Background: an optimization exercise with open tools, aiming at small area, a short achievable clock period and few clock cycles. Do not read the settings as production practice.
RTL that was checked went through simulation tests only; none was proved equivalent to the original.
Some runs may be left out. An edit can pass the tests and still lose a function that they never use.
The RTL of runs 2 to 5 was laid out without a check of its function.

**Run 1: routed metal, one colour a layer**

The bar under the picture is 200 µm long. Only two layers are drawn.
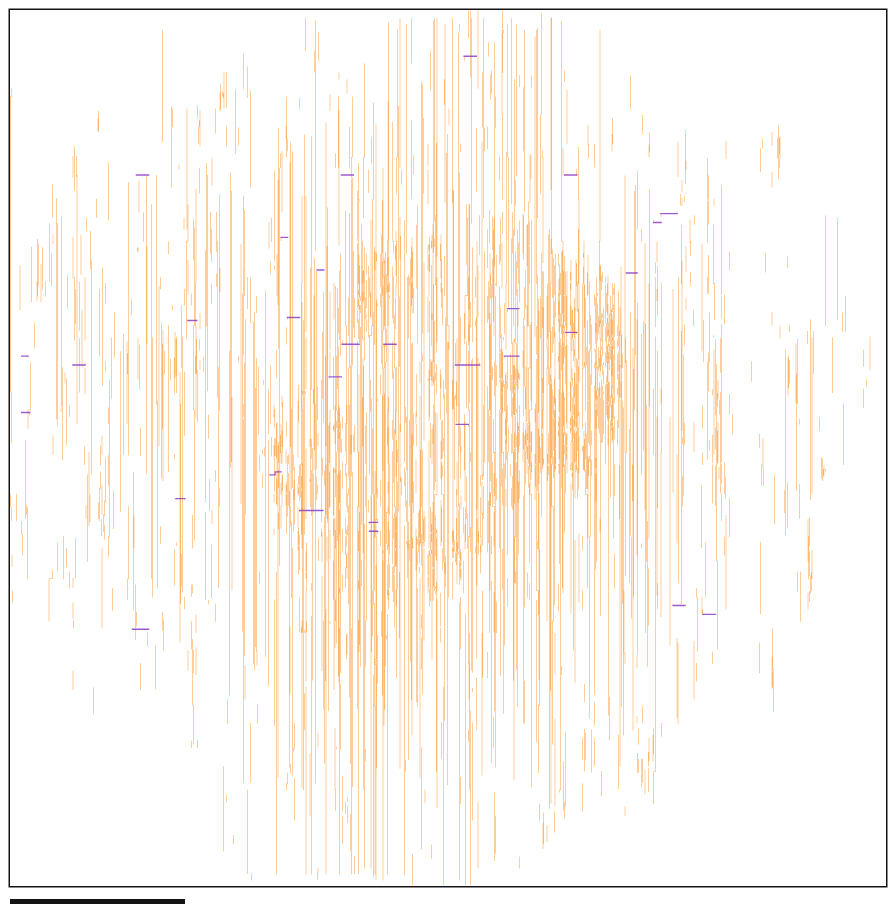
**Run 1: zoomed window**

Window x 492 to 512, y 492 to 512 µm. Cells in grey, sequential cells in the stronger grey; small squares are vias.
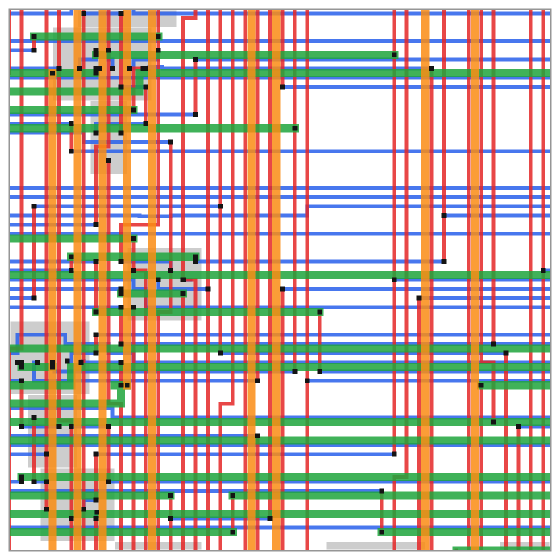
**Run 1: routed metal per tile**

The die is cut into 25 by 25 equal tiles; dark blue is low, red is high, scaled to the fullest tile. Values are wire area over tile area, all layers added.
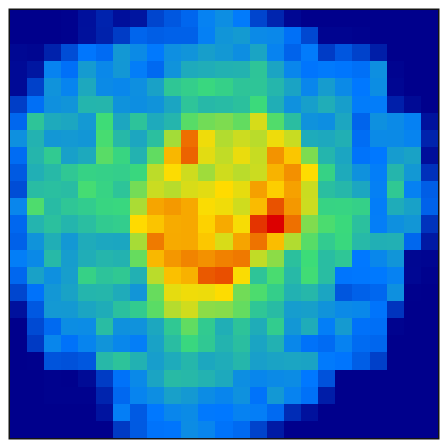
**design.v**
```verilog
module systolic_array #(
    parameter DATAWIDTH = 16,
    parameter N_SIZE = 5            
) (
    input  wire                     clk,
    input  wire                     rst_n,
    input  wire                     valid_in,
    input  wire signed [N_SIZE*DATAWIDTH-1:0] matrix_a_in,
    input  wire signed [N_SIZE*DATAWIDTH-1:0] matrix_b_in,
    output wire valid_out,
    output reg signed [N_SIZE*2*DATAWIDTH-1:0] matrix_c_out                  
);
    wire signed [DATAWIDTH-1:0] a_internal_flow [0:N_SIZE-1][0:N_SIZE];
    wire signed [DATAWIDTH-1:0] b_internal_flow [0:N_SIZE][0:N_SIZE-1];
    wire signed [2*DATAWIDTH-1:0] c_pe_out [0:N_SIZE-1][0:N_SIZE-1];
    wire valid_pe_input [0:N_SIZE-1][0:N_SIZE-1];
    reg [0:2*N_SIZE-1] valid_shift;
    wire valid_out_start = valid_shift[2*N_SIZE-1];
    reg [N_SIZE-1:0] valid_out_shift;
    localparam ROW_CNT_WIDTH = ($clog2(N_SIZE) > 0) ? $clog2(N_SIZE) : 1;
    reg [ROW_CNT_WIDTH-1:0] row_counter;
    genvar i, j;
    generate
        for (i = 0; i < N_SIZE; i = i + 1) begin : a_input_delay_gen
            reg signed [DATAWIDTH-1:0] a_delay_chain [0:i];
            always @(posedge clk or negedge rst_n) begin
                if (!rst_n) begin
                    for (integer k = 0; k <= i; k = k + 1) begin
                        a_delay_chain[k] <= 0;
                    end
                end else begin
                    a_delay_chain[0] <= matrix_a_in[i*DATAWIDTH +: DATAWIDTH];
                    for (integer k = 0; k < i; k = k + 1) begin
                        a_delay_chain[k+1] <= a_delay_chain[k];
                    end
                end
            end
            assign a_internal_flow[i][0] = a_delay_chain[i];
        end
    endgenerate
    generate
        for (j = 0; j < N_SIZE; j = j + 1) begin : b_input_delay_gen
            reg signed [DATAWIDTH-1:0] b_delay_chain [0:j];
            always @(posedge clk or negedge rst_n) begin
                if (!rst_n) begin
                    for (integer k = 0; k <= j; k = k + 1) begin
                        b_delay_chain[k] <= 0;
                    end
                end else begin
                    b_delay_chain[0] <= matrix_b_in[j*DATAWIDTH +: DATAWIDTH];
                    for (integer k = 0; k < j; k = k + 1) begin
                        b_delay_chain[k+1] <= b_delay_chain[k];
                    end
                end
            end
            assign b_internal_flow[0][j] = b_delay_chain[j];
        end
    endgenerate
    generate
        for (i = 0; i < N_SIZE; i = i + 1) begin : valid_row_gen
            for (j = 0; j < N_SIZE; j = j + 1) begin : valid_col_gen
                reg valid_delay_chain [0:i+j];
                always @(posedge clk or negedge rst_n) begin
                    if (!rst_n) begin
                        for (integer k = 0; k <= (i+j); k = k + 1) begin
                            valid_delay_chain[k] <= 1'b0;
                        end
                    end else begin
                        valid_delay_chain[0] <= valid_in;
                        for (integer k = 0; k < (i+j); k = k + 1) begin
                            valid_delay_chain[k+1] <= valid_delay_chain[k];
                        end
                    end
                end
                assign valid_pe_input[i][j] = valid_delay_chain[i+j];
            end
        end
    endgenerate
    generate
        for (i = 0; i < N_SIZE; i = i + 1) begin : row_gen
            for (j = 0; j < N_SIZE; j = j + 1) begin : col_gen
                processing_element #(
                    .DATAWIDTH(DATAWIDTH)
                ) pe_inst (
                    .clk(clk),
                    .rst_n(rst_n),
                    .valid_in(valid_pe_input[i][j]),  
                    .a_in_pe(a_internal_flow[i][j]),  
                    .b_in_pe(b_internal_flow[i][j]),  
                    .a_out_pe(a_internal_flow[i][j+1]),  
                    .b_out_pe(b_internal_flow[i+1][j]),  
                    .c_out_pe(c_pe_out[i][j]),        
                    .valid_out_pe()                   
                );
            end
        end
    endgenerate
    always @(posedge clk or negedge rst_n) begin
        if (!rst_n) begin
            valid_shift <= 0;  
        end else begin
            valid_shift[0] <= valid_in;  
            for (integer k = 0; k < 2*N_SIZE-1; k = k + 1) begin
                valid_shift[k+1] <= valid_shift[k];
            end
        end
    end
    always @(posedge clk or negedge rst_n) begin
        if (!rst_n) begin
            valid_out_shift <= 0;  
        end else begin
            if (valid_out_start) begin
                valid_out_shift <= {N_SIZE{1'b1}};
            end else begin
                valid_out_shift <= valid_out_shift >> 1;
            end
        end
    end
    always @(posedge clk or negedge rst_n) begin
        if (!rst_n) begin
            row_counter <= 0;  
        end else if (|valid_out_shift) begin  
            if (row_counter < N_SIZE-1) begin
                row_counter <= row_counter + 1;  
            end else begin
                row_counter <= 0;  
            end
        end else begin
            row_counter <= 0;  
        end
    end
    assign valid_out = |valid_out_shift;
    always @(*) begin
        for (integer j = 0; j < N_SIZE; j = j + 1) begin
            matrix_c_out[j*2*DATAWIDTH +: 2*DATAWIDTH] = c_pe_out[row_counter][j];
        end
    end
endmodule
module processing_element #(
    parameter DATAWIDTH = 16
) (
    input  wire clk,
    input  wire rst_n,
    input  wire valid_in,
    input  wire signed [DATAWIDTH-1:0] a_in_pe,
    input  wire signed [DATAWIDTH-1:0] b_in_pe,
    output wire valid_out_pe,
    output wire signed [DATAWIDTH-1:0] a_out_pe,
    output wire signed [DATAWIDTH-1:0] b_out_pe,
    output wire signed [2*DATAWIDTH-1:0] c_out_pe
);
    reg signed [DATAWIDTH-1:0] a_reg, b_reg;
    reg signed [2*DATAWIDTH-1:0] c_accum_reg;
    reg valid_reg;
    always @(posedge clk or negedge rst_n) begin
        if (!rst_n) begin
            a_reg       <= 0;
            b_reg       <= 0;
            c_accum_reg <= 0;
            valid_reg   <= 1'b0;
        end else begin
            a_reg <= a_in_pe;
            b_reg <= b_in_pe;
            valid_reg <= valid_in;
            if (valid_in) begin
                c_accum_reg <= c_accum_reg + (a_in_pe * b_in_pe);
            end
        end
    end
    assign a_out_pe     = a_reg;
    assign b_out_pe     = b_reg;
    assign c_out_pe     = c_accum_reg;
    assign valid_out_pe = valid_reg;
endmodule
```
**run.sh**
```bash
#!/bin/bash
# synth_recipe.tcl (not shown) runs the flow's synth.tcl, then flattens the netlist and writes it again
# the make line also repeats each setting of config.mk as NAME=value (left out here)
make -C /OpenROAD-flow-scripts/flow DESIGN_CONFIG=/design/flow/config.mk WORK_HOME=/design/flow/orfs CLKGATE_MAP_FILE= SYNTH_SCRIPT=/design/flow/synth_recipe.tcl finish
```
**config.mk**
```make
export PLATFORM = sky130hd
export DESIGN_NAME = systolic_array
export DESIGN_NICKNAME = systolic_array
export VERILOG_FILES = /design/flow/design.v
export SDC_FILE = /design/flow/constraint.sdc
export NUM_CORES = 8
export LEC_CHECK = 0
export CAP_MARGIN = 40
export CORE_MARGIN = 2
export CORE_UTILIZATION = 35
export SLEW_MARGIN = 40
```
**constraint.sdc**
```tcl
create_clock -name core_clock -period 9.0 [get_ports {clk}]
set_input_delay 1.8000 -clock core_clock [delete_from_list [all_inputs] [get_ports {clk}]]
set_output_delay 1.8000 -clock core_clock [all_outputs]
set_load 0.01 [all_outputs]
```
==> impl_metrics.toml, run 1 <==
[logic_synthesis]
synthSimpleGateAreaFrac_pct = 12.5
synth_edf_count = 0
syn_avg_cell_area_um2 = 9.76
synth.area.mux_share_pct = 1.95
synth_top_family_by_area = "adder cells"
synth_top_cell_by_area = "fa_1"
synth.cell_area_mm2 = 0.350
synth_fa_ha_area_share_pct = 50.6
synth.area.top_cells = "fa_1, dfrtp_1, inv_1"
synth_seq_cells = 1938
synthFlopType = "dfrtp_1"
synth_nets = 45751

[clock_tree]
cts_buffers = 280
h-tree-depth = 5
clock_sinks = 1938
ctsLongestPathBuffers = 5
cts_root_buffer = "clkbuf_16"
post_cts_buffers = 0
hold_buffers = 0

[floorplanning]
initial_utilization_pct = 35.1
fp.dieH_um = 1000
rows = 367
core_mm2 = 0.997

[layout]
fin_nets = 46040
instances_no_fill = 49908
largest_reg_flops = 800
fin_area_mm2 = 0.386

[critical_path]
crit_path_max_fanout = 50
crit_path_end_kind = "primary output"
required_ns = 7.20
start_kind = "flip-flop"

[placed_design]
gp_congestion = 1.08

[timing]
fmax_mhz = 113
grt_setup_unrepaired = "false"
tns_ns = 0

[route]
first_iter_violations = 29065
ant_nets = 0
viasPerCell = 5.48

[run_status]
outcome = "timing/DRC/antenna clean"
Testbench counts for the RTL of run 1, summed over its fixed seeds: cycles 38,400.
Back to the opening pictures, 'routed metal, one colour a layer':
legend:
  purple:
    layer: M5
    wire_length: 412 µm
  orange:
    layer: M4
    wire_length: 138 mm
GRT Resource Usage Total: 31.8%
Routed wire per std cell: 32.1 µm
final wirelength: 1,600,000 µm
Vias: 273,601

Back to the opening pictures, 'zoomed window':
legend:
  red:
    layer: M2
  blue:
    layer: M1
  orange:
    layer: M4
  green:
    layer: M3
sequential cells in the window: 0
most frequent: a22oi_1 (2), a222oi_1 (2)
cells with their middle in the window: 6

Back to the opening pictures, 'routed metal per tile':
densest ninth of the die: middle
nearly empty tiles: 17%
emptiest ninth of the die: bottom right
tiles over half the peak: 18%

-- run 1: through the flow --
step | utilization (%) | setup slack (ns)
final | 38.7 | 0.115
after floorplan | - | 2.19
after CTS | 38.6 | 0.245
after global routing | 38.6 | 0.0937
after global placement | 37.5 | 0.818
after detailed placement | 37.6 | 1.36
-- run 1: cell type report --
cell class,count,area [µm²]
antenna,291,728
clock buffer,345,7530
clock inverter,156,2130
fill,98088,611000
inverter,8415,31600
multi-input combinational,24059,265000
sequential,1938,49000
tap,13284,16600
timing repair buffer,1420,13100
-- run 1: worst paths after layout --
kind / startpoint / end / slack (ns) / cells past startpoint
max: row_counter[0] / matrix_c_out[102] / 0.11 / 14
min: a_input_delay_gen[4].a_delay_chain[2][15] / a_input_delay_gen[4].a_delay_chain[3][15] / 0.32 / 0
max in group asynchronous: rst_n / row_gen[3].col_gen[4].pe_inst.c_accum_reg[13] / 6.30 / 4
max reg2reg: a_input_delay_gen[0].a_delay_chain[0][15] / row_gen[0].col_gen[0].pe_inst.c_accum_reg[31] / 1.43 / 23
min reg2reg: a_input_delay_gen[4].a_delay_chain[2][15] / a_input_delay_gen[4].a_delay_chain[3][15] / 0.32 / 0
min in group asynchronous: rst_n / row_gen[0].col_gen[4].pe_inst.c_accum_reg[31] / 0.76 / 1
-- run 1: critical path: stages (launching register included) --
cell             delay [ns]
dfrtp_1                0.47
ha_1                   0.24
ha_1                   0.76
and2_4                 0.33
nor2b_4                0.20
xnor2_4                0.17
or2_1                  0.30
nor2_2                 0.08
nor4_1                 0.41
nand4_1                0.12
or4_2                  0.72
buf_12                 0.27
buf_4                  0.35
a21oi_2                0.74
clkdlybuf4s50_1        0.74
-- run 1: kinds of logic (layout without fill, tap and decap cells) --
kind of cell / after synthesis / count (layout)
other: 0 / 291
DFF: 1938 / 1938
adders and majority gates: 9763 / 9763
muxes: 610 / 610
xor gates and xnor gates: 963 / 963
and+or+nand+nor: 8835 / 8835
AOI/OAI and AO/OA: 3888 / 3888
buffers and inverters: 9828 / 10336
-- run 1: cells in the mapped netlist, types with 20 or more instances --
cell,count
ha_1,2463
or3_1,42
dfrtp_1,1938
and2_1,3100
a31oi_1,106
o2111ai_1,21
o31ai_1,66
o21ai_0,374
o22a_1,57
o21a_1,135
inv_1,8411
xnor2_1,750
nand3_1,280
a211oi_1,95
nor2_1,860
a221oi_1,295
o21bai_1,88
o211ai_1,42
a222oi_1,364
nand2b_1,180
a2111oi_0,25
mux2_2,576
nand3b_1,30
fa_1,7300
buf_1,54
a22oi_1,672
a21oi_1,797
or4_1,22
nor3_1,189
xor2_1,211
clkbuf_1,1340
and3_1,117
a31o_2,20
mux2i_1,33
nand2_1,3603
a22o_1,252
a21o_1,296
nor2b_1,68
or2_2,26
nand4_1,256
-- run 1: placed cells by master (no fill, tap or decap), types with 135 or more instances in the layout --
master / count
o21a_1: 135
nor3_1: 167
inv_1: 8406
a222oi_1: 364
a22o_1: 252
and2_1: 3094
a221oi_1: 295
nand2b_1: 179
clkbuf_16: 281
ha_1: 2461
a21oi_1: 778
xor2_1: 211
nand2_1: 3601
nor2_1: 804
a22oi_1: 671
mux2_2: 576
xnor2_1: 748
diode_2: 291
o21ai_0: 359
nand4_1: 256
dfrtp_1: 1577
dfrtp_2: 351
fa_1: 7283
nand3_1: 279
buf_4: 958
a21o_1: 296
clkdlybuf4s50_1: 313
-- run 1: per-layer routing --
| layer | vias up | GRT usage [%] | part of all wire (%) |
|---|---|---|---|
| met1 | 144936 | 39.6 | 39 |
| li1 | 111102 | - | - |
| met5 | - | 0 | 0.026 |
| met4 | 60 | 21.8 | 8.6 |
| met3 | 3741 | 10.6 | 10 |
| met2 | 13762 | 46.9 | 42 |
## Run 2: files that changed since run 1, shown whole
==> design.v <==
module systolic_array #(
    parameter DATAWIDTH = 16,
    parameter N_SIZE = 5
) (
    input  wire                     clk,
    input  wire                     rst_n,
    input  wire                     valid_in,
    input  wire signed [N_SIZE*DATAWIDTH-1:0] matrix_a_in,
    input  wire signed [N_SIZE*DATAWIDTH-1:0] matrix_b_in,
    output reg  valid_out,
    output wire signed [N_SIZE*2*DATAWIDTH-1:0] matrix_c_out
);
    localparam DW = DATAWIDTH;
    localparam N  = N_SIZE;
    localparam CW = 2*DATAWIDTH;
    reg [4:0] cnt;
    reg       load;      
    reg       first;     
    wire      run = (cnt != 5'd0) | valid_in;
    wire [4:0] cnt_nx = (cnt == 5'd31) ? cnt : cnt + 5'd1;
    always @(posedge clk or negedge rst_n) begin
        if (!rst_n) begin
            cnt       <= 5'd0;
            load      <= 1'b1;
            first     <= 1'b0;
            valid_out <= 1'b0;
        end else if (run) begin
            cnt       <= cnt_nx;
            load      <= (cnt_nx <= 5'd4);
            first     <= (cnt_nx == 5'd2) | (cnt_nx == 5'd7) | (cnt_nx == 5'd12) |
                         (cnt_nx == 5'd17) | (cnt_nx == 5'd22);
            valid_out <= (cnt_nx == 5'd7) | (cnt_nx == 5'd12) | (cnt_nx == 5'd17) |
                         (cnt_nx == 5'd22) | (cnt_nx == 5'd27);
        end
    end
    reg signed [DW-1:0] a_st [1:20];
    integer q;
    always @(posedge clk) begin
        for (q = 1; q < 20; q = q + 1) begin
            if (q % 5 == 0)
                a_st[q] <= load ? matrix_a_in[(q/5)*DW +: DW] : a_st[q+1];
            else
                a_st[q] <= a_st[q+1];
        end
        a_st[20] <= matrix_a_in[4*DW +: DW];
    end
    wire [DW-1:0] a0_nx = load ? matrix_a_in[0 +: DW] : a_st[1];
    wire [DW:0]   a0_ext = {a0_nx, 1'b0};
    reg  [7:0] neg, one, two;
    integer d;
    always @(posedge clk) begin
        for (d = 0; d < 8; d = d + 1) begin
            neg[d] <= a0_ext[2*d+2];
            one[d] <= a0_ext[2*d+1] ^ a0_ext[2*d];
            two[d] <= (a0_ext[2*d+2] & ~a0_ext[2*d+1] & ~a0_ext[2*d]) |
                      (~a0_ext[2*d+2] & a0_ext[2*d+1] & a0_ext[2*d]);
        end
    end
    genvar j;
    generate
        for (j = 0; j < N; j = j + 1) begin : col
            reg signed [DW-1:0] b_st [0:4];
            integer p;
            always @(posedge clk) begin
                b_st[0] <= load ? matrix_b_in[j*DW +: DW] : b_st[4];
                for (p = 1; p < 5; p = p + 1)
                    b_st[p] <= b_st[p-1];
            end
            wire [CW-1:0] acc;
            mac_lane lane (
                .clk(clk), .first(first), .neg(neg), .one(one), .two(two),
                .b(b_st[0]), .acc(acc)
            );
            assign matrix_c_out[j*CW +: CW] = acc;
        end
    endgenerate
endmodule
module mac_lane (
    input  wire        clk,
    input  wire        first,
    input  wire [7:0]  neg,
    input  wire [7:0]  one,
    input  wire [7:0]  two,
    input  wire [15:0] b,
    output reg  [31:0] acc
);
    wire pp0_0 = ((one[0] & b[0]) ^ neg[0]);
    wire pp0_1 = (((one[0] & b[1]) | (two[0] & b[0])) ^ neg[0]);
    wire pp0_2 = (((one[0] & b[2]) | (two[0] & b[1])) ^ neg[0]);
    wire pp0_3 = (((one[0] & b[3]) | (two[0] & b[2])) ^ neg[0]);
    wire pp0_4 = (((one[0] & b[4]) | (two[0] & b[3])) ^ neg[0]);
    wire pp0_5 = (((one[0] & b[5]) | (two[0] & b[4])) ^ neg[0]);
    wire pp0_6 = (((one[0] & b[6]) | (two[0] & b[5])) ^ neg[0]);
    wire pp0_7 = (((one[0] & b[7]) | (two[0] & b[6])) ^ neg[0]);
    wire pp0_8 = (((one[0] & b[8]) | (two[0] & b[7])) ^ neg[0]);
    wire pp0_9 = (((one[0] & b[9]) | (two[0] & b[8])) ^ neg[0]);
    wire pp0_10 = (((one[0] & b[10]) | (two[0] & b[9])) ^ neg[0]);
    wire pp0_11 = (((one[0] & b[11]) | (two[0] & b[10])) ^ neg[0]);
    wire pp0_12 = (((one[0] & b[12]) | (two[0] & b[11])) ^ neg[0]);
    wire pp0_13 = (((one[0] & b[13]) | (two[0] & b[12])) ^ neg[0]);
    wire pp0_14 = (((one[0] & b[14]) | (two[0] & b[13])) ^ neg[0]);
    wire pp0_15 = (((one[0] & b[15]) | (two[0] & b[14])) ^ neg[0]);
    wire pp0_16 = ~(((one[0] & b[15]) | (two[0] & b[15])) ^ neg[0]);
    wire pp1_0 = ((one[1] & b[0]) ^ neg[1]);
    wire pp1_1 = (((one[1] & b[1]) | (two[1] & b[0])) ^ neg[1]);
    wire pp1_2 = (((one[1] & b[2]) | (two[1] & b[1])) ^ neg[1]);
    wire pp1_3 = (((one[1] & b[3]) | (two[1] & b[2])) ^ neg[1]);
    wire pp1_4 = (((one[1] & b[4]) | (two[1] & b[3])) ^ neg[1]);
    wire pp1_5 = (((one[1] & b[5]) | (two[1] & b[4])) ^ neg[1]);
    wire pp1_6 = (((one[1] & b[6]) | (two[1] & b[5])) ^ neg[1]);
    wire pp1_7 = (((one[1] & b[7]) | (two[1] & b[6])) ^ neg[1]);
    wire pp1_8 = (((one[1] & b[8]) | (two[1] & b[7])) ^ neg[1]);
    wire pp1_9 = (((one[1] & b[9]) | (two[1] & b[8])) ^ neg[1]);
    wire pp1_10 = (((one[1] & b[10]) | (two[1] & b[9])) ^ neg[1]);
    wire pp1_11 = (((one[1] & b[11]) | (two[1] & b[10])) ^ neg[1]);
    wire pp1_12 = (((one[1] & b[12]) | (two[1] & b[11])) ^ neg[1]);
    wire pp1_13 = (((one[1] & b[13]) | (two[1] & b[12])) ^ neg[1]);
    wire pp1_14 = (((one[1] & b[14]) | (two[1] & b[13])) ^ neg[1]);
    wire pp1_15 = (((one[1] & b[15]) | (two[1] & b[14])) ^ neg[1]);
    wire pp1_16 = ~(((one[1] & b[15]) | (two[1] & b[15])) ^ neg[1]);
    wire pp2_0 = ((one[2] & b[0]) ^ neg[2]);
    wire pp2_1 = (((one[2] & b[1]) | (two[2] & b[0])) ^ neg[2]);
    wire pp2_2 = (((one[2] & b[2]) | (two[2] & b[1])) ^ neg[2]);
    wire pp2_3 = (((one[2] & b[3]) | (two[2] & b[2])) ^ neg[2]);
    wire pp2_4 = (((one[2] & b[4]) | (two[2] & b[3])) ^ neg[2]);
    wire pp2_5 = (((one[2] & b[5]) | (two[2] & b[4])) ^ neg[2]);
    wire pp2_6 = (((one[2] & b[6]) | (two[2] & b[5])) ^ neg[2]);
    wire pp2_7 = (((one[2] & b[7]) | (two[2] & b[6])) ^ neg[2]);
    wire pp2_8 = (((one[2] & b[8]) | (two[2] & b[7])) ^ neg[2]);
    wire pp2_9 = (((one[2] & b[9]) | (two[2] & b[8])) ^ neg[2]);
    wire pp2_10 = (((one[2] & b[10]) | (two[2] & b[9])) ^ neg[2]);
    wire pp2_11 = (((one[2] & b[11]) | (two[2] & b[10])) ^ neg[2]);
    wire pp2_12 = (((one[2] & b[12]) | (two[2] & b[11])) ^ neg[2]);
    wire pp2_13 = (((one[2] & b[13]) | (two[2] & b[12])) ^ neg[2]);
    wire pp2_14 = (((one[2] & b[14]) | (two[2] & b[13])) ^ neg[2]);
    wire pp2_15 = (((one[2] & b[15]) | (two[2] & b[14])) ^ neg[2]);
    wire pp2_16 = ~(((one[2] & b[15]) | (two[2] & b[15])) ^ neg[2]);
    wire pp3_0 = ((one[3] & b[0]) ^ neg[3]);
    wire pp3_1 = (((one[3] & b[1]) | (two[3] & b[0])) ^ neg[3]);
    wire pp3_2 = (((one[3] & b[2]) | (two[3] & b[1])) ^ neg[3]);
    wire pp3_3 = (((one[3] & b[3]) | (two[3] & b[2])) ^ neg[3]);
    wire pp3_4 = (((one[3] & b[4]) | (two[3] & b[3])) ^ neg[3]);
    wire pp3_5 = (((one[3] & b[5]) | (two[3] & b[4])) ^ neg[3]);
    wire pp3_6 = (((one[3] & b[6]) | (two[3] & b[5])) ^ neg[3]);
    wire pp3_7 = (((one[3] & b[7]) | (two[3] & b[6])) ^ neg[3]);
    wire pp3_8 = (((one[3] & b[8]) | (two[3] & b[7])) ^ neg[3]);
    wire pp3_9 = (((one[3] & b[9]) | (two[3] & b[8])) ^ neg[3]);
    wire pp3_10 = (((one[3] & b[10]) | (two[3] & b[9])) ^ neg[3]);
    wire pp3_11 = (((one[3] & b[11]) | (two[3] & b[10])) ^ neg[3]);
    wire pp3_12 = (((one[3] & b[12]) | (two[3] & b[11])) ^ neg[3]);
    wire pp3_13 = (((one[3] & b[13]) | (two[3] & b[12])) ^ neg[3]);
    wire pp3_14 = (((one[3] & b[14]) | (two[3] & b[13])) ^ neg[3]);
    wire pp3_15 = (((one[3] & b[15]) | (two[3] & b[14])) ^ neg[3]);
    wire pp3_16 = ~(((one[3] & b[15]) | (two[3] & b[15])) ^ neg[3]);
    wire pp4_0 = ((one[4] & b[0]) ^ neg[4]);
    wire pp4_1 = (((one[4] & b[1]) | (two[4] & b[0])) ^ neg[4]);
    wire pp4_2 = (((one[4] & b[2]) | (two[4] & b[1])) ^ neg[4]);
    wire pp4_3 = (((one[4] & b[3]) | (two[4] & b[2])) ^ neg[4]);
    wire pp4_4 = (((one[4] & b[4]) | (two[4] & b[3])) ^ neg[4]);
    wire pp4_5 = (((one[4] & b[5]) | (two[4] & b[4])) ^ neg[4]);
    wire pp4_6 = (((one[4] & b[6]) | (two[4] & b[5])) ^ neg[4]);
    wire pp4_7 = (((one[4] & b[7]) | (two[4] & b[6])) ^ neg[4]);
    wire pp4_8 = (((one[4] & b[8]) | (two[4] & b[7])) ^ neg[4]);
    wire pp4_9 = (((one[4] & b[9]) | (two[4] & b[8])) ^ neg[4]);
    wire pp4_10 = (((one[4] & b[10]) | (two[4] & b[9])) ^ neg[4]);
    wire pp4_11 = (((one[4] & b[11]) | (two[4] & b[10])) ^ neg[4]);
    wire pp4_12 = (((one[4] & b[12]) | (two[4] & b[11])) ^ neg[4]);
    wire pp4_13 = (((one[4] & b[13]) | (two[4] & b[12])) ^ neg[4]);
    wire pp4_14 = (((one[4] & b[14]) | (two[4] & b[13])) ^ neg[4]);
    wire pp4_15 = (((one[4] & b[15]) | (two[4] & b[14])) ^ neg[4]);
    wire pp4_16 = ~(((one[4] & b[15]) | (two[4] & b[15])) ^ neg[4]);
    wire pp5_0 = ((one[5] & b[0]) ^ neg[5]);
    wire pp5_1 = (((one[5] & b[1]) | (two[5] & b[0])) ^ neg[5]);
    wire pp5_2 = (((one[5] & b[2]) | (two[5] & b[1])) ^ neg[5]);
    wire pp5_3 = (((one[5] & b[3]) | (two[5] & b[2])) ^ neg[5]);
    wire pp5_4 = (((one[5] & b[4]) | (two[5] & b[3])) ^ neg[5]);
    wire pp5_5 = (((one[5] & b[5]) | (two[5] & b[4])) ^ neg[5]);
    wire pp5_6 = (((one[5] & b[6]) | (two[5] & b[5])) ^ neg[5]);
    wire pp5_7 = (((one[5] & b[7]) | (two[5] & b[6])) ^ neg[5]);
    wire pp5_8 = (((one[5] & b[8]) | (two[5] & b[7])) ^ neg[5]);
    wire pp5_9 = (((one[5] & b[9]) | (two[5] & b[8])) ^ neg[5]);
    wire pp5_10 = (((one[5] & b[10]) | (two[5] & b[9])) ^ neg[5]);
    wire pp5_11 = (((one[5] & b[11]) | (two[5] & b[10])) ^ neg[5]);
    wire pp5_12 = (((one[5] & b[12]) | (two[5] & b[11])) ^ neg[5]);
    wire pp5_13 = (((one[5] & b[13]) | (two[5] & b[12])) ^ neg[5]);
    wire pp5_14 = (((one[5] & b[14]) | (two[5] & b[13])) ^ neg[5]);
    wire pp5_15 = (((one[5] & b[15]) | (two[5] & b[14])) ^ neg[5]);
    wire pp5_16 = ~(((one[5] & b[15]) | (two[5] & b[15])) ^ neg[5]);
    wire pp6_0 = ((one[6] & b[0]) ^ neg[6]);
    wire pp6_1 = (((one[6] & b[1]) | (two[6] & b[0])) ^ neg[6]);
    wire pp6_2 = (((one[6] & b[2]) | (two[6] & b[1])) ^ neg[6]);
    wire pp6_3 = (((one[6] & b[3]) | (two[6] & b[2])) ^ neg[6]);
    wire pp6_4 = (((one[6] & b[4]) | (two[6] & b[3])) ^ neg[6]);
    wire pp6_5 = (((one[6] & b[5]) | (two[6] & b[4])) ^ neg[6]);
    wire pp6_6 = (((one[6] & b[6]) | (two[6] & b[5])) ^ neg[6]);
    wire pp6_7 = (((one[6] & b[7]) | (two[6] & b[6])) ^ neg[6]);
    wire pp6_8 = (((one[6] & b[8]) | (two[6] & b[7])) ^ neg[6]);
    wire pp6_9 = (((one[6] & b[9]) | (two[6] & b[8])) ^ neg[6]);
    wire pp6_10 = (((one[6] & b[10]) | (two[6] & b[9])) ^ neg[6]);
    wire pp6_11 = (((one[6] & b[11]) | (two[6] & b[10])) ^ neg[6]);
    wire pp6_12 = (((one[6] & b[12]) | (two[6] & b[11])) ^ neg[6]);
    wire pp6_13 = (((one[6] & b[13]) | (two[6] & b[12])) ^ neg[6]);
    wire pp6_14 = (((one[6] & b[14]) | (two[6] & b[13])) ^ neg[6]);
    wire pp6_15 = (((one[6] & b[15]) | (two[6] & b[14])) ^ neg[6]);
    wire pp6_16 = ~(((one[6] & b[15]) | (two[6] & b[15])) ^ neg[6]);
    wire pp7_0 = ((one[7] & b[0]) ^ neg[7]);
    wire pp7_1 = (((one[7] & b[1]) | (two[7] & b[0])) ^ neg[7]);
    wire pp7_2 = (((one[7] & b[2]) | (two[7] & b[1])) ^ neg[7]);
    wire pp7_3 = (((one[7] & b[3]) | (two[7] & b[2])) ^ neg[7]);
    wire pp7_4 = (((one[7] & b[4]) | (two[7] & b[3])) ^ neg[7]);
    wire pp7_5 = (((one[7] & b[5]) | (two[7] & b[4])) ^ neg[7]);
    wire pp7_6 = (((one[7] & b[6]) | (two[7] & b[5])) ^ neg[7]);
    wire pp7_7 = (((one[7] & b[7]) | (two[7] & b[6])) ^ neg[7]);
    wire pp7_8 = (((one[7] & b[8]) | (two[7] & b[7])) ^ neg[7]);
    wire pp7_9 = (((one[7] & b[9]) | (two[7] & b[8])) ^ neg[7]);
    wire pp7_10 = (((one[7] & b[10]) | (two[7] & b[9])) ^ neg[7]);
    wire pp7_11 = (((one[7] & b[11]) | (two[7] & b[10])) ^ neg[7]);
    wire pp7_12 = (((one[7] & b[12]) | (two[7] & b[11])) ^ neg[7]);
    wire pp7_13 = (((one[7] & b[13]) | (two[7] & b[12])) ^ neg[7]);
    wire pp7_14 = (((one[7] & b[14]) | (two[7] & b[13])) ^ neg[7]);
    wire pp7_15 = (((one[7] & b[15]) | (two[7] & b[14])) ^ neg[7]);
    wire pp7_16 = ~(((one[7] & b[15]) | (two[7] & b[15])) ^ neg[7]);
    wire t1 = neg[1] ^ pp0_2;
    wire t2 = neg[1] & pp0_2;
    wire t3 = pp0_3 ^ pp1_1;
    wire t4 = pp0_3 & pp1_1;
    wire t5 = neg[2] ^ pp0_4 ^ pp1_2;
    wire t6 = (neg[2] & pp0_4) | (neg[2] & pp1_2) | (pp0_4 & pp1_2);
    wire t7 = pp2_0 ^ t4;
    wire t8 = pp2_0 & t4;
    wire t9 = pp0_5 ^ pp1_3 ^ pp2_1;
    wire t10 = (pp0_5 & pp1_3) | (pp0_5 & pp2_1) | (pp1_3 & pp2_1);
    wire t11 = t6 ^ t9;
    wire t12 = t6 & t9;
    wire t13 = neg[3] ^ pp0_6 ^ pp1_4;
    wire t14 = (neg[3] & pp0_6) | (neg[3] & pp1_4) | (pp0_6 & pp1_4);
    wire t15 = pp2_2 ^ pp3_0 ^ t10;
    wire t16 = (pp2_2 & pp3_0) | (pp2_2 & t10) | (pp3_0 & t10);
    wire t17 = t13 ^ t12;
    wire t18 = t13 & t12;
    wire t19 = pp0_7 ^ pp1_5 ^ pp2_3;
    wire t20 = (pp0_7 & pp1_5) | (pp0_7 & pp2_3) | (pp1_5 & pp2_3);
    wire t21 = pp3_1 ^ t14 ^ t19;
    wire t22 = (pp3_1 & t14) | (pp3_1 & t19) | (t14 & t19);
    wire t23 = t16 ^ t21;
    wire t24 = t16 & t21;
    wire t25 = neg[4] ^ pp0_8 ^ pp1_6;
    wire t26 = (neg[4] & pp0_8) | (neg[4] & pp1_6) | (pp0_8 & pp1_6);
    wire t27 = pp2_4 ^ pp3_2 ^ pp4_0;
    wire t28 = (pp2_4 & pp3_2) | (pp2_4 & pp4_0) | (pp3_2 & pp4_0);
    wire t29 = t20 ^ t25 ^ t27;
    wire t30 = (t20 & t25) | (t20 & t27) | (t25 & t27);
    wire t31 = t22 ^ t29;
    wire t32 = t22 & t29;
    wire t33 = pp0_9 ^ pp1_7 ^ pp2_5;
    wire t34 = (pp0_9 & pp1_7) | (pp0_9 & pp2_5) | (pp1_7 & pp2_5);
    wire t35 = pp3_3 ^ pp4_1 ^ t26;
    wire t36 = (pp3_3 & pp4_1) | (pp3_3 & t26) | (pp4_1 & t26);
    wire t37 = t28 ^ t33 ^ t30;
    wire t38 = (t28 & t33) | (t28 & t30) | (t33 & t30);
    wire t39 = t35 ^ t32;
    wire t40 = t35 & t32;
    wire t41 = neg[5] ^ pp0_10 ^ pp1_8;
    wire t42 = (neg[5] & pp0_10) | (neg[5] & pp1_8) | (pp0_10 & pp1_8);
    wire t43 = pp2_6 ^ pp3_4 ^ pp4_2;
    wire t44 = (pp2_6 & pp3_4) | (pp2_6 & pp4_2) | (pp3_4 & pp4_2);
    wire t45 = pp5_0 ^ t34 ^ t41;
    wire t46 = (pp5_0 & t34) | (pp5_0 & t41) | (t34 & t41);
    wire t47 = t43 ^ t36 ^ t45;
    wire t48 = (t43 & t36) | (t43 & t45) | (t36 & t45);
    wire t49 = t38 ^ t47;
    wire t50 = t38 & t47;
    wire t51 = pp0_11 ^ pp1_9 ^ pp2_7;
    wire t52 = (pp0_11 & pp1_9) | (pp0_11 & pp2_7) | (pp1_9 & pp2_7);
    wire t53 = pp3_5 ^ pp4_3 ^ pp5_1;
    wire t54 = (pp3_5 & pp4_3) | (pp3_5 & pp5_1) | (pp4_3 & pp5_1);
    wire t55 = t42 ^ t44 ^ t51;
    wire t56 = (t42 & t44) | (t42 & t51) | (t44 & t51);
    wire t57 = t53 ^ t46 ^ t55;
    wire t58 = (t53 & t46) | (t53 & t55) | (t46 & t55);
    wire t59 = t48 ^ t57;
    wire t60 = t48 & t57;
    wire t61 = neg[6] ^ pp0_12 ^ pp1_10;
    wire t62 = (neg[6] & pp0_12) | (neg[6] & pp1_10) | (pp0_12 & pp1_10);
    wire t63 = pp2_8 ^ pp3_6 ^ pp4_4;
    wire t64 = (pp2_8 & pp3_6) | (pp2_8 & pp4_4) | (pp3_6 & pp4_4);
    wire t65 = pp5_2 ^ pp6_0 ^ t52;
    wire t66 = (pp5_2 & pp6_0) | (pp5_2 & t52) | (pp6_0 & t52);
    wire t67 = t54 ^ t61 ^ t63;
    wire t68 = (t54 & t61) | (t54 & t63) | (t61 & t63);
    wire t69 = t56 ^ t65 ^ t67;
    wire t70 = (t56 & t65) | (t56 & t67) | (t65 & t67);
    wire t71 = t58 ^ t69;
    wire t72 = t58 & t69;
    wire t73 = pp0_13 ^ pp1_11 ^ pp2_9;
    wire t74 = (pp0_13 & pp1_11) | (pp0_13 & pp2_9) | (pp1_11 & pp2_9);
    wire t75 = pp3_7 ^ pp4_5 ^ pp5_3;
    wire t76 = (pp3_7 & pp4_5) | (pp3_7 & pp5_3) | (pp4_5 & pp5_3);
    wire t77 = pp6_1 ^ t62 ^ t64;
    wire t78 = (pp6_1 & t62) | (pp6_1 & t64) | (t62 & t64);
    wire t79 = t73 ^ t75 ^ t66;
    wire t80 = (t73 & t75) | (t73 & t66) | (t75 & t66);
    wire t81 = t68 ^ t77 ^ t79;
    wire t82 = (t68 & t77) | (t68 & t79) | (t77 & t79);
    wire t83 = t70 ^ t72;
    wire t84 = t70 & t72;
    wire t85 = neg[7] ^ pp0_14 ^ pp1_12;
    wire t86 = (neg[7] & pp0_14) | (neg[7] & pp1_12) | (pp0_14 & pp1_12);
    wire t87 = pp2_10 ^ pp3_8 ^ pp4_6;
    wire t88 = (pp2_10 & pp3_8) | (pp2_10 & pp4_6) | (pp3_8 & pp4_6);
    wire t89 = pp5_4 ^ pp6_2 ^ pp7_0;
    wire t90 = (pp5_4 & pp6_2) | (pp5_4 & pp7_0) | (pp6_2 & pp7_0);
    wire t91 = t74 ^ t76 ^ t85;
    wire t92 = (t74 & t76) | (t74 & t85) | (t76 & t85);
    wire t93 = t87 ^ t89 ^ t78;
    wire t94 = (t87 & t89) | (t87 & t78) | (t89 & t78);
    wire t95 = t91 ^ t80 ^ t93;
    wire t96 = (t91 & t80) | (t91 & t93) | (t80 & t93);
    wire t97 = t82 ^ t95;
    wire t98 = t82 & t95;
    wire t99 = pp0_15 ^ pp1_13 ^ pp2_11;
    wire t100 = (pp0_15 & pp1_13) | (pp0_15 & pp2_11) | (pp1_13 & pp2_11);
    wire t101 = pp3_9 ^ pp4_7 ^ pp5_5;
    wire t102 = (pp3_9 & pp4_7) | (pp3_9 & pp5_5) | (pp4_7 & pp5_5);
    wire t103 = pp6_3 ^ pp7_1 ^ t86;
    wire t104 = (pp6_3 & pp7_1) | (pp6_3 & t86) | (pp7_1 & t86);
    wire t105 = t88 ^ t90 ^ t99;
    wire t106 = (t88 & t90) | (t88 & t99) | (t90 & t99);
    wire t107 = t101 ^ t92 ^ t103;
    wire t108 = (t101 & t92) | (t101 & t103) | (t92 & t103);
    wire t109 = t105 ^ t94 ^ t107;
    wire t110 = (t105 & t94) | (t105 & t107) | (t94 & t107);
    wire t111 = t96 ^ t109;
    wire t112 = t96 & t109;
    wire t113 = 1'b1 ^ pp0_16 ^ pp1_14;
    wire t114 = (1'b1 & pp0_16) | (1'b1 & pp1_14) | (pp0_16 & pp1_14);
    wire t115 = pp2_12 ^ pp3_10 ^ pp4_8;
    wire t116 = (pp2_12 & pp3_10) | (pp2_12 & pp4_8) | (pp3_10 & pp4_8);
    wire t117 = pp5_6 ^ pp6_4 ^ pp7_2;
    wire t118 = (pp5_6 & pp6_4) | (pp5_6 & pp7_2) | (pp6_4 & pp7_2);
    wire t119 = t100 ^ t102 ^ t113;
    wire t120 = (t100 & t102) | (t100 & t113) | (t102 & t113);
    wire t121 = t115 ^ t117 ^ t104;
    wire t122 = (t115 & t117) | (t115 & t104) | (t117 & t104);
    wire t123 = t106 ^ t119 ^ t108;
    wire t124 = (t106 & t119) | (t106 & t108) | (t119 & t108);
    wire t125 = t121 ^ t110 ^ t123;
    wire t126 = (t121 & t110) | (t121 & t123) | (t110 & t123);
    wire t127 = 1'b1 ^ pp1_15 ^ pp2_13;
    wire t128 = (1'b1 & pp1_15) | (1'b1 & pp2_13) | (pp1_15 & pp2_13);
    wire t129 = pp3_11 ^ pp4_9 ^ pp5_7;
    wire t130 = (pp3_11 & pp4_9) | (pp3_11 & pp5_7) | (pp4_9 & pp5_7);
    wire t131 = pp6_5 ^ pp7_3 ^ t114;
    wire t132 = (pp6_5 & pp7_3) | (pp6_5 & t114) | (pp7_3 & t114);
    wire t133 = t116 ^ t118 ^ t127;
    wire t134 = (t116 & t118) | (t116 & t127) | (t118 & t127);
    wire t135 = t129 ^ t120 ^ t131;
    wire t136 = (t129 & t120) | (t129 & t131) | (t120 & t131);
    wire t137 = t133 ^ t122 ^ t135;
    wire t138 = (t133 & t122) | (t133 & t135) | (t122 & t135);
    wire t139 = t124 ^ t137;
    wire t140 = t124 & t137;
    wire t141 = pp1_16 ^ pp2_14 ^ pp3_12;
    wire t142 = (pp1_16 & pp2_14) | (pp1_16 & pp3_12) | (pp2_14 & pp3_12);
    wire t143 = pp4_10 ^ pp5_8 ^ pp6_6;
    wire t144 = (pp4_10 & pp5_8) | (pp4_10 & pp6_6) | (pp5_8 & pp6_6);
    wire t145 = pp7_4 ^ t128 ^ t130;
    wire t146 = (pp7_4 & t128) | (pp7_4 & t130) | (t128 & t130);
    wire t147 = t141 ^ t143 ^ t132;
    wire t148 = (t141 & t143) | (t141 & t132) | (t143 & t132);
    wire t149 = t134 ^ t145 ^ t136;
    wire t150 = (t134 & t145) | (t134 & t136) | (t145 & t136);
    wire t151 = t147 ^ t138 ^ t149;
    wire t152 = (t147 & t138) | (t147 & t149) | (t138 & t149);
    wire t153 = 1'b1 ^ pp2_15 ^ pp3_13;
    wire t154 = (1'b1 & pp2_15) | (1'b1 & pp3_13) | (pp2_15 & pp3_13);
    wire t155 = pp4_11 ^ pp5_9 ^ pp6_7;
    wire t156 = (pp4_11 & pp5_9) | (pp4_11 & pp6_7) | (pp5_9 & pp6_7);
    wire t157 = pp7_5 ^ t142 ^ t144;
    wire t158 = (pp7_5 & t142) | (pp7_5 & t144) | (t142 & t144);
    wire t159 = t153 ^ t155 ^ t146;
    wire t160 = (t153 & t155) | (t153 & t146) | (t155 & t146);
    wire t161 = t157 ^ t148 ^ t159;
    wire t162 = (t157 & t148) | (t157 & t159) | (t148 & t159);
    wire t163 = t150 ^ t161;
    wire t164 = t150 & t161;
    wire t165 = pp2_16 ^ pp3_14 ^ pp4_12;
    wire t166 = (pp2_16 & pp3_14) | (pp2_16 & pp4_12) | (pp3_14 & pp4_12);
    wire t167 = pp5_10 ^ pp6_8 ^ pp7_6;
    wire t168 = (pp5_10 & pp6_8) | (pp5_10 & pp7_6) | (pp6_8 & pp7_6);
    wire t169 = t154 ^ t156 ^ t165;
    wire t170 = (t154 & t156) | (t154 & t165) | (t156 & t165);
    wire t171 = t167 ^ t158 ^ t169;
    wire t172 = (t167 & t158) | (t167 & t169) | (t158 & t169);
    wire t173 = t160 ^ t171 ^ t162;
    wire t174 = (t160 & t171) | (t160 & t162) | (t171 & t162);
    wire t175 = 1'b1 ^ pp3_15 ^ pp4_13;
    wire t176 = (1'b1 & pp3_15) | (1'b1 & pp4_13) | (pp3_15 & pp4_13);
    wire t177 = pp5_11 ^ pp6_9 ^ pp7_7;
    wire t178 = (pp5_11 & pp6_9) | (pp5_11 & pp7_7) | (pp6_9 & pp7_7);
    wire t179 = t166 ^ t168 ^ t175;
    wire t180 = (t166 & t168) | (t166 & t175) | (t168 & t175);
    wire t181 = t177 ^ t170 ^ t179;
    wire t182 = (t177 & t170) | (t177 & t179) | (t170 & t179);
    wire t183 = t172 ^ t181;
    wire t184 = t172 & t181;
    wire t185 = pp3_16 ^ pp4_14 ^ pp5_12;
    wire t186 = (pp3_16 & pp4_14) | (pp3_16 & pp5_12) | (pp4_14 & pp5_12);
    wire t187 = pp6_10 ^ pp7_8 ^ t176;
    wire t188 = (pp6_10 & pp7_8) | (pp6_10 & t176) | (pp7_8 & t176);
    wire t189 = t178 ^ t185 ^ t180;
    wire t190 = (t178 & t185) | (t178 & t180) | (t185 & t180);
    wire t191 = t187 ^ t182 ^ t189;
    wire t192 = (t187 & t182) | (t187 & t189) | (t182 & t189);
    wire t193 = 1'b1 ^ pp4_15 ^ pp5_13;
    wire t194 = (1'b1 & pp4_15) | (1'b1 & pp5_13) | (pp4_15 & pp5_13);
    wire t195 = pp6_11 ^ pp7_9 ^ t186;
    wire t196 = (pp6_11 & pp7_9) | (pp6_11 & t186) | (pp7_9 & t186);
    wire t197 = t193 ^ t188 ^ t195;
    wire t198 = (t193 & t188) | (t193 & t195) | (t188 & t195);
    wire t199 = t190 ^ t197;
    wire t200 = t190 & t197;
    wire t201 = pp4_16 ^ pp5_14 ^ pp6_12;
    wire t202 = (pp4_16 & pp5_14) | (pp4_16 & pp6_12) | (pp5_14 & pp6_12);
    wire t203 = pp7_10 ^ t194 ^ t201;
    wire t204 = (pp7_10 & t194) | (pp7_10 & t201) | (t194 & t201);
    wire t205 = t196 ^ t203 ^ t198;
    wire t206 = (t196 & t203) | (t196 & t198) | (t203 & t198);
    wire t207 = 1'b1 ^ pp5_15 ^ pp6_13;
    wire t208 = (1'b1 & pp5_15) | (1'b1 & pp6_13) | (pp5_15 & pp6_13);
    wire t209 = pp7_11 ^ t202 ^ t207;
    wire t210 = (pp7_11 & t202) | (pp7_11 & t207) | (t202 & t207);
    wire t211 = t204 ^ t209;
    wire t212 = t204 & t209;
    wire t213 = pp5_16 ^ pp6_14 ^ pp7_12;
    wire t214 = (pp5_16 & pp6_14) | (pp5_16 & pp7_12) | (pp6_14 & pp7_12);
    wire t215 = t208 ^ t213 ^ t210;
    wire t216 = (t208 & t213) | (t208 & t210) | (t213 & t210);
    wire t217 = 1'b1 ^ pp6_15 ^ pp7_13;
    wire t218 = (1'b1 & pp6_15) | (1'b1 & pp7_13) | (pp6_15 & pp7_13);
    wire t219 = t214 ^ t217;
    wire t220 = t214 & t217;
    wire t221 = pp6_16 ^ pp7_14 ^ t218;
    wire t222 = (pp6_16 & pp7_14) | (pp6_16 & t218) | (pp7_14 & t218);
    wire t223 = 1'b1 ^ pp7_15;
    wire t224 = 1'b1 & pp7_15;
    reg [61:0] s1;
    always @(posedge clk) begin
        s1[0] <= neg[0];
        s1[1] <= pp0_0;
        s1[2] <= pp0_1;
        s1[3] <= pp1_0;
        s1[4] <= t1;
        s1[5] <= t2;
        s1[6] <= t3;
        s1[7] <= t5;
        s1[8] <= t7;
        s1[9] <= t8;
        s1[10] <= t11;
        s1[11] <= t15;
        s1[12] <= t17;
        s1[13] <= t18;
        s1[14] <= t23;
        s1[15] <= t24;
        s1[16] <= t31;
        s1[17] <= t37;
        s1[18] <= t39;
        s1[19] <= t40;
        s1[20] <= t49;
        s1[21] <= t50;
        s1[22] <= t59;
        s1[23] <= t60;
        s1[24] <= t71;
        s1[25] <= t81;
        s1[26] <= t83;
        s1[27] <= t84;
        s1[28] <= t97;
        s1[29] <= t98;
        s1[30] <= t111;
        s1[31] <= t112;
        s1[32] <= t125;
        s1[33] <= t139;
        s1[34] <= t126;
        s1[35] <= t140;
        s1[36] <= t151;
        s1[37] <= t163;
        s1[38] <= t152;
        s1[39] <= t164;
        s1[40] <= t173;
        s1[41] <= t183;
        s1[42] <= t174;
        s1[43] <= t184;
        s1[44] <= t191;
        s1[45] <= t199;
        s1[46] <= t192;
        s1[47] <= t200;
        s1[48] <= t205;
        s1[49] <= t211;
        s1[50] <= t206;
        s1[51] <= t212;
        s1[52] <= t215;
        s1[53] <= t219;
        s1[54] <= t216;
        s1[55] <= t220;
        s1[56] <= t221;
        s1[57] <= t223;
        s1[58] <= t222;
        s1[59] <= pp7_16;
        s1[60] <= t224;
        s1[61] <= 1'b1;
    end
    wire [31:0] acc_in = first ? 32'd0 : acc;
    wire u1 = s1[0] ^ s1[1];
    wire u2 = s1[0] & s1[1];
    wire u3 = s1[2] ^ acc_in[1];
    wire u4 = s1[2] & acc_in[1];
    wire u5 = s1[3] ^ s1[4] ^ acc_in[2];
    wire u6 = (s1[3] & s1[4]) | (s1[3] & acc_in[2]) | (s1[4] & acc_in[2]);
    wire u7 = s1[5] ^ s1[6] ^ acc_in[3];
    wire u8 = (s1[5] & s1[6]) | (s1[5] & acc_in[3]) | (s1[6] & acc_in[3]);
    wire u9 = s1[7] ^ s1[8] ^ acc_in[4];
    wire u10 = (s1[7] & s1[8]) | (s1[7] & acc_in[4]) | (s1[8] & acc_in[4]);
    wire u11 = s1[9] ^ s1[10] ^ acc_in[5];
    wire u12 = (s1[9] & s1[10]) | (s1[9] & acc_in[5]) | (s1[10] & acc_in[5]);
    wire u13 = s1[11] ^ s1[12] ^ acc_in[6];
    wire u14 = (s1[11] & s1[12]) | (s1[11] & acc_in[6]) | (s1[12] & acc_in[6]);
    wire u15 = s1[13] ^ s1[14] ^ acc_in[7];
    wire u16 = (s1[13] & s1[14]) | (s1[13] & acc_in[7]) | (s1[14] & acc_in[7]);
    wire u17 = s1[15] ^ s1[16] ^ acc_in[8];
    wire u18 = (s1[15] & s1[16]) | (s1[15] & acc_in[8]) | (s1[16] & acc_in[8]);
    wire u19 = s1[17] ^ s1[18] ^ acc_in[9];
    wire u20 = (s1[17] & s1[18]) | (s1[17] & acc_in[9]) | (s1[18] & acc_in[9]);
    wire u21 = s1[19] ^ s1[20] ^ acc_in[10];
    wire u22 = (s1[19] & s1[20]) | (s1[19] & acc_in[10]) | (s1[20] & acc_in[10]);
    wire u23 = s1[21] ^ s1[22] ^ acc_in[11];
    wire u24 = (s1[21] & s1[22]) | (s1[21] & acc_in[11]) | (s1[22] & acc_in[11]);
    wire u25 = s1[23] ^ s1[24] ^ acc_in[12];
    wire u26 = (s1[23] & s1[24]) | (s1[23] & acc_in[12]) | (s1[24] & acc_in[12]);
    wire u27 = s1[25] ^ s1[26] ^ acc_in[13];
    wire u28 = (s1[25] & s1[26]) | (s1[25] & acc_in[13]) | (s1[26] & acc_in[13]);
    wire u29 = s1[27] ^ s1[28] ^ acc_in[14];
    wire u30 = (s1[27] & s1[28]) | (s1[27] & acc_in[14]) | (s1[28] & acc_in[14]);
    wire u31 = s1[29] ^ s1[30] ^ acc_in[15];
    wire u32 = (s1[29] & s1[30]) | (s1[29] & acc_in[15]) | (s1[30] & acc_in[15]);
    wire u33 = s1[31] ^ s1[32] ^ acc_in[16];
    wire u34 = (s1[31] & s1[32]) | (s1[31] & acc_in[16]) | (s1[32] & acc_in[16]);
    wire u35 = s1[33] ^ s1[34] ^ acc_in[17];
    wire u36 = (s1[33] & s1[34]) | (s1[33] & acc_in[17]) | (s1[34] & acc_in[17]);
    wire u37 = s1[35] ^ s1[36] ^ acc_in[18];
    wire u38 = (s1[35] & s1[36]) | (s1[35] & acc_in[18]) | (s1[36] & acc_in[18]);
    wire u39 = s1[37] ^ s1[38] ^ acc_in[19];
    wire u40 = (s1[37] & s1[38]) | (s1[37] & acc_in[19]) | (s1[38] & acc_in[19]);
    wire u41 = s1[39] ^ s1[40] ^ acc_in[20];
    wire u42 = (s1[39] & s1[40]) | (s1[39] & acc_in[20]) | (s1[40] & acc_in[20]);
    wire u43 = s1[41] ^ s1[42] ^ acc_in[21];
    wire u44 = (s1[41] & s1[42]) | (s1[41] & acc_in[21]) | (s1[42] & acc_in[21]);
    wire u45 = s1[43] ^ s1[44] ^ acc_in[22];
    wire u46 = (s1[43] & s1[44]) | (s1[43] & acc_in[22]) | (s1[44] & acc_in[22]);
    wire u47 = s1[45] ^ s1[46] ^ acc_in[23];
    wire u48 = (s1[45] & s1[46]) | (s1[45] & acc_in[23]) | (s1[46] & acc_in[23]);
    wire u49 = s1[47] ^ s1[48] ^ acc_in[24];
    wire u50 = (s1[47] & s1[48]) | (s1[47] & acc_in[24]) | (s1[48] & acc_in[24]);
    wire u51 = s1[49] ^ s1[50] ^ acc_in[25];
    wire u52 = (s1[49] & s1[50]) | (s1[49] & acc_in[25]) | (s1[50] & acc_in[25]);
    wire u53 = s1[51] ^ s1[52] ^ acc_in[26];
    wire u54 = (s1[51] & s1[52]) | (s1[51] & acc_in[26]) | (s1[52] & acc_in[26]);
    wire u55 = s1[53] ^ s1[54] ^ acc_in[27];
    wire u56 = (s1[53] & s1[54]) | (s1[53] & acc_in[27]) | (s1[54] & acc_in[27]);
    wire u57 = s1[55] ^ s1[56] ^ acc_in[28];
    wire u58 = (s1[55] & s1[56]) | (s1[55] & acc_in[28]) | (s1[56] & acc_in[28]);
    wire u59 = s1[57] ^ s1[58] ^ acc_in[29];
    wire u60 = (s1[57] & s1[58]) | (s1[57] & acc_in[29]) | (s1[58] & acc_in[29]);
    wire u61 = s1[59] ^ s1[60] ^ acc_in[30];
    wire u62 = (s1[59] & s1[60]) | (s1[59] & acc_in[30]) | (s1[60] & acc_in[30]);
    wire u63 = s1[61] ^ acc_in[31];
    wire [31:0] x = {u63, u60, u58, u56, u54, u52, u50, u48, u46, u44, u42, u40, u38, u36, u34, u32, u30, u28, u26, u24, u22, u20, u18, u16, u14, u12, u10, u8, u6, u4, u2, acc_in[0]};
    wire [31:0] y = {u62, u61, u59, u57, u55, u53, u51, u49, u47, u45, u43, u41, u39, u37, u35, u33, u31, u29, u27, u25, u23, u21, u19, u17, u15, u13, u11, u9, u7, u5, u3, u1};
    always @(posedge clk) acc <= x + y;
endmodule
==> config.mk <==
export PLATFORM = sky130hd
export DESIGN_NAME = systolic_array
export DESIGN_NICKNAME = systolic_array
export VERILOG_FILES = /design/flow/design.v
export SDC_FILE = /design/flow/constraint.sdc
export NUM_CORES = 8
export LEC_CHECK = 0
export CAP_MARGIN = 40
export CORE_MARGIN = 2
export CORE_UTILIZATION = 45
export SETUP_SLACK_MARGIN = 5
export SLEW_MARGIN = 40
==> impl_metrics.toml, run 2 <==
[timing]
fin_ws_ns = 5.08
fmax_mhz = 255
tns_ns = 0

[logic_synthesis]
synth_top_family_by_area = "adder cells"
synth_seq_cells = 1213
synth_top_cell_by_area = "dfxtp_1"
synth.area.top_cells = "dfxtp_1, fa_1, xnor2_1"
synth_edf_count = 0
synth.area.mux_share_pct = 2.54
synth_fa_ha_area_share_pct = 23.7
synthFlopType = "dfxtp_1"

[placed_design]
gp_congestion = 0.869
pre_cts_ws_ns = 3.99

[layout]
utilization_pct = 53.0
multi_input_area_mm2 = 0.0350
layout_commonest_cell = "dfxtp_1"
final_cell_mix = "dfxtp_1, inv_1, a22oi_1"
fin_nets = 7262
largest_reg_flops = 400

[floorplanning]
core_mm2 = 0.141
initial_utilization_pct = 45.3

[critical_path]
slowest_stage = "dfrtp_4"
path_delay_family = "compound AO/OA/AOI/OAI gates"
path_common_cell = "buf_12"
path_cells = "buf_4 > buf_12 > buf_12 > nand2b_1 > fa_1 > inv_1 > ha_1 > a21o_1 > a21oi_2 > o21a_1 > a2bb2oi_1 > o311a_1 > nor2_1 > a221oi_2 > xnor2_1"
path_buf_inv = 4
crit_path_max_fanout = 43

[route]
first_iter_violations = 3179
ant_nets = 0

[run_status]
outcome = "timing/DRC/antenna clean"

[clock_tree]
ctsLongestPathBuffers = 3
==> run 2: cell count changes in the layout (fill, tap and decap cells not counted), sizes merged, moves of 1931 or more <==
cell / delta
and2: -3097
inv: -7479
nand2: -3476
ha: -2160
fa: -6730
dfrtp: -1931
==> run 2: path summary, 6_finish.rpt <==
kind | cells past startpoint | from | to | slack, ns
max | 15 | first | col[1].lane.acc[28] | 5.08
min | 0 | col[1].b_st[1][2] | col[1].b_st[2][2] | 0.29
max reg2reg | 15 | first | col[1].lane.acc[28] | 5.08
min reg2reg | 0 | col[1].b_st[1][2] | col[1].b_st[2][2] | 0.29
max in group asynchronous | 1 | rst_n | first | 7.30
min in group asynchronous | 1 | rst_n | cnt[0] | 1.31
==> run 2: per-layer routing <==
metal  GRT usage (%)  vias to the layer above  share of wire (%)
li1                -                    19777                  -
met1            30.3                    21496                 42
met2            36.6                     1795                 44
met3            6.78                      407                9.5
met4            9.93                       30                4.3
met5               0                        -               0.18
==> run 2: worst reg2reg max path: stages (launching register included) <==
cell       delay (ns)
dfrtp_4          0.56
buf_4            0.18
buf_12           0.15
buf_12           0.18
nand2b_1         0.28
fa_1             0.48
inv_1            0.04
ha_1             0.35
a21o_1           0.20
a21oi_2          0.19
o21a_1           0.19
a2bb2oi_1        0.22
o311a_1          0.27
nor2_1           0.12
a221oi_2         0.29
xnor2_1          0.15
==> run 2: logic make-up after synthesis <==
kind of cell | count (synthesis)
and+or+nand+nor | 520
xor gates and xnor gates | 839
muxes | 146
buffers and inverters | 1400
adders and majority gates | 873
DFF | 1213
AOI/OAI and AO/OA | 1084
==> run 2: what timing repair did <==
action,in CTS,in global routing
pin swaps,8,26
hold buffers,0,0
gates cloned,0,4
buffers inserted,9,45
resized for setup,75,100
endpoints found under the setup margin,199,73
==> run 2: cell type report <==
class / instances / area share, %
Inverter: 964 / 4.88
Multi-Input combinational cell: 3462 / 46.6
Clock inverter: 58 / 1.33
Antenna cell: 5 / 0.0167
Sequential cell: 1213 / 32.6
Clock buffer: 182 / 5.03
Tap cell: 1890 / 3.15
Timing Repair Buffer: 452 / 6.36
==> run 2: per-stage QoR <==
| stage | instance area [µm²] | instances |
|---|---|---|
| 6_report | 75000 | 8226 |
| 5_1_grt | 75000 | 8222 |
| 4_1_cts | 73900 | 8172 |
| 3_5_place_dp | 68700 | 7923 |
| 3_3_place_gp | 68600 | 7922 |
| 2_1_floorplan | 64100 | 6075 |
**Run 2: routed metal per tile**

The die is cut into 38 by 38 equal tiles; dark blue is low, red is high, scaled to the fullest tile. Values are wire area over tile area, all layers added.
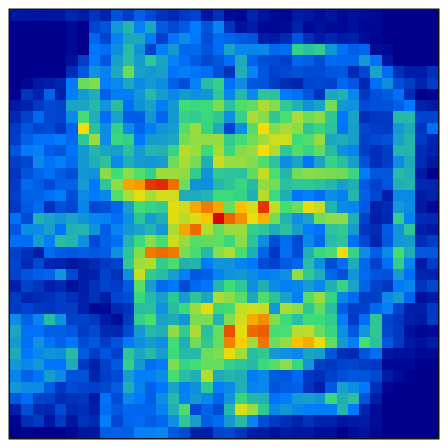
densest ninth of the die: middle
tiles over half the peak: 15%
mean over tiles: 0.21
fullest tile: 0.73
final wirelength: 176,000 µm
Vias: 43,505
GRT Resource Usage Total: 23.5%
Routed wire per std cell: 21.4 µm

**Run 2: nets reached from selected ports**

The bar under the picture is 100 µm long.
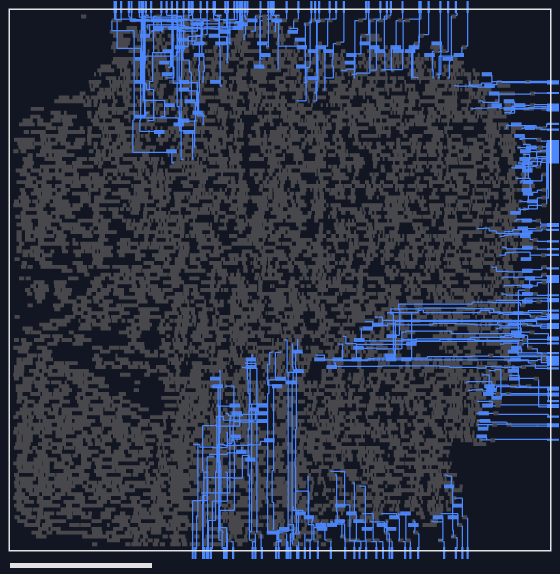
legend:
  blue:
    port: matrix_c_out
    bits: 160
    direction: output
    edge: 63 right, 57 top, 40 bottom
    end_cells: 160
    buffers: 160
    wire: 11,300 µm
input/output buffers: 323
# IOs: 324

**Run 2: full-chip view from the flow's report step**

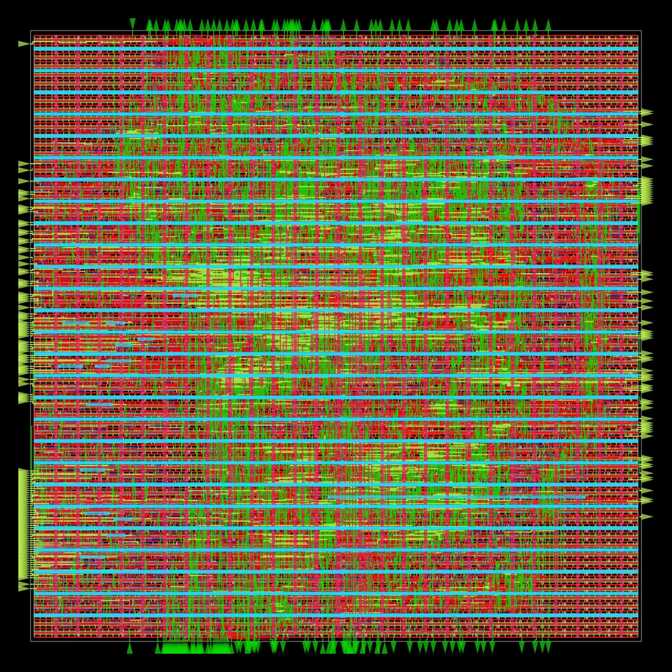
finished layout cell area: 0.0750 mm²
die width: 381 µm
# rows: 138

## Run 3: large edit since run 2, in outline
design.v: 579 -> 586 lines; modules unchanged: 1
  mac_lane: edited, 502 -> 509 lines
==> impl_metrics.toml, run 3 <==
[min_path]
whs_endpoint = "col[4].b_st[3][2]"
hold_path_depth = 0

[clock_tree]
cts_root_buffer = "clkbuf_16"
h-tree-depth = 4
clock_sinks = 1324

[timing]
fmax_mhz = 252
fin_ws_ns = 5.04
grt_setup_unrepaired = "true"
tns_ns = 0

[logic_synthesis]
synth.top_cells.by_count = "dfxtp_1, xnor2_1, a22oi_1"
synth.cell_area_mm2 = 0.0639
synth_top_cell_by_area = "dfxtp_1"
syn_avg_cell_area_um2 = 11.4
synth_nets = 6605
synth.area.top_cells = "dfxtp_1, fa_1, xnor2_1"
synth_edf_count = 0

[placed_design]
dpl.cell_count = 7449
pre_cts_ws_ns = 4.38

[critical_path]
start_kind = "flip-flop"
crit_path_end_kind = "flip-flop"
r2r_start = "first"
crit_path_max_fanout = 64
required_ns = 9.73

[floorplanning]
fp.dieH_um = 381
core_mm2 = 0.141
initial_utilization_pct = 45.2

[route]
first_iter_violations = 3110
ant_nets = 0
viasPerCell = 5.38

[layout]
largest_reg_flops = 412
layout_commonest_cell = "dfxtp_1"

[run_status]
outcome = "timing/DRC/antenna clean"
run 3: cell families after synthesis:
family	synth area share (%)
flops	41.6
mux	2.55
simple gates	4.27
buf+inv	4.80
compound gates	12.2
xor+xnor	11.5
fa+ha+maj	23.2
run 3: how the worst max path moves through the flow:
stage	from	end	slack (ns)	cells past startpoint
final	first	col[3].lane.acc[30]	5.04	14
after global routing	first	col[2].lane.acc[28]	4.86	15
after CTS	first	col[3].lane.acc[30]	5.00	14
after detailed placement	first	col[2].lane.acc[31]	4.38	13
after global placement	first	col[2].lane.acc[31]	4.44	13
after floorplan	first	col[3].lane.acc[30]	5.38	15
run 3: cell type report:
| type | instances | area, µm² |
|---|---|---|
| fill | 12496 | 67000 |
| multi-input combinational | 3465 | 34500 |
| sequential | 1324 | 26700 |
| timing repair buffer | 410 | 4020 |
| clock buffer | 185 | 3960 |
| tap | 1890 | 2360 |
| inverter | 372 | 1400 |
| clock inverter | 74 | 1250 |
| antenna | 5 | 12.5 |
run 3: layer usage:
| layer | part of all wire, % | GRT usage (%) | vias to the layer above |
|---|---|---|---|
| met5 | 0.028 | 0 | - |
| met4 | 2.8 | 7.12 | 6 |
| met3 | 7.7 | 5.38 | 278 |
| met2 | 45 | 35.9 | 1519 |
| met1 | 45 | 31.5 | 20868 |
| li1 | - | - | 18855 |
run 3: critical path, stage by stage, from the launching register on:
cell and delay [ns]:
dfrtp_4 0.59, buf_12 0.22, nand2b_1 0.22, fa_1 0.50
inv_1 0.04, ha_1 0.33, a21o_1 0.22, a21oi_2 0.21
o211ai_1 0.19, a21oi_2 0.28, o31ai_2 0.16, a211o_1 0.29
a21o_1 0.21, a221oi_2 0.26, xnor2_1 0.14
run 3: what timing repair did:
action / 4_1_cts / 5_1_grt
cloned: 0 / 1
pin swaps: 3 / 14
setup buffers: 4 / 6
gates resized for setup: 13 / 50
endpoints found under the setup margin: 61 / 38
**Run 3: nets reached from selected ports**

The bar under the picture is 100 µm long.
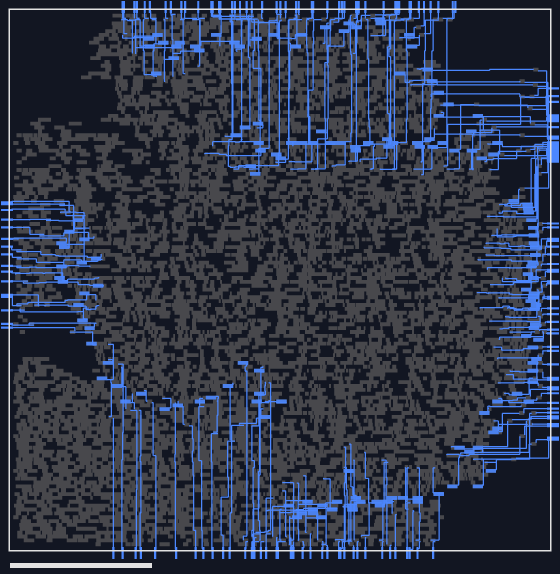
legend:
  blue:
    port: matrix_c_out
    bits: 160
    direction: output
    edge: 56 right, 49 top, 39 bottom, 16 left
    end_cells: 160
    buffers: 160
    wire: 12,700 µm

**Run 3: routed metal per tile**

The die is cut into 38 by 38 equal tiles; dark blue is low, red is high, scaled to the fullest tile. Values are wire area over tile area, all layers added.
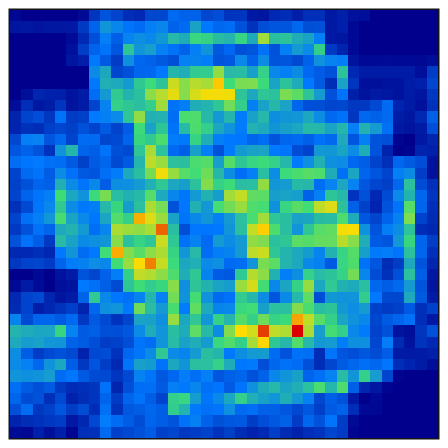
fullest tile: 0.71
emptiest ninth of the die: top right
mean over tiles: 0.19
GRT Resource Usage Total: 22.9%
final wirelength: 167,000 µm
Vias: 41,526
Routed wire per std cell: 21.6 µm

**Run 3: routed metal, one colour a layer**

The bar under the picture is 100 µm long. Only two layers are drawn.
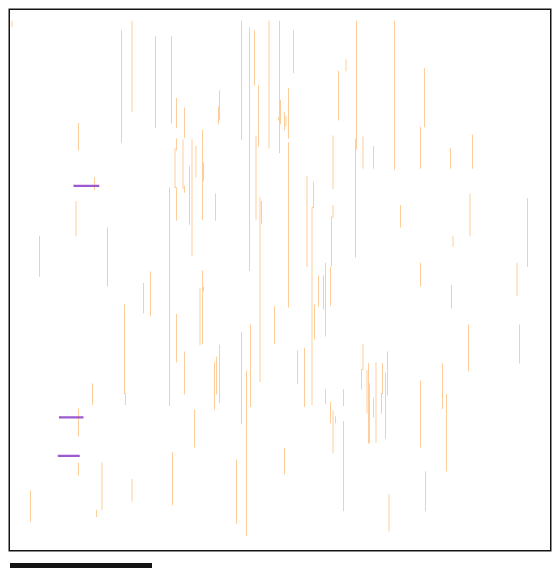
legend:
  purple:
    layer: M5
    wire_length: 46.0 µm
  orange:
    layer: M4
    wire_length: 4,670 µm

==> inputs of run 4 (changes only) <==
==> flow/run.sh (new file) <==
#!/bin/bash
set -euo pipefail
MARGIN=6.0
bash standard.sh synth > log_synth.txt 2>&1
bash standard.sh SETUP_SLACK_MARGIN=$MARGIN finish > log_layout.txt 2>&1
test -f out/final.def
==> standard.sh (new file) <==
#!/bin/bash
# synth_recipe.tcl (not shown) runs the flow's synth.tcl, then flattens the netlist and writes it again
# the make line also repeats each setting of config.mk as NAME=value (left out here)
make -C /OpenROAD-flow-scripts/flow DESIGN_CONFIG=/design/flow/config.mk WORK_HOME=/design/flow/orfs CLKGATE_MAP_FILE= SYNTH_SCRIPT=/design/flow/synth_recipe.tcl "${@:-finish}"
--- a/config.mk
+++ b/config.mk
@@ -10,3 +10,2 @@
 export CORE_UTILIZATION = 45
-export SETUP_SLACK_MARGIN = 5
 export SLEW_MARGIN = 40
removed: run.sh
==> impl_metrics.toml, run 4 <==
[placed_design]
pre_cts_ws_ns = 4.73
io_buffers = 323
gp_congestion = 0.865

[clock_tree]
cts_buffers = 145
clock_sinks = 1324
ctsLongestPathBuffers = 3
h-tree-depth = 4
cts_root_buffer = "clkbuf_16"

[critical_path]
r2r_start = "first"
required_ns = 9.70
ff2ff_path_depth = 14
r2r-end = "col[4].lane.acc[31]"
start_kind = "flip-flop"
crit_path_max_fanout = 7
crit_path_end_kind = "flip-flop"

[timing]
tns_ns = 0
fin_ws_ns = 5.25
fmax_mhz = 266
grt_setup_unrepaired = "true"

[logic_synthesis]
synth.top_cells.by_count = "dfxtp_1, xnor2_1, a22oi_1"
synth.cell_area_mm2 = 0.0639
synth_seq_cells = 1324
synth_most_common_cell = "dfxtp_1"
synth_nets = 6605
synth_edf_count = 0
synth.area.top_cells = "dfxtp_1, fa_1, xnor2_1"
synthFlopType = "dfxtp_1"

[layout]
fin_nets = 7004
largest_reg_flops = 412
fin_area_mm2 = 0.0805

[min_path]
hold_path_depth = 0
whs_endpoint = "col[1].b_st[4][13]"
hold_start = "col[1].b_st[3][13]"

[route]
ant_nets = 0
first_iter_violations = 3716

[floorplanning]
rows = 138
ioPinCount = 324
fp.dieH_um = 381

[run_status]
outcome = "timing/DRC/antenna clean"
## run 4: layout make-up
cell class | count | area [µm²] | share of cell area [%]
antenna | 8 | 20.0 | 0.0249
clock buffer | 181 | 4060 | 5.04
clock inverter | 82 | 1240 | 1.54
inverter | 372 | 1400 | 1.74
multi-input combinational | 3465 | 36900 | 45.9
sequential | 1324 | 27000 | 33.5
tap | 1890 | 2360 | 2.94
timing repair buffer | 690 | 7500 | 9.31
## run 4: how the worst max path moves through the flow
stage,cells past startpoint,to
final,14,col[4].lane.acc[31]
after global routing,16,col[4].lane.acc[26]
after CTS,14,col[3].lane.acc[30]
after detailed placement,13,col[3].lane.acc[30]
after global placement,14,col[0].lane.acc[30]
after floorplan,15,col[3].lane.acc[30]
## run 4: cells by family (layout without fill, tap and decap cells)
family	count (synthesis)	after routing	synth area share (%)
other cells	0	8	0
flops	1324	1324	41.6
xor+xnor	835	835	11.5
buf+inv	810	1325	4.80
fa+ha+maj	843	843	23.2
compound gates	1105	1105	12.2
simple gates	536	536	4.27
mux	146	146	2.55
## run 4: metrics by stage
| step | utilization (%) | std cells |
|---|---|---|
| floorplan | - | 5599 |
| global placement | 48.8 | 7457 |
| detailed placement | 48.9 | 7460 |
| CTS | 54.7 | 7862 |
| global route | 57.0 | 8004 |
| finish | 57.0 | 8012 |
## run 4: timing repair
item                       4_1_cts  5_1_grt
buffers inserted               136      127
resized for setup             1267      380
cloned                           3       14
hold buffers                     0        0
pin swaps                       60      228
setup endpoints to repair      455      316
## run 4: critical path, cell delays in order, from the launching register on
cell       delay (ns)
dfrtp_4          0.54
buf_4            0.17
buf_12           0.14
clkbuf_16        0.19
or2_2            0.31
fa_1             0.50
ha_2             0.32
nand2_1          0.09
nor2_1           0.05
a211oi_2         0.23
o31a_1           0.30
o21ai_2          0.12
a41o_1           0.26
a311o_1          0.28
xnor2_1          0.12
## run 4: routing by layer
metal,global-route usage (%),up-vias,routed length [µm]
li1,-,19450,-
met1,32.8,22005,78500
met2,39.6,1882,87200
met3,5.87,424,16400
met4,9.62,22,7840
met5,0,-,161
**Run 4: routed metal, one colour a layer**

The bar under the picture is 100 µm long. Only two layers are drawn.
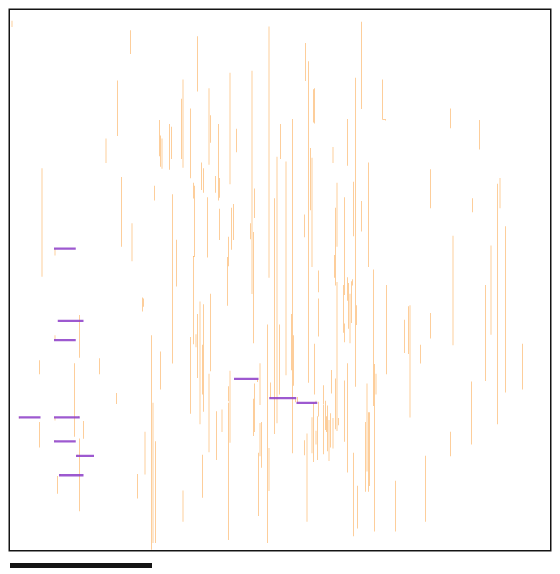
legend:
  purple:
    layer: M5
    wire_length: 161 µm
  orange:
    layer: M4
    wire_length: 7,840 µm
Vias: 43,783
Routed wire per std cell: 23.7 µm

**Run 4: routed metal per tile**

The die is cut into 38 by 38 equal tiles; dark blue is low, red is high, scaled to the fullest tile. Values are wire area over tile area, all layers added.
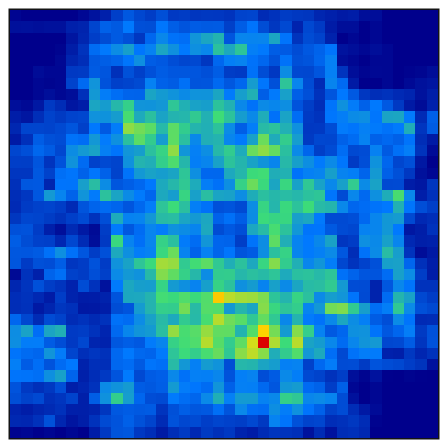
fullest tile: 0.96
tiles over half the peak: 4.9%
nearly empty tiles: 8.9%
emptiest ninth of the die: top right
GRT Resource Usage Total: 24.9%
final wirelength: 190,000 µm

**Run 4: nets reached from selected ports**

The bar under the picture is 100 µm long.
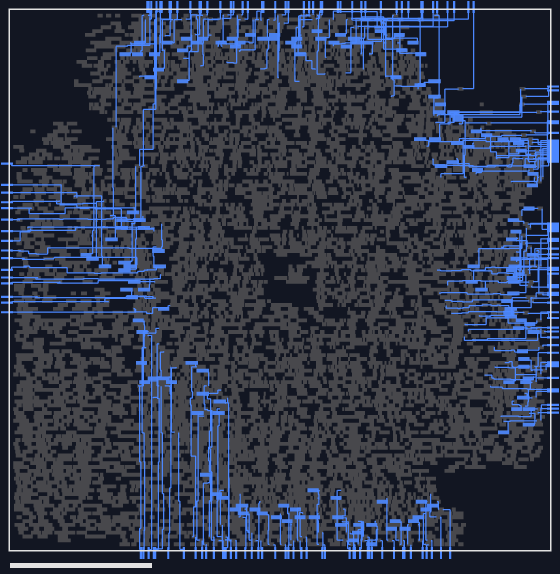
legend:
  blue:
    port: matrix_c_out
    bits: 160
    direction: output
    edge: 54 right, 45 bottom, 45 top, 16 left
    end_cells: 160
    buffers: 160
    wire: 10,900 µm

--- run 5: outline of the changes from run 4 ---
design.v: 586 -> 2850 lines; modules unchanged: 0
  systolic_array: edited, 77 -> 125 lines
  mac_lane0: new, 545 lines
  mac_lane1: new, 545 lines
  mac_lane2: new, 545 lines
  mac_lane3: new, 545 lines
  mac_lane4: new, 545 lines
  removed: mac_lane
==> module systolic_array as of run 5 <==
module systolic_array #(
    parameter DATAWIDTH = 16,
    parameter N_SIZE = 5
) (
    input  wire                     clk,
    input  wire                     rst_n,
    input  wire                     valid_in,
    input  wire signed [N_SIZE*DATAWIDTH-1:0] matrix_a_in,
    input  wire signed [N_SIZE*DATAWIDTH-1:0] matrix_b_in,
    output reg  valid_out,
    output wire signed [N_SIZE*2*DATAWIDTH-1:0] matrix_c_out
);
    localparam DW = DATAWIDTH;
    localparam N  = N_SIZE;
    localparam CW = 2*DATAWIDTH;
    reg [4:0] cnt;
    reg       load;      
    reg       first_0;   
    reg       first_1;   
    reg       first_2;   
    reg       first_3;   
    reg       first_4;   
    wire      run = (cnt != 5'd0) | valid_in;
    wire [4:0] cnt_nx = (cnt == 5'd31) ? cnt : cnt + 5'd1;
    always @(posedge clk or negedge rst_n) begin
        if (!rst_n)
            cnt <= 5'd0;
        else if (run)
            cnt <= cnt_nx;
    end
    always @(posedge clk) begin
        load      <= ~run | (cnt_nx <= 5'd4);
        valid_out <= run & ((cnt_nx == 5'd7) | (cnt_nx == 5'd12) | (cnt_nx == 5'd17) |
                            (cnt_nx == 5'd22) | (cnt_nx == 5'd27));
        first_0 <= run & ((cnt_nx == 5'd2) | (cnt_nx == 5'd7) | (cnt_nx == 5'd12) | (cnt_nx == 5'd17) | (cnt_nx == 5'd22));
        first_1 <= ~(run & ((cnt_nx == 5'd2) | (cnt_nx == 5'd7) | (cnt_nx == 5'd12) | (cnt_nx == 5'd17) | (cnt_nx == 5'd22)));
        first_2 <= run & ((cnt_nx == 5'd1) | (cnt_nx == 5'd2) | (cnt_nx == 5'd7) | (cnt_nx == 5'd12) | (cnt_nx == 5'd17) | (cnt_nx == 5'd22));
        first_3 <= ~(run & ((cnt_nx == 5'd1) | (cnt_nx == 5'd2) | (cnt_nx == 5'd7) | (cnt_nx == 5'd12) | (cnt_nx == 5'd17) | (cnt_nx == 5'd22)));
        first_4 <= run & ((cnt_nx == 5'd2) | (cnt_nx == 5'd7) | (cnt_nx == 5'd12) | (cnt_nx == 5'd17) | (cnt_nx == 5'd22) | (cnt_nx == 5'd27));
    end
    reg signed [DW-1:0] a_st [1:20];
    integer q;
    always @(posedge clk) begin
        for (q = 1; q < 20; q = q + 1) begin
            if (q % 5 == 0)
                a_st[q] <= load ? matrix_a_in[(q/5)*DW +: DW] : a_st[q+1];
            else
                a_st[q] <= a_st[q+1];
        end
        a_st[20] <= matrix_a_in[4*DW +: DW];
    end
    wire [DW-1:0] a0_nx = load ? matrix_a_in[0 +: DW] : a_st[1];
    wire [DW:0]   a0_ext = {a0_nx, 1'b0};
    reg  [7:0] e0_0, e1_0, e2_0;
    reg  [7:0] e0_1, e1_1, e2_1;
    reg  [7:0] e0_2, e1_2, e2_2;
    reg  [7:0] e0_3, e1_3, e2_3;
    reg  [7:0] e0_4, e1_4, e2_4;
    integer d;
    reg x2, x1, x0;
    always @(posedge clk) begin
        for (d = 0; d < 8; d = d + 1) begin
            x2 = a0_ext[2*d+2];
            x1 = a0_ext[2*d+1];
            x0 = a0_ext[2*d];
            e0_0[d] <= x2;
            e1_0[d] <= x1 ^ x0;
            e2_0[d] <= (x2 & ~x1 & ~x0) | (~x2 & x1 & x0);
            e0_1[d] <= ~x2;
            e1_1[d] <= ~(x1 ^ x0);
            e2_1[d] <= ~((x2 & ~x1 & ~x0) | (~x2 & x1 & x0));
            e0_2[d] <= x2 & ~(x1 & x0);
            e1_2[d] <= x1 ^ x0;
            e2_2[d] <= (x2 & ~x1 & ~x0) | (~x2 & x1 & x0);
            e0_3[d] <= ~(x2 & ~(x1 & x0));
            e1_3[d] <= ~(x1 ^ x0);
            e2_3[d] <= ~((x2 & ~x1 & ~x0) | (~x2 & x1 & x0));
            e0_4[d] <= x2;
            e1_4[d] <= (x1 ^ x0) | (x2 & ~x1 & ~x0) | (~x2 & x1 & x0);
            e2_4[d] <= (x2 & ~x1 & ~x0) | (~x2 & x1 & x0);
        end
    end
    genvar j;
    generate
        for (j = 0; j < N; j = j + 1) begin : col
            reg signed [DW-1:0] b_st [0:4];
            integer p;
            always @(posedge clk) begin
                b_st[0] <= load ? matrix_b_in[j*DW +: DW] : b_st[4];
                for (p = 1; p < 5; p = p + 1)
                    b_st[p] <= b_st[p-1];
            end
        end
    endgenerate
    wire [CW-1:0] acc_0;
    mac_lane0 lane0 (
        .clk(clk), .first(first_0), .e0(e0_0), .e1(e1_0), .e2(e2_0),
        .b(col[0].b_st[0]), .acc(acc_0)
    );
    assign matrix_c_out[0*CW +: CW] = acc_0;
    wire [CW-1:0] acc_1;
    mac_lane1 lane1 (
        .clk(clk), .first(first_1), .e0(e0_1), .e1(e1_1), .e2(e2_1),
        .b(col[1].b_st[0]), .acc(acc_1)
    );
    assign matrix_c_out[1*CW +: CW] = acc_1;
    wire [CW-1:0] acc_2;
    mac_lane2 lane2 (
        .clk(clk), .first(first_2), .e0(e0_2), .e1(e1_2), .e2(e2_2),
        .b(col[2].b_st[0]), .acc(acc_2)
    );
    assign matrix_c_out[2*CW +: CW] = acc_2;
    wire [CW-1:0] acc_3;
    mac_lane3 lane3 (
        .clk(clk), .first(first_3), .e0(e0_3), .e1(e1_3), .e2(e2_3),
        .b(col[3].b_st[0]), .acc(acc_3)
    );
    assign matrix_c_out[3*CW +: CW] = acc_3;
    wire [CW-1:0] acc_4;
    mac_lane4 lane4 (
        .clk(clk), .first(first_4), .e0(e0_4), .e1(e1_4), .e2(e2_4),
        .b(col[4].b_st[0]), .acc(acc_4)
    );
    assign matrix_c_out[4*CW +: CW] = acc_4;
endmodule
==> flow/run.sh (replaced) <==
#!/bin/bash
set -euo pipefail
MARGIN=5.9
bash standard.sh synth > log_synth.txt 2>&1
bash standard.sh SETUP_SLACK_MARGIN=$MARGIN finish > log_layout.txt 2>&1
test -f out/final.def
==> impl_metrics.toml, run 5 <==
[run_status]
outcome = "timing/DRC/antenna clean"

[placed_design]
gp_congestion = 0.862

[critical_path]
path_cells = "ha_4 > inv_2 > fa_1 > inv_2 > fa_1 > ha_4 > nand4_1 > nor4b_4 > o31a_1 > o2bb2ai_4 > a221oi_4 > o41a_1 > xnor2_1"
slowest_stage = "fa_1"
r2r_start = "lane1.s1[27]"
start_kind = "flip-flop"
crit_path_end_kind = "flip-flop"
ff2ff_setup_slack_ns = 5.39
cp-startpoint = "lane1.s1[27]"
r2r-end = "lane1.acc[30]"
path_delay_family = "adder cells"

[clock_tree]
cts_buffers = 141
clock_sinks = 1339
cts_root_buffer = "clkbuf_16"
ctsLongestPathBuffers = 3
h-tree-depth = 4

[min_path]
hold_path_depth = 0
whs_endpoint = "col[0].b_st[2][4]"

[logic_synthesis]
synth_most_common_cell = "dfxtp_1"
syn_avg_cell_area_um2 = 10.7
synth_nets = 7410
synth_seq_cells = 1339
synth.cell_area_mm2 = 0.0676
synthFlopType = "dfxtp_1"
synth_top_cell_by_area = "dfxtp_1"
synth.top_cells.by_count = "dfxtp_1, inv_1, xnor2_1"
synth.area.top_cells = "dfxtp_1, fa_1, xnor2_1"
synth_edf_count = 0

[layout]
layout_commonest_cell = "dfxtp_1"
largest_reg_flops = 400
num-fill-cells = 12821

[floorplanning]
rows = 142
ioPinCount = 324
core_mm2 = 0.149
fp.dieH_um = 392
dieWidth_um = 392

[route]
viasPerCell = 5.16
first_iter_violations = 2875
ant_nets = 0

[timing]
grt_setup_unrepaired = "true"
fin_ws_ns = 5.39
-- run 5: worst max-delay path by stage --
| stage | slack [ns] | to | cells past startpoint |
|---|---|---|---|
| after floorplan | 5.56 | lane1.acc[31] | 12 |
| after global placement | 5.08 | lane4.acc[28] | 12 |
| after CTS | 5.37 | lane0.acc[30] | 14 |
| after global routing | 5.28 | lane4.acc[28] | 14 |
| after detailed placement | 5.11 | lane3.acc[30] | 12 |
| final | 5.39 | lane1.acc[30] | 13 |
-- run 5: cell families after synthesis --
logic type	count (synthesis)	synth area share (%)
and+or+nand+nor	705	4.98
xor gates and xnor gates	831	10.8
DFF	1339	39.7
AOI/OAI and AO/OA	978	9.59
muxes	270	4.46
buffers and inverters	1254	6.98
adders and majority gates	935	23.5
-- run 5: what timing repair did --
action | 4_1_cts | 5_1_grt
endpoints found under the setup margin | 257 | 181
gates cloned | 3 | 1
resized for setup | 1303 | 236
buffers inserted | 129 | 70
pin swaps | 162 | 172
hold buffers | 0 | 0
-- run 5: metal layers --
layer | GRT usage [%] | wire (µm) | share of wire, %
met3 | 4.05 | 9920 | 5.6
met1 | 28.9 | 74100 | 42
met4 | 8.63 | 5210 | 2.9
met2 | 39.0 | 87600 | 50
met5 | 0 | 13 | 0.0073
-- run 5: area by class of cell --
cell class	instances	area, µm²	area share (%)
Antenna cell	5	12.5	0.0152
Clock buffer	183	3970	4.81
Clock inverter	73	1110	1.35
Inverter	863	3240	3.93
Multi-Input combinational cell	3719	38700	46.9
Sequential cell	1339	27200	33.0
Tap cell	2016	2520	3.06
Timing Repair Buffer	595	5750	6.97
-- run 5: through the flow --
step / cell area [µm²] / instances
2_1_floorplan: 68200 / 6312
3_3_place_gp: 72900 / 8327
3_5_place_dp: 73000 / 8329
4_1_cts: 80900 / 8717
5_1_grt: 82500 / 8792
6_report: 82500 / 8793
**Run 5: routed metal per tile**

The die is cut into 39 by 39 equal tiles; dark blue is low, red is high, scaled to the fullest tile. Values are wire area over tile area, all layers added.
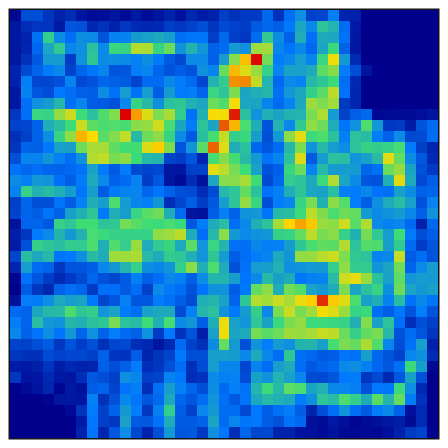
Vias: 45,344
GRT Resource Usage Total: 22.9%
final wirelength: 177,000 µm
Routed wire per std cell: 20.1 µm

**Run 5: routed metal, one colour a layer**

The bar under the picture is 100 µm long. Only two layers are drawn.
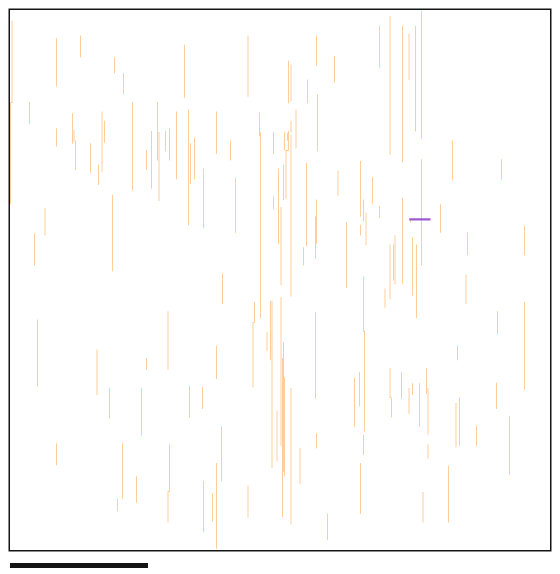

**Run 5: nets reached from selected ports**

The bar under the picture is 100 µm long.
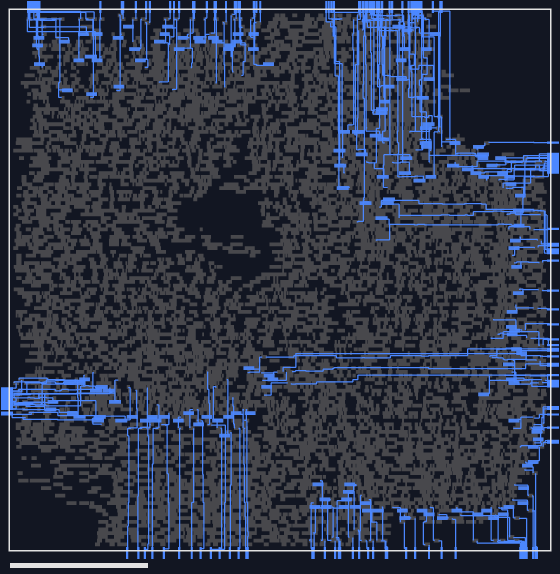
legend:
  blue:
    port: matrix_c_out
    bits: 160
    direction: output
    edge: 66 top, 40 right, 40 bottom, 14 left
    end_cells: 160
    buffers: 160
    wire: 11,800 µm


==> gallery <==
Zoomed window.
shot_01.png
Window x 180 to 200, y 180 to 200 µm. Cells in grey, sequential cells in the stronger grey; small squares are vias.
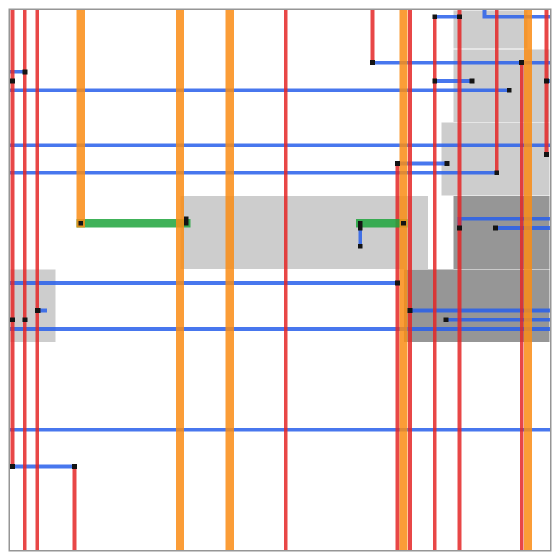
shot_02.png
Window x 186 to 206, y 186 to 206 µm. Cells in grey, sequential cells in the stronger grey; small squares are vias.
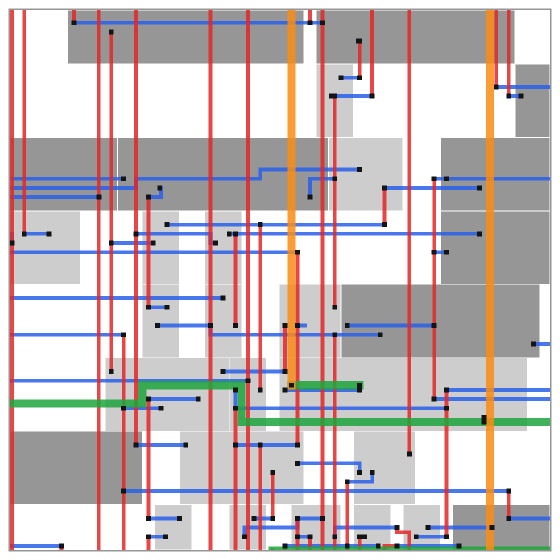
shot_03.png
Window x 181 to 201, y 181 to 201 µm. Cells in grey, sequential cells in the stronger grey; small squares are vias.
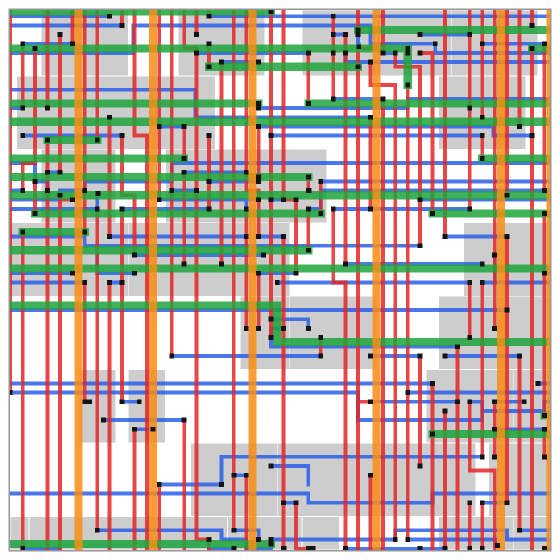
shot_04.png
Window x 180 to 200, y 180 to 200 µm. Cells in grey, sequential cells in the stronger grey; small squares are vias.
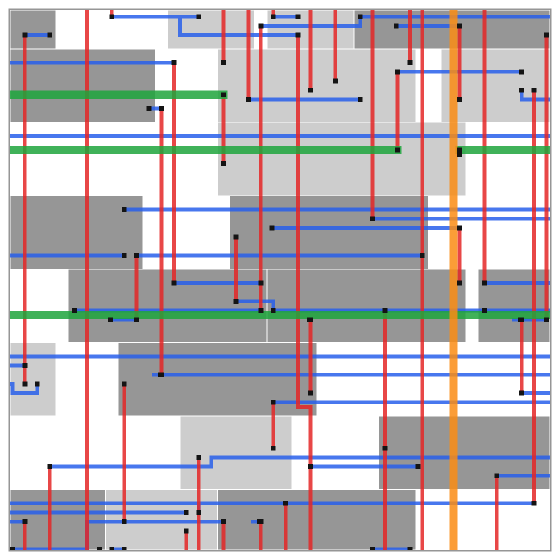
shot_04.png is run 3.
shot_02.png is run 5.
shot_03.png is run 2.
shot_01.png is run 4.

Key to shot_02.png:
legend:
  green:
    layer: M3
  blue:
    layer: M1
  red:
    layer: M2
  orange:
    layer: M4
cells with their middle in the window: 26
sequential cells in the window: 8
most frequent: inv_1 (8), dfxtp_1 (4)
netlist names of flops here include: e1_3 (3)


## Gallery

Full-chip view from the flow's report step.
Plate I
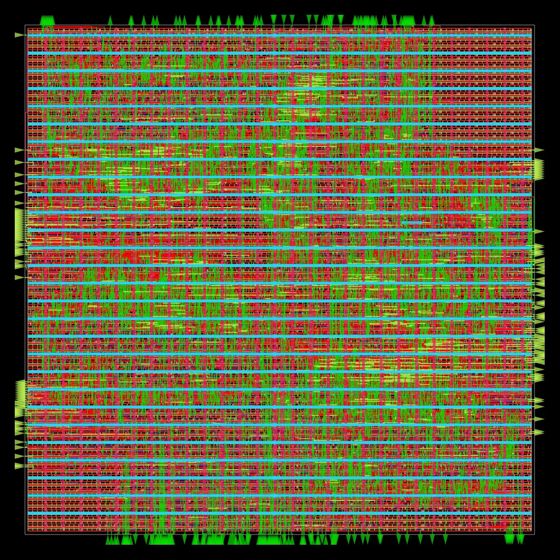
Plate II
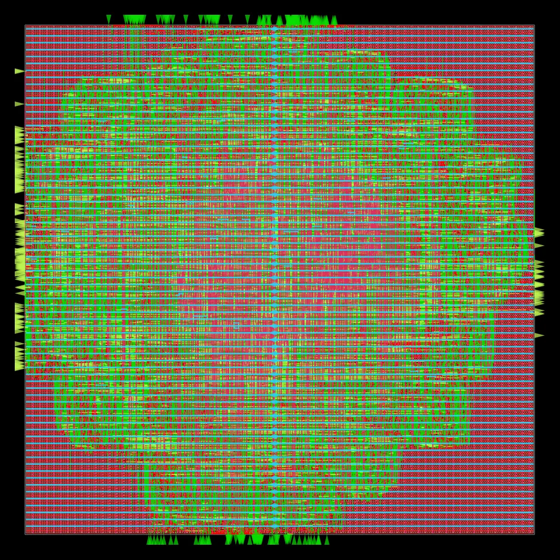
Plate III
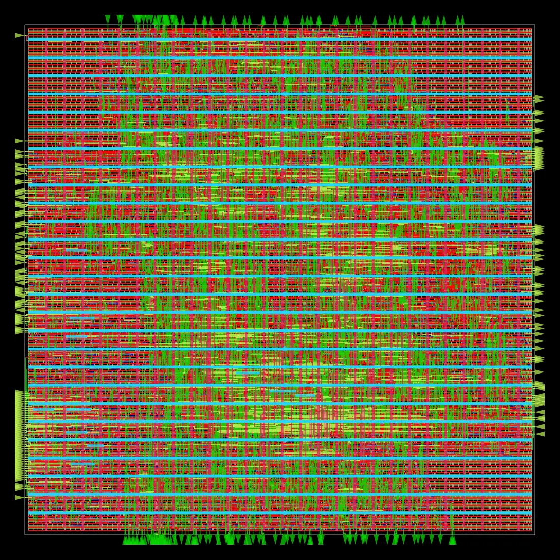
- largest die: Plate II
- Plate II = run 1
- Plate III = run 4
- Plate I = run 5

## what the ideal ports hide
The flow's constraints put no driver on any port. The routed layouts listed below were extracted and timed again, unchanged, in two steps. Step 1 assumes that a clkbuf_16 drives the clock port and a buf_2 every other input. Step 2 adds t to the input delays and takes it off the output delays; t is the mean of the earliest and latest rising clock arrival at the registers after step 1. Input paths then give back, and output paths get back, about the clock's delay inside the block. a / b / c = no drivers / after step 1 / after step 2; a / b = the first two.
| run | shift t [ns] | setup WS [ns] | hold WS [ns] | worst slew at a driven data input, ns |
|---|---|---|---|---|
| run 1 | 1.196 | 0.115 / -0.046 / 1.151 | 0.322 / 0.322 / 0.322 | 0.12 |
| run 2 | 0.854 | 5.076 / 5.076 / 5.076 | 0.292 / 0.292 / 0.292 | 0.12 |
| run 3 | 0.856 | 5.038 / 5.038 / 5.038 | 0.277 / 0.277 / 0.277 | 0.14 |
| run 4 | 0.865 | 5.246 / 5.246 / 5.246 | 0.301 / 0.301 / 0.301 | 0.09 |
| run 5 | 0.853 | 5.388 / 5.388 / 5.349 | 0.309 / 0.309 / 0.309 | 0.08 |
After both steps every run listed still meets setup and hold. For run 5, which loses most, drivers alone change the setup slack by 0.000 ns; drivers and shift together by -0.039 ns.
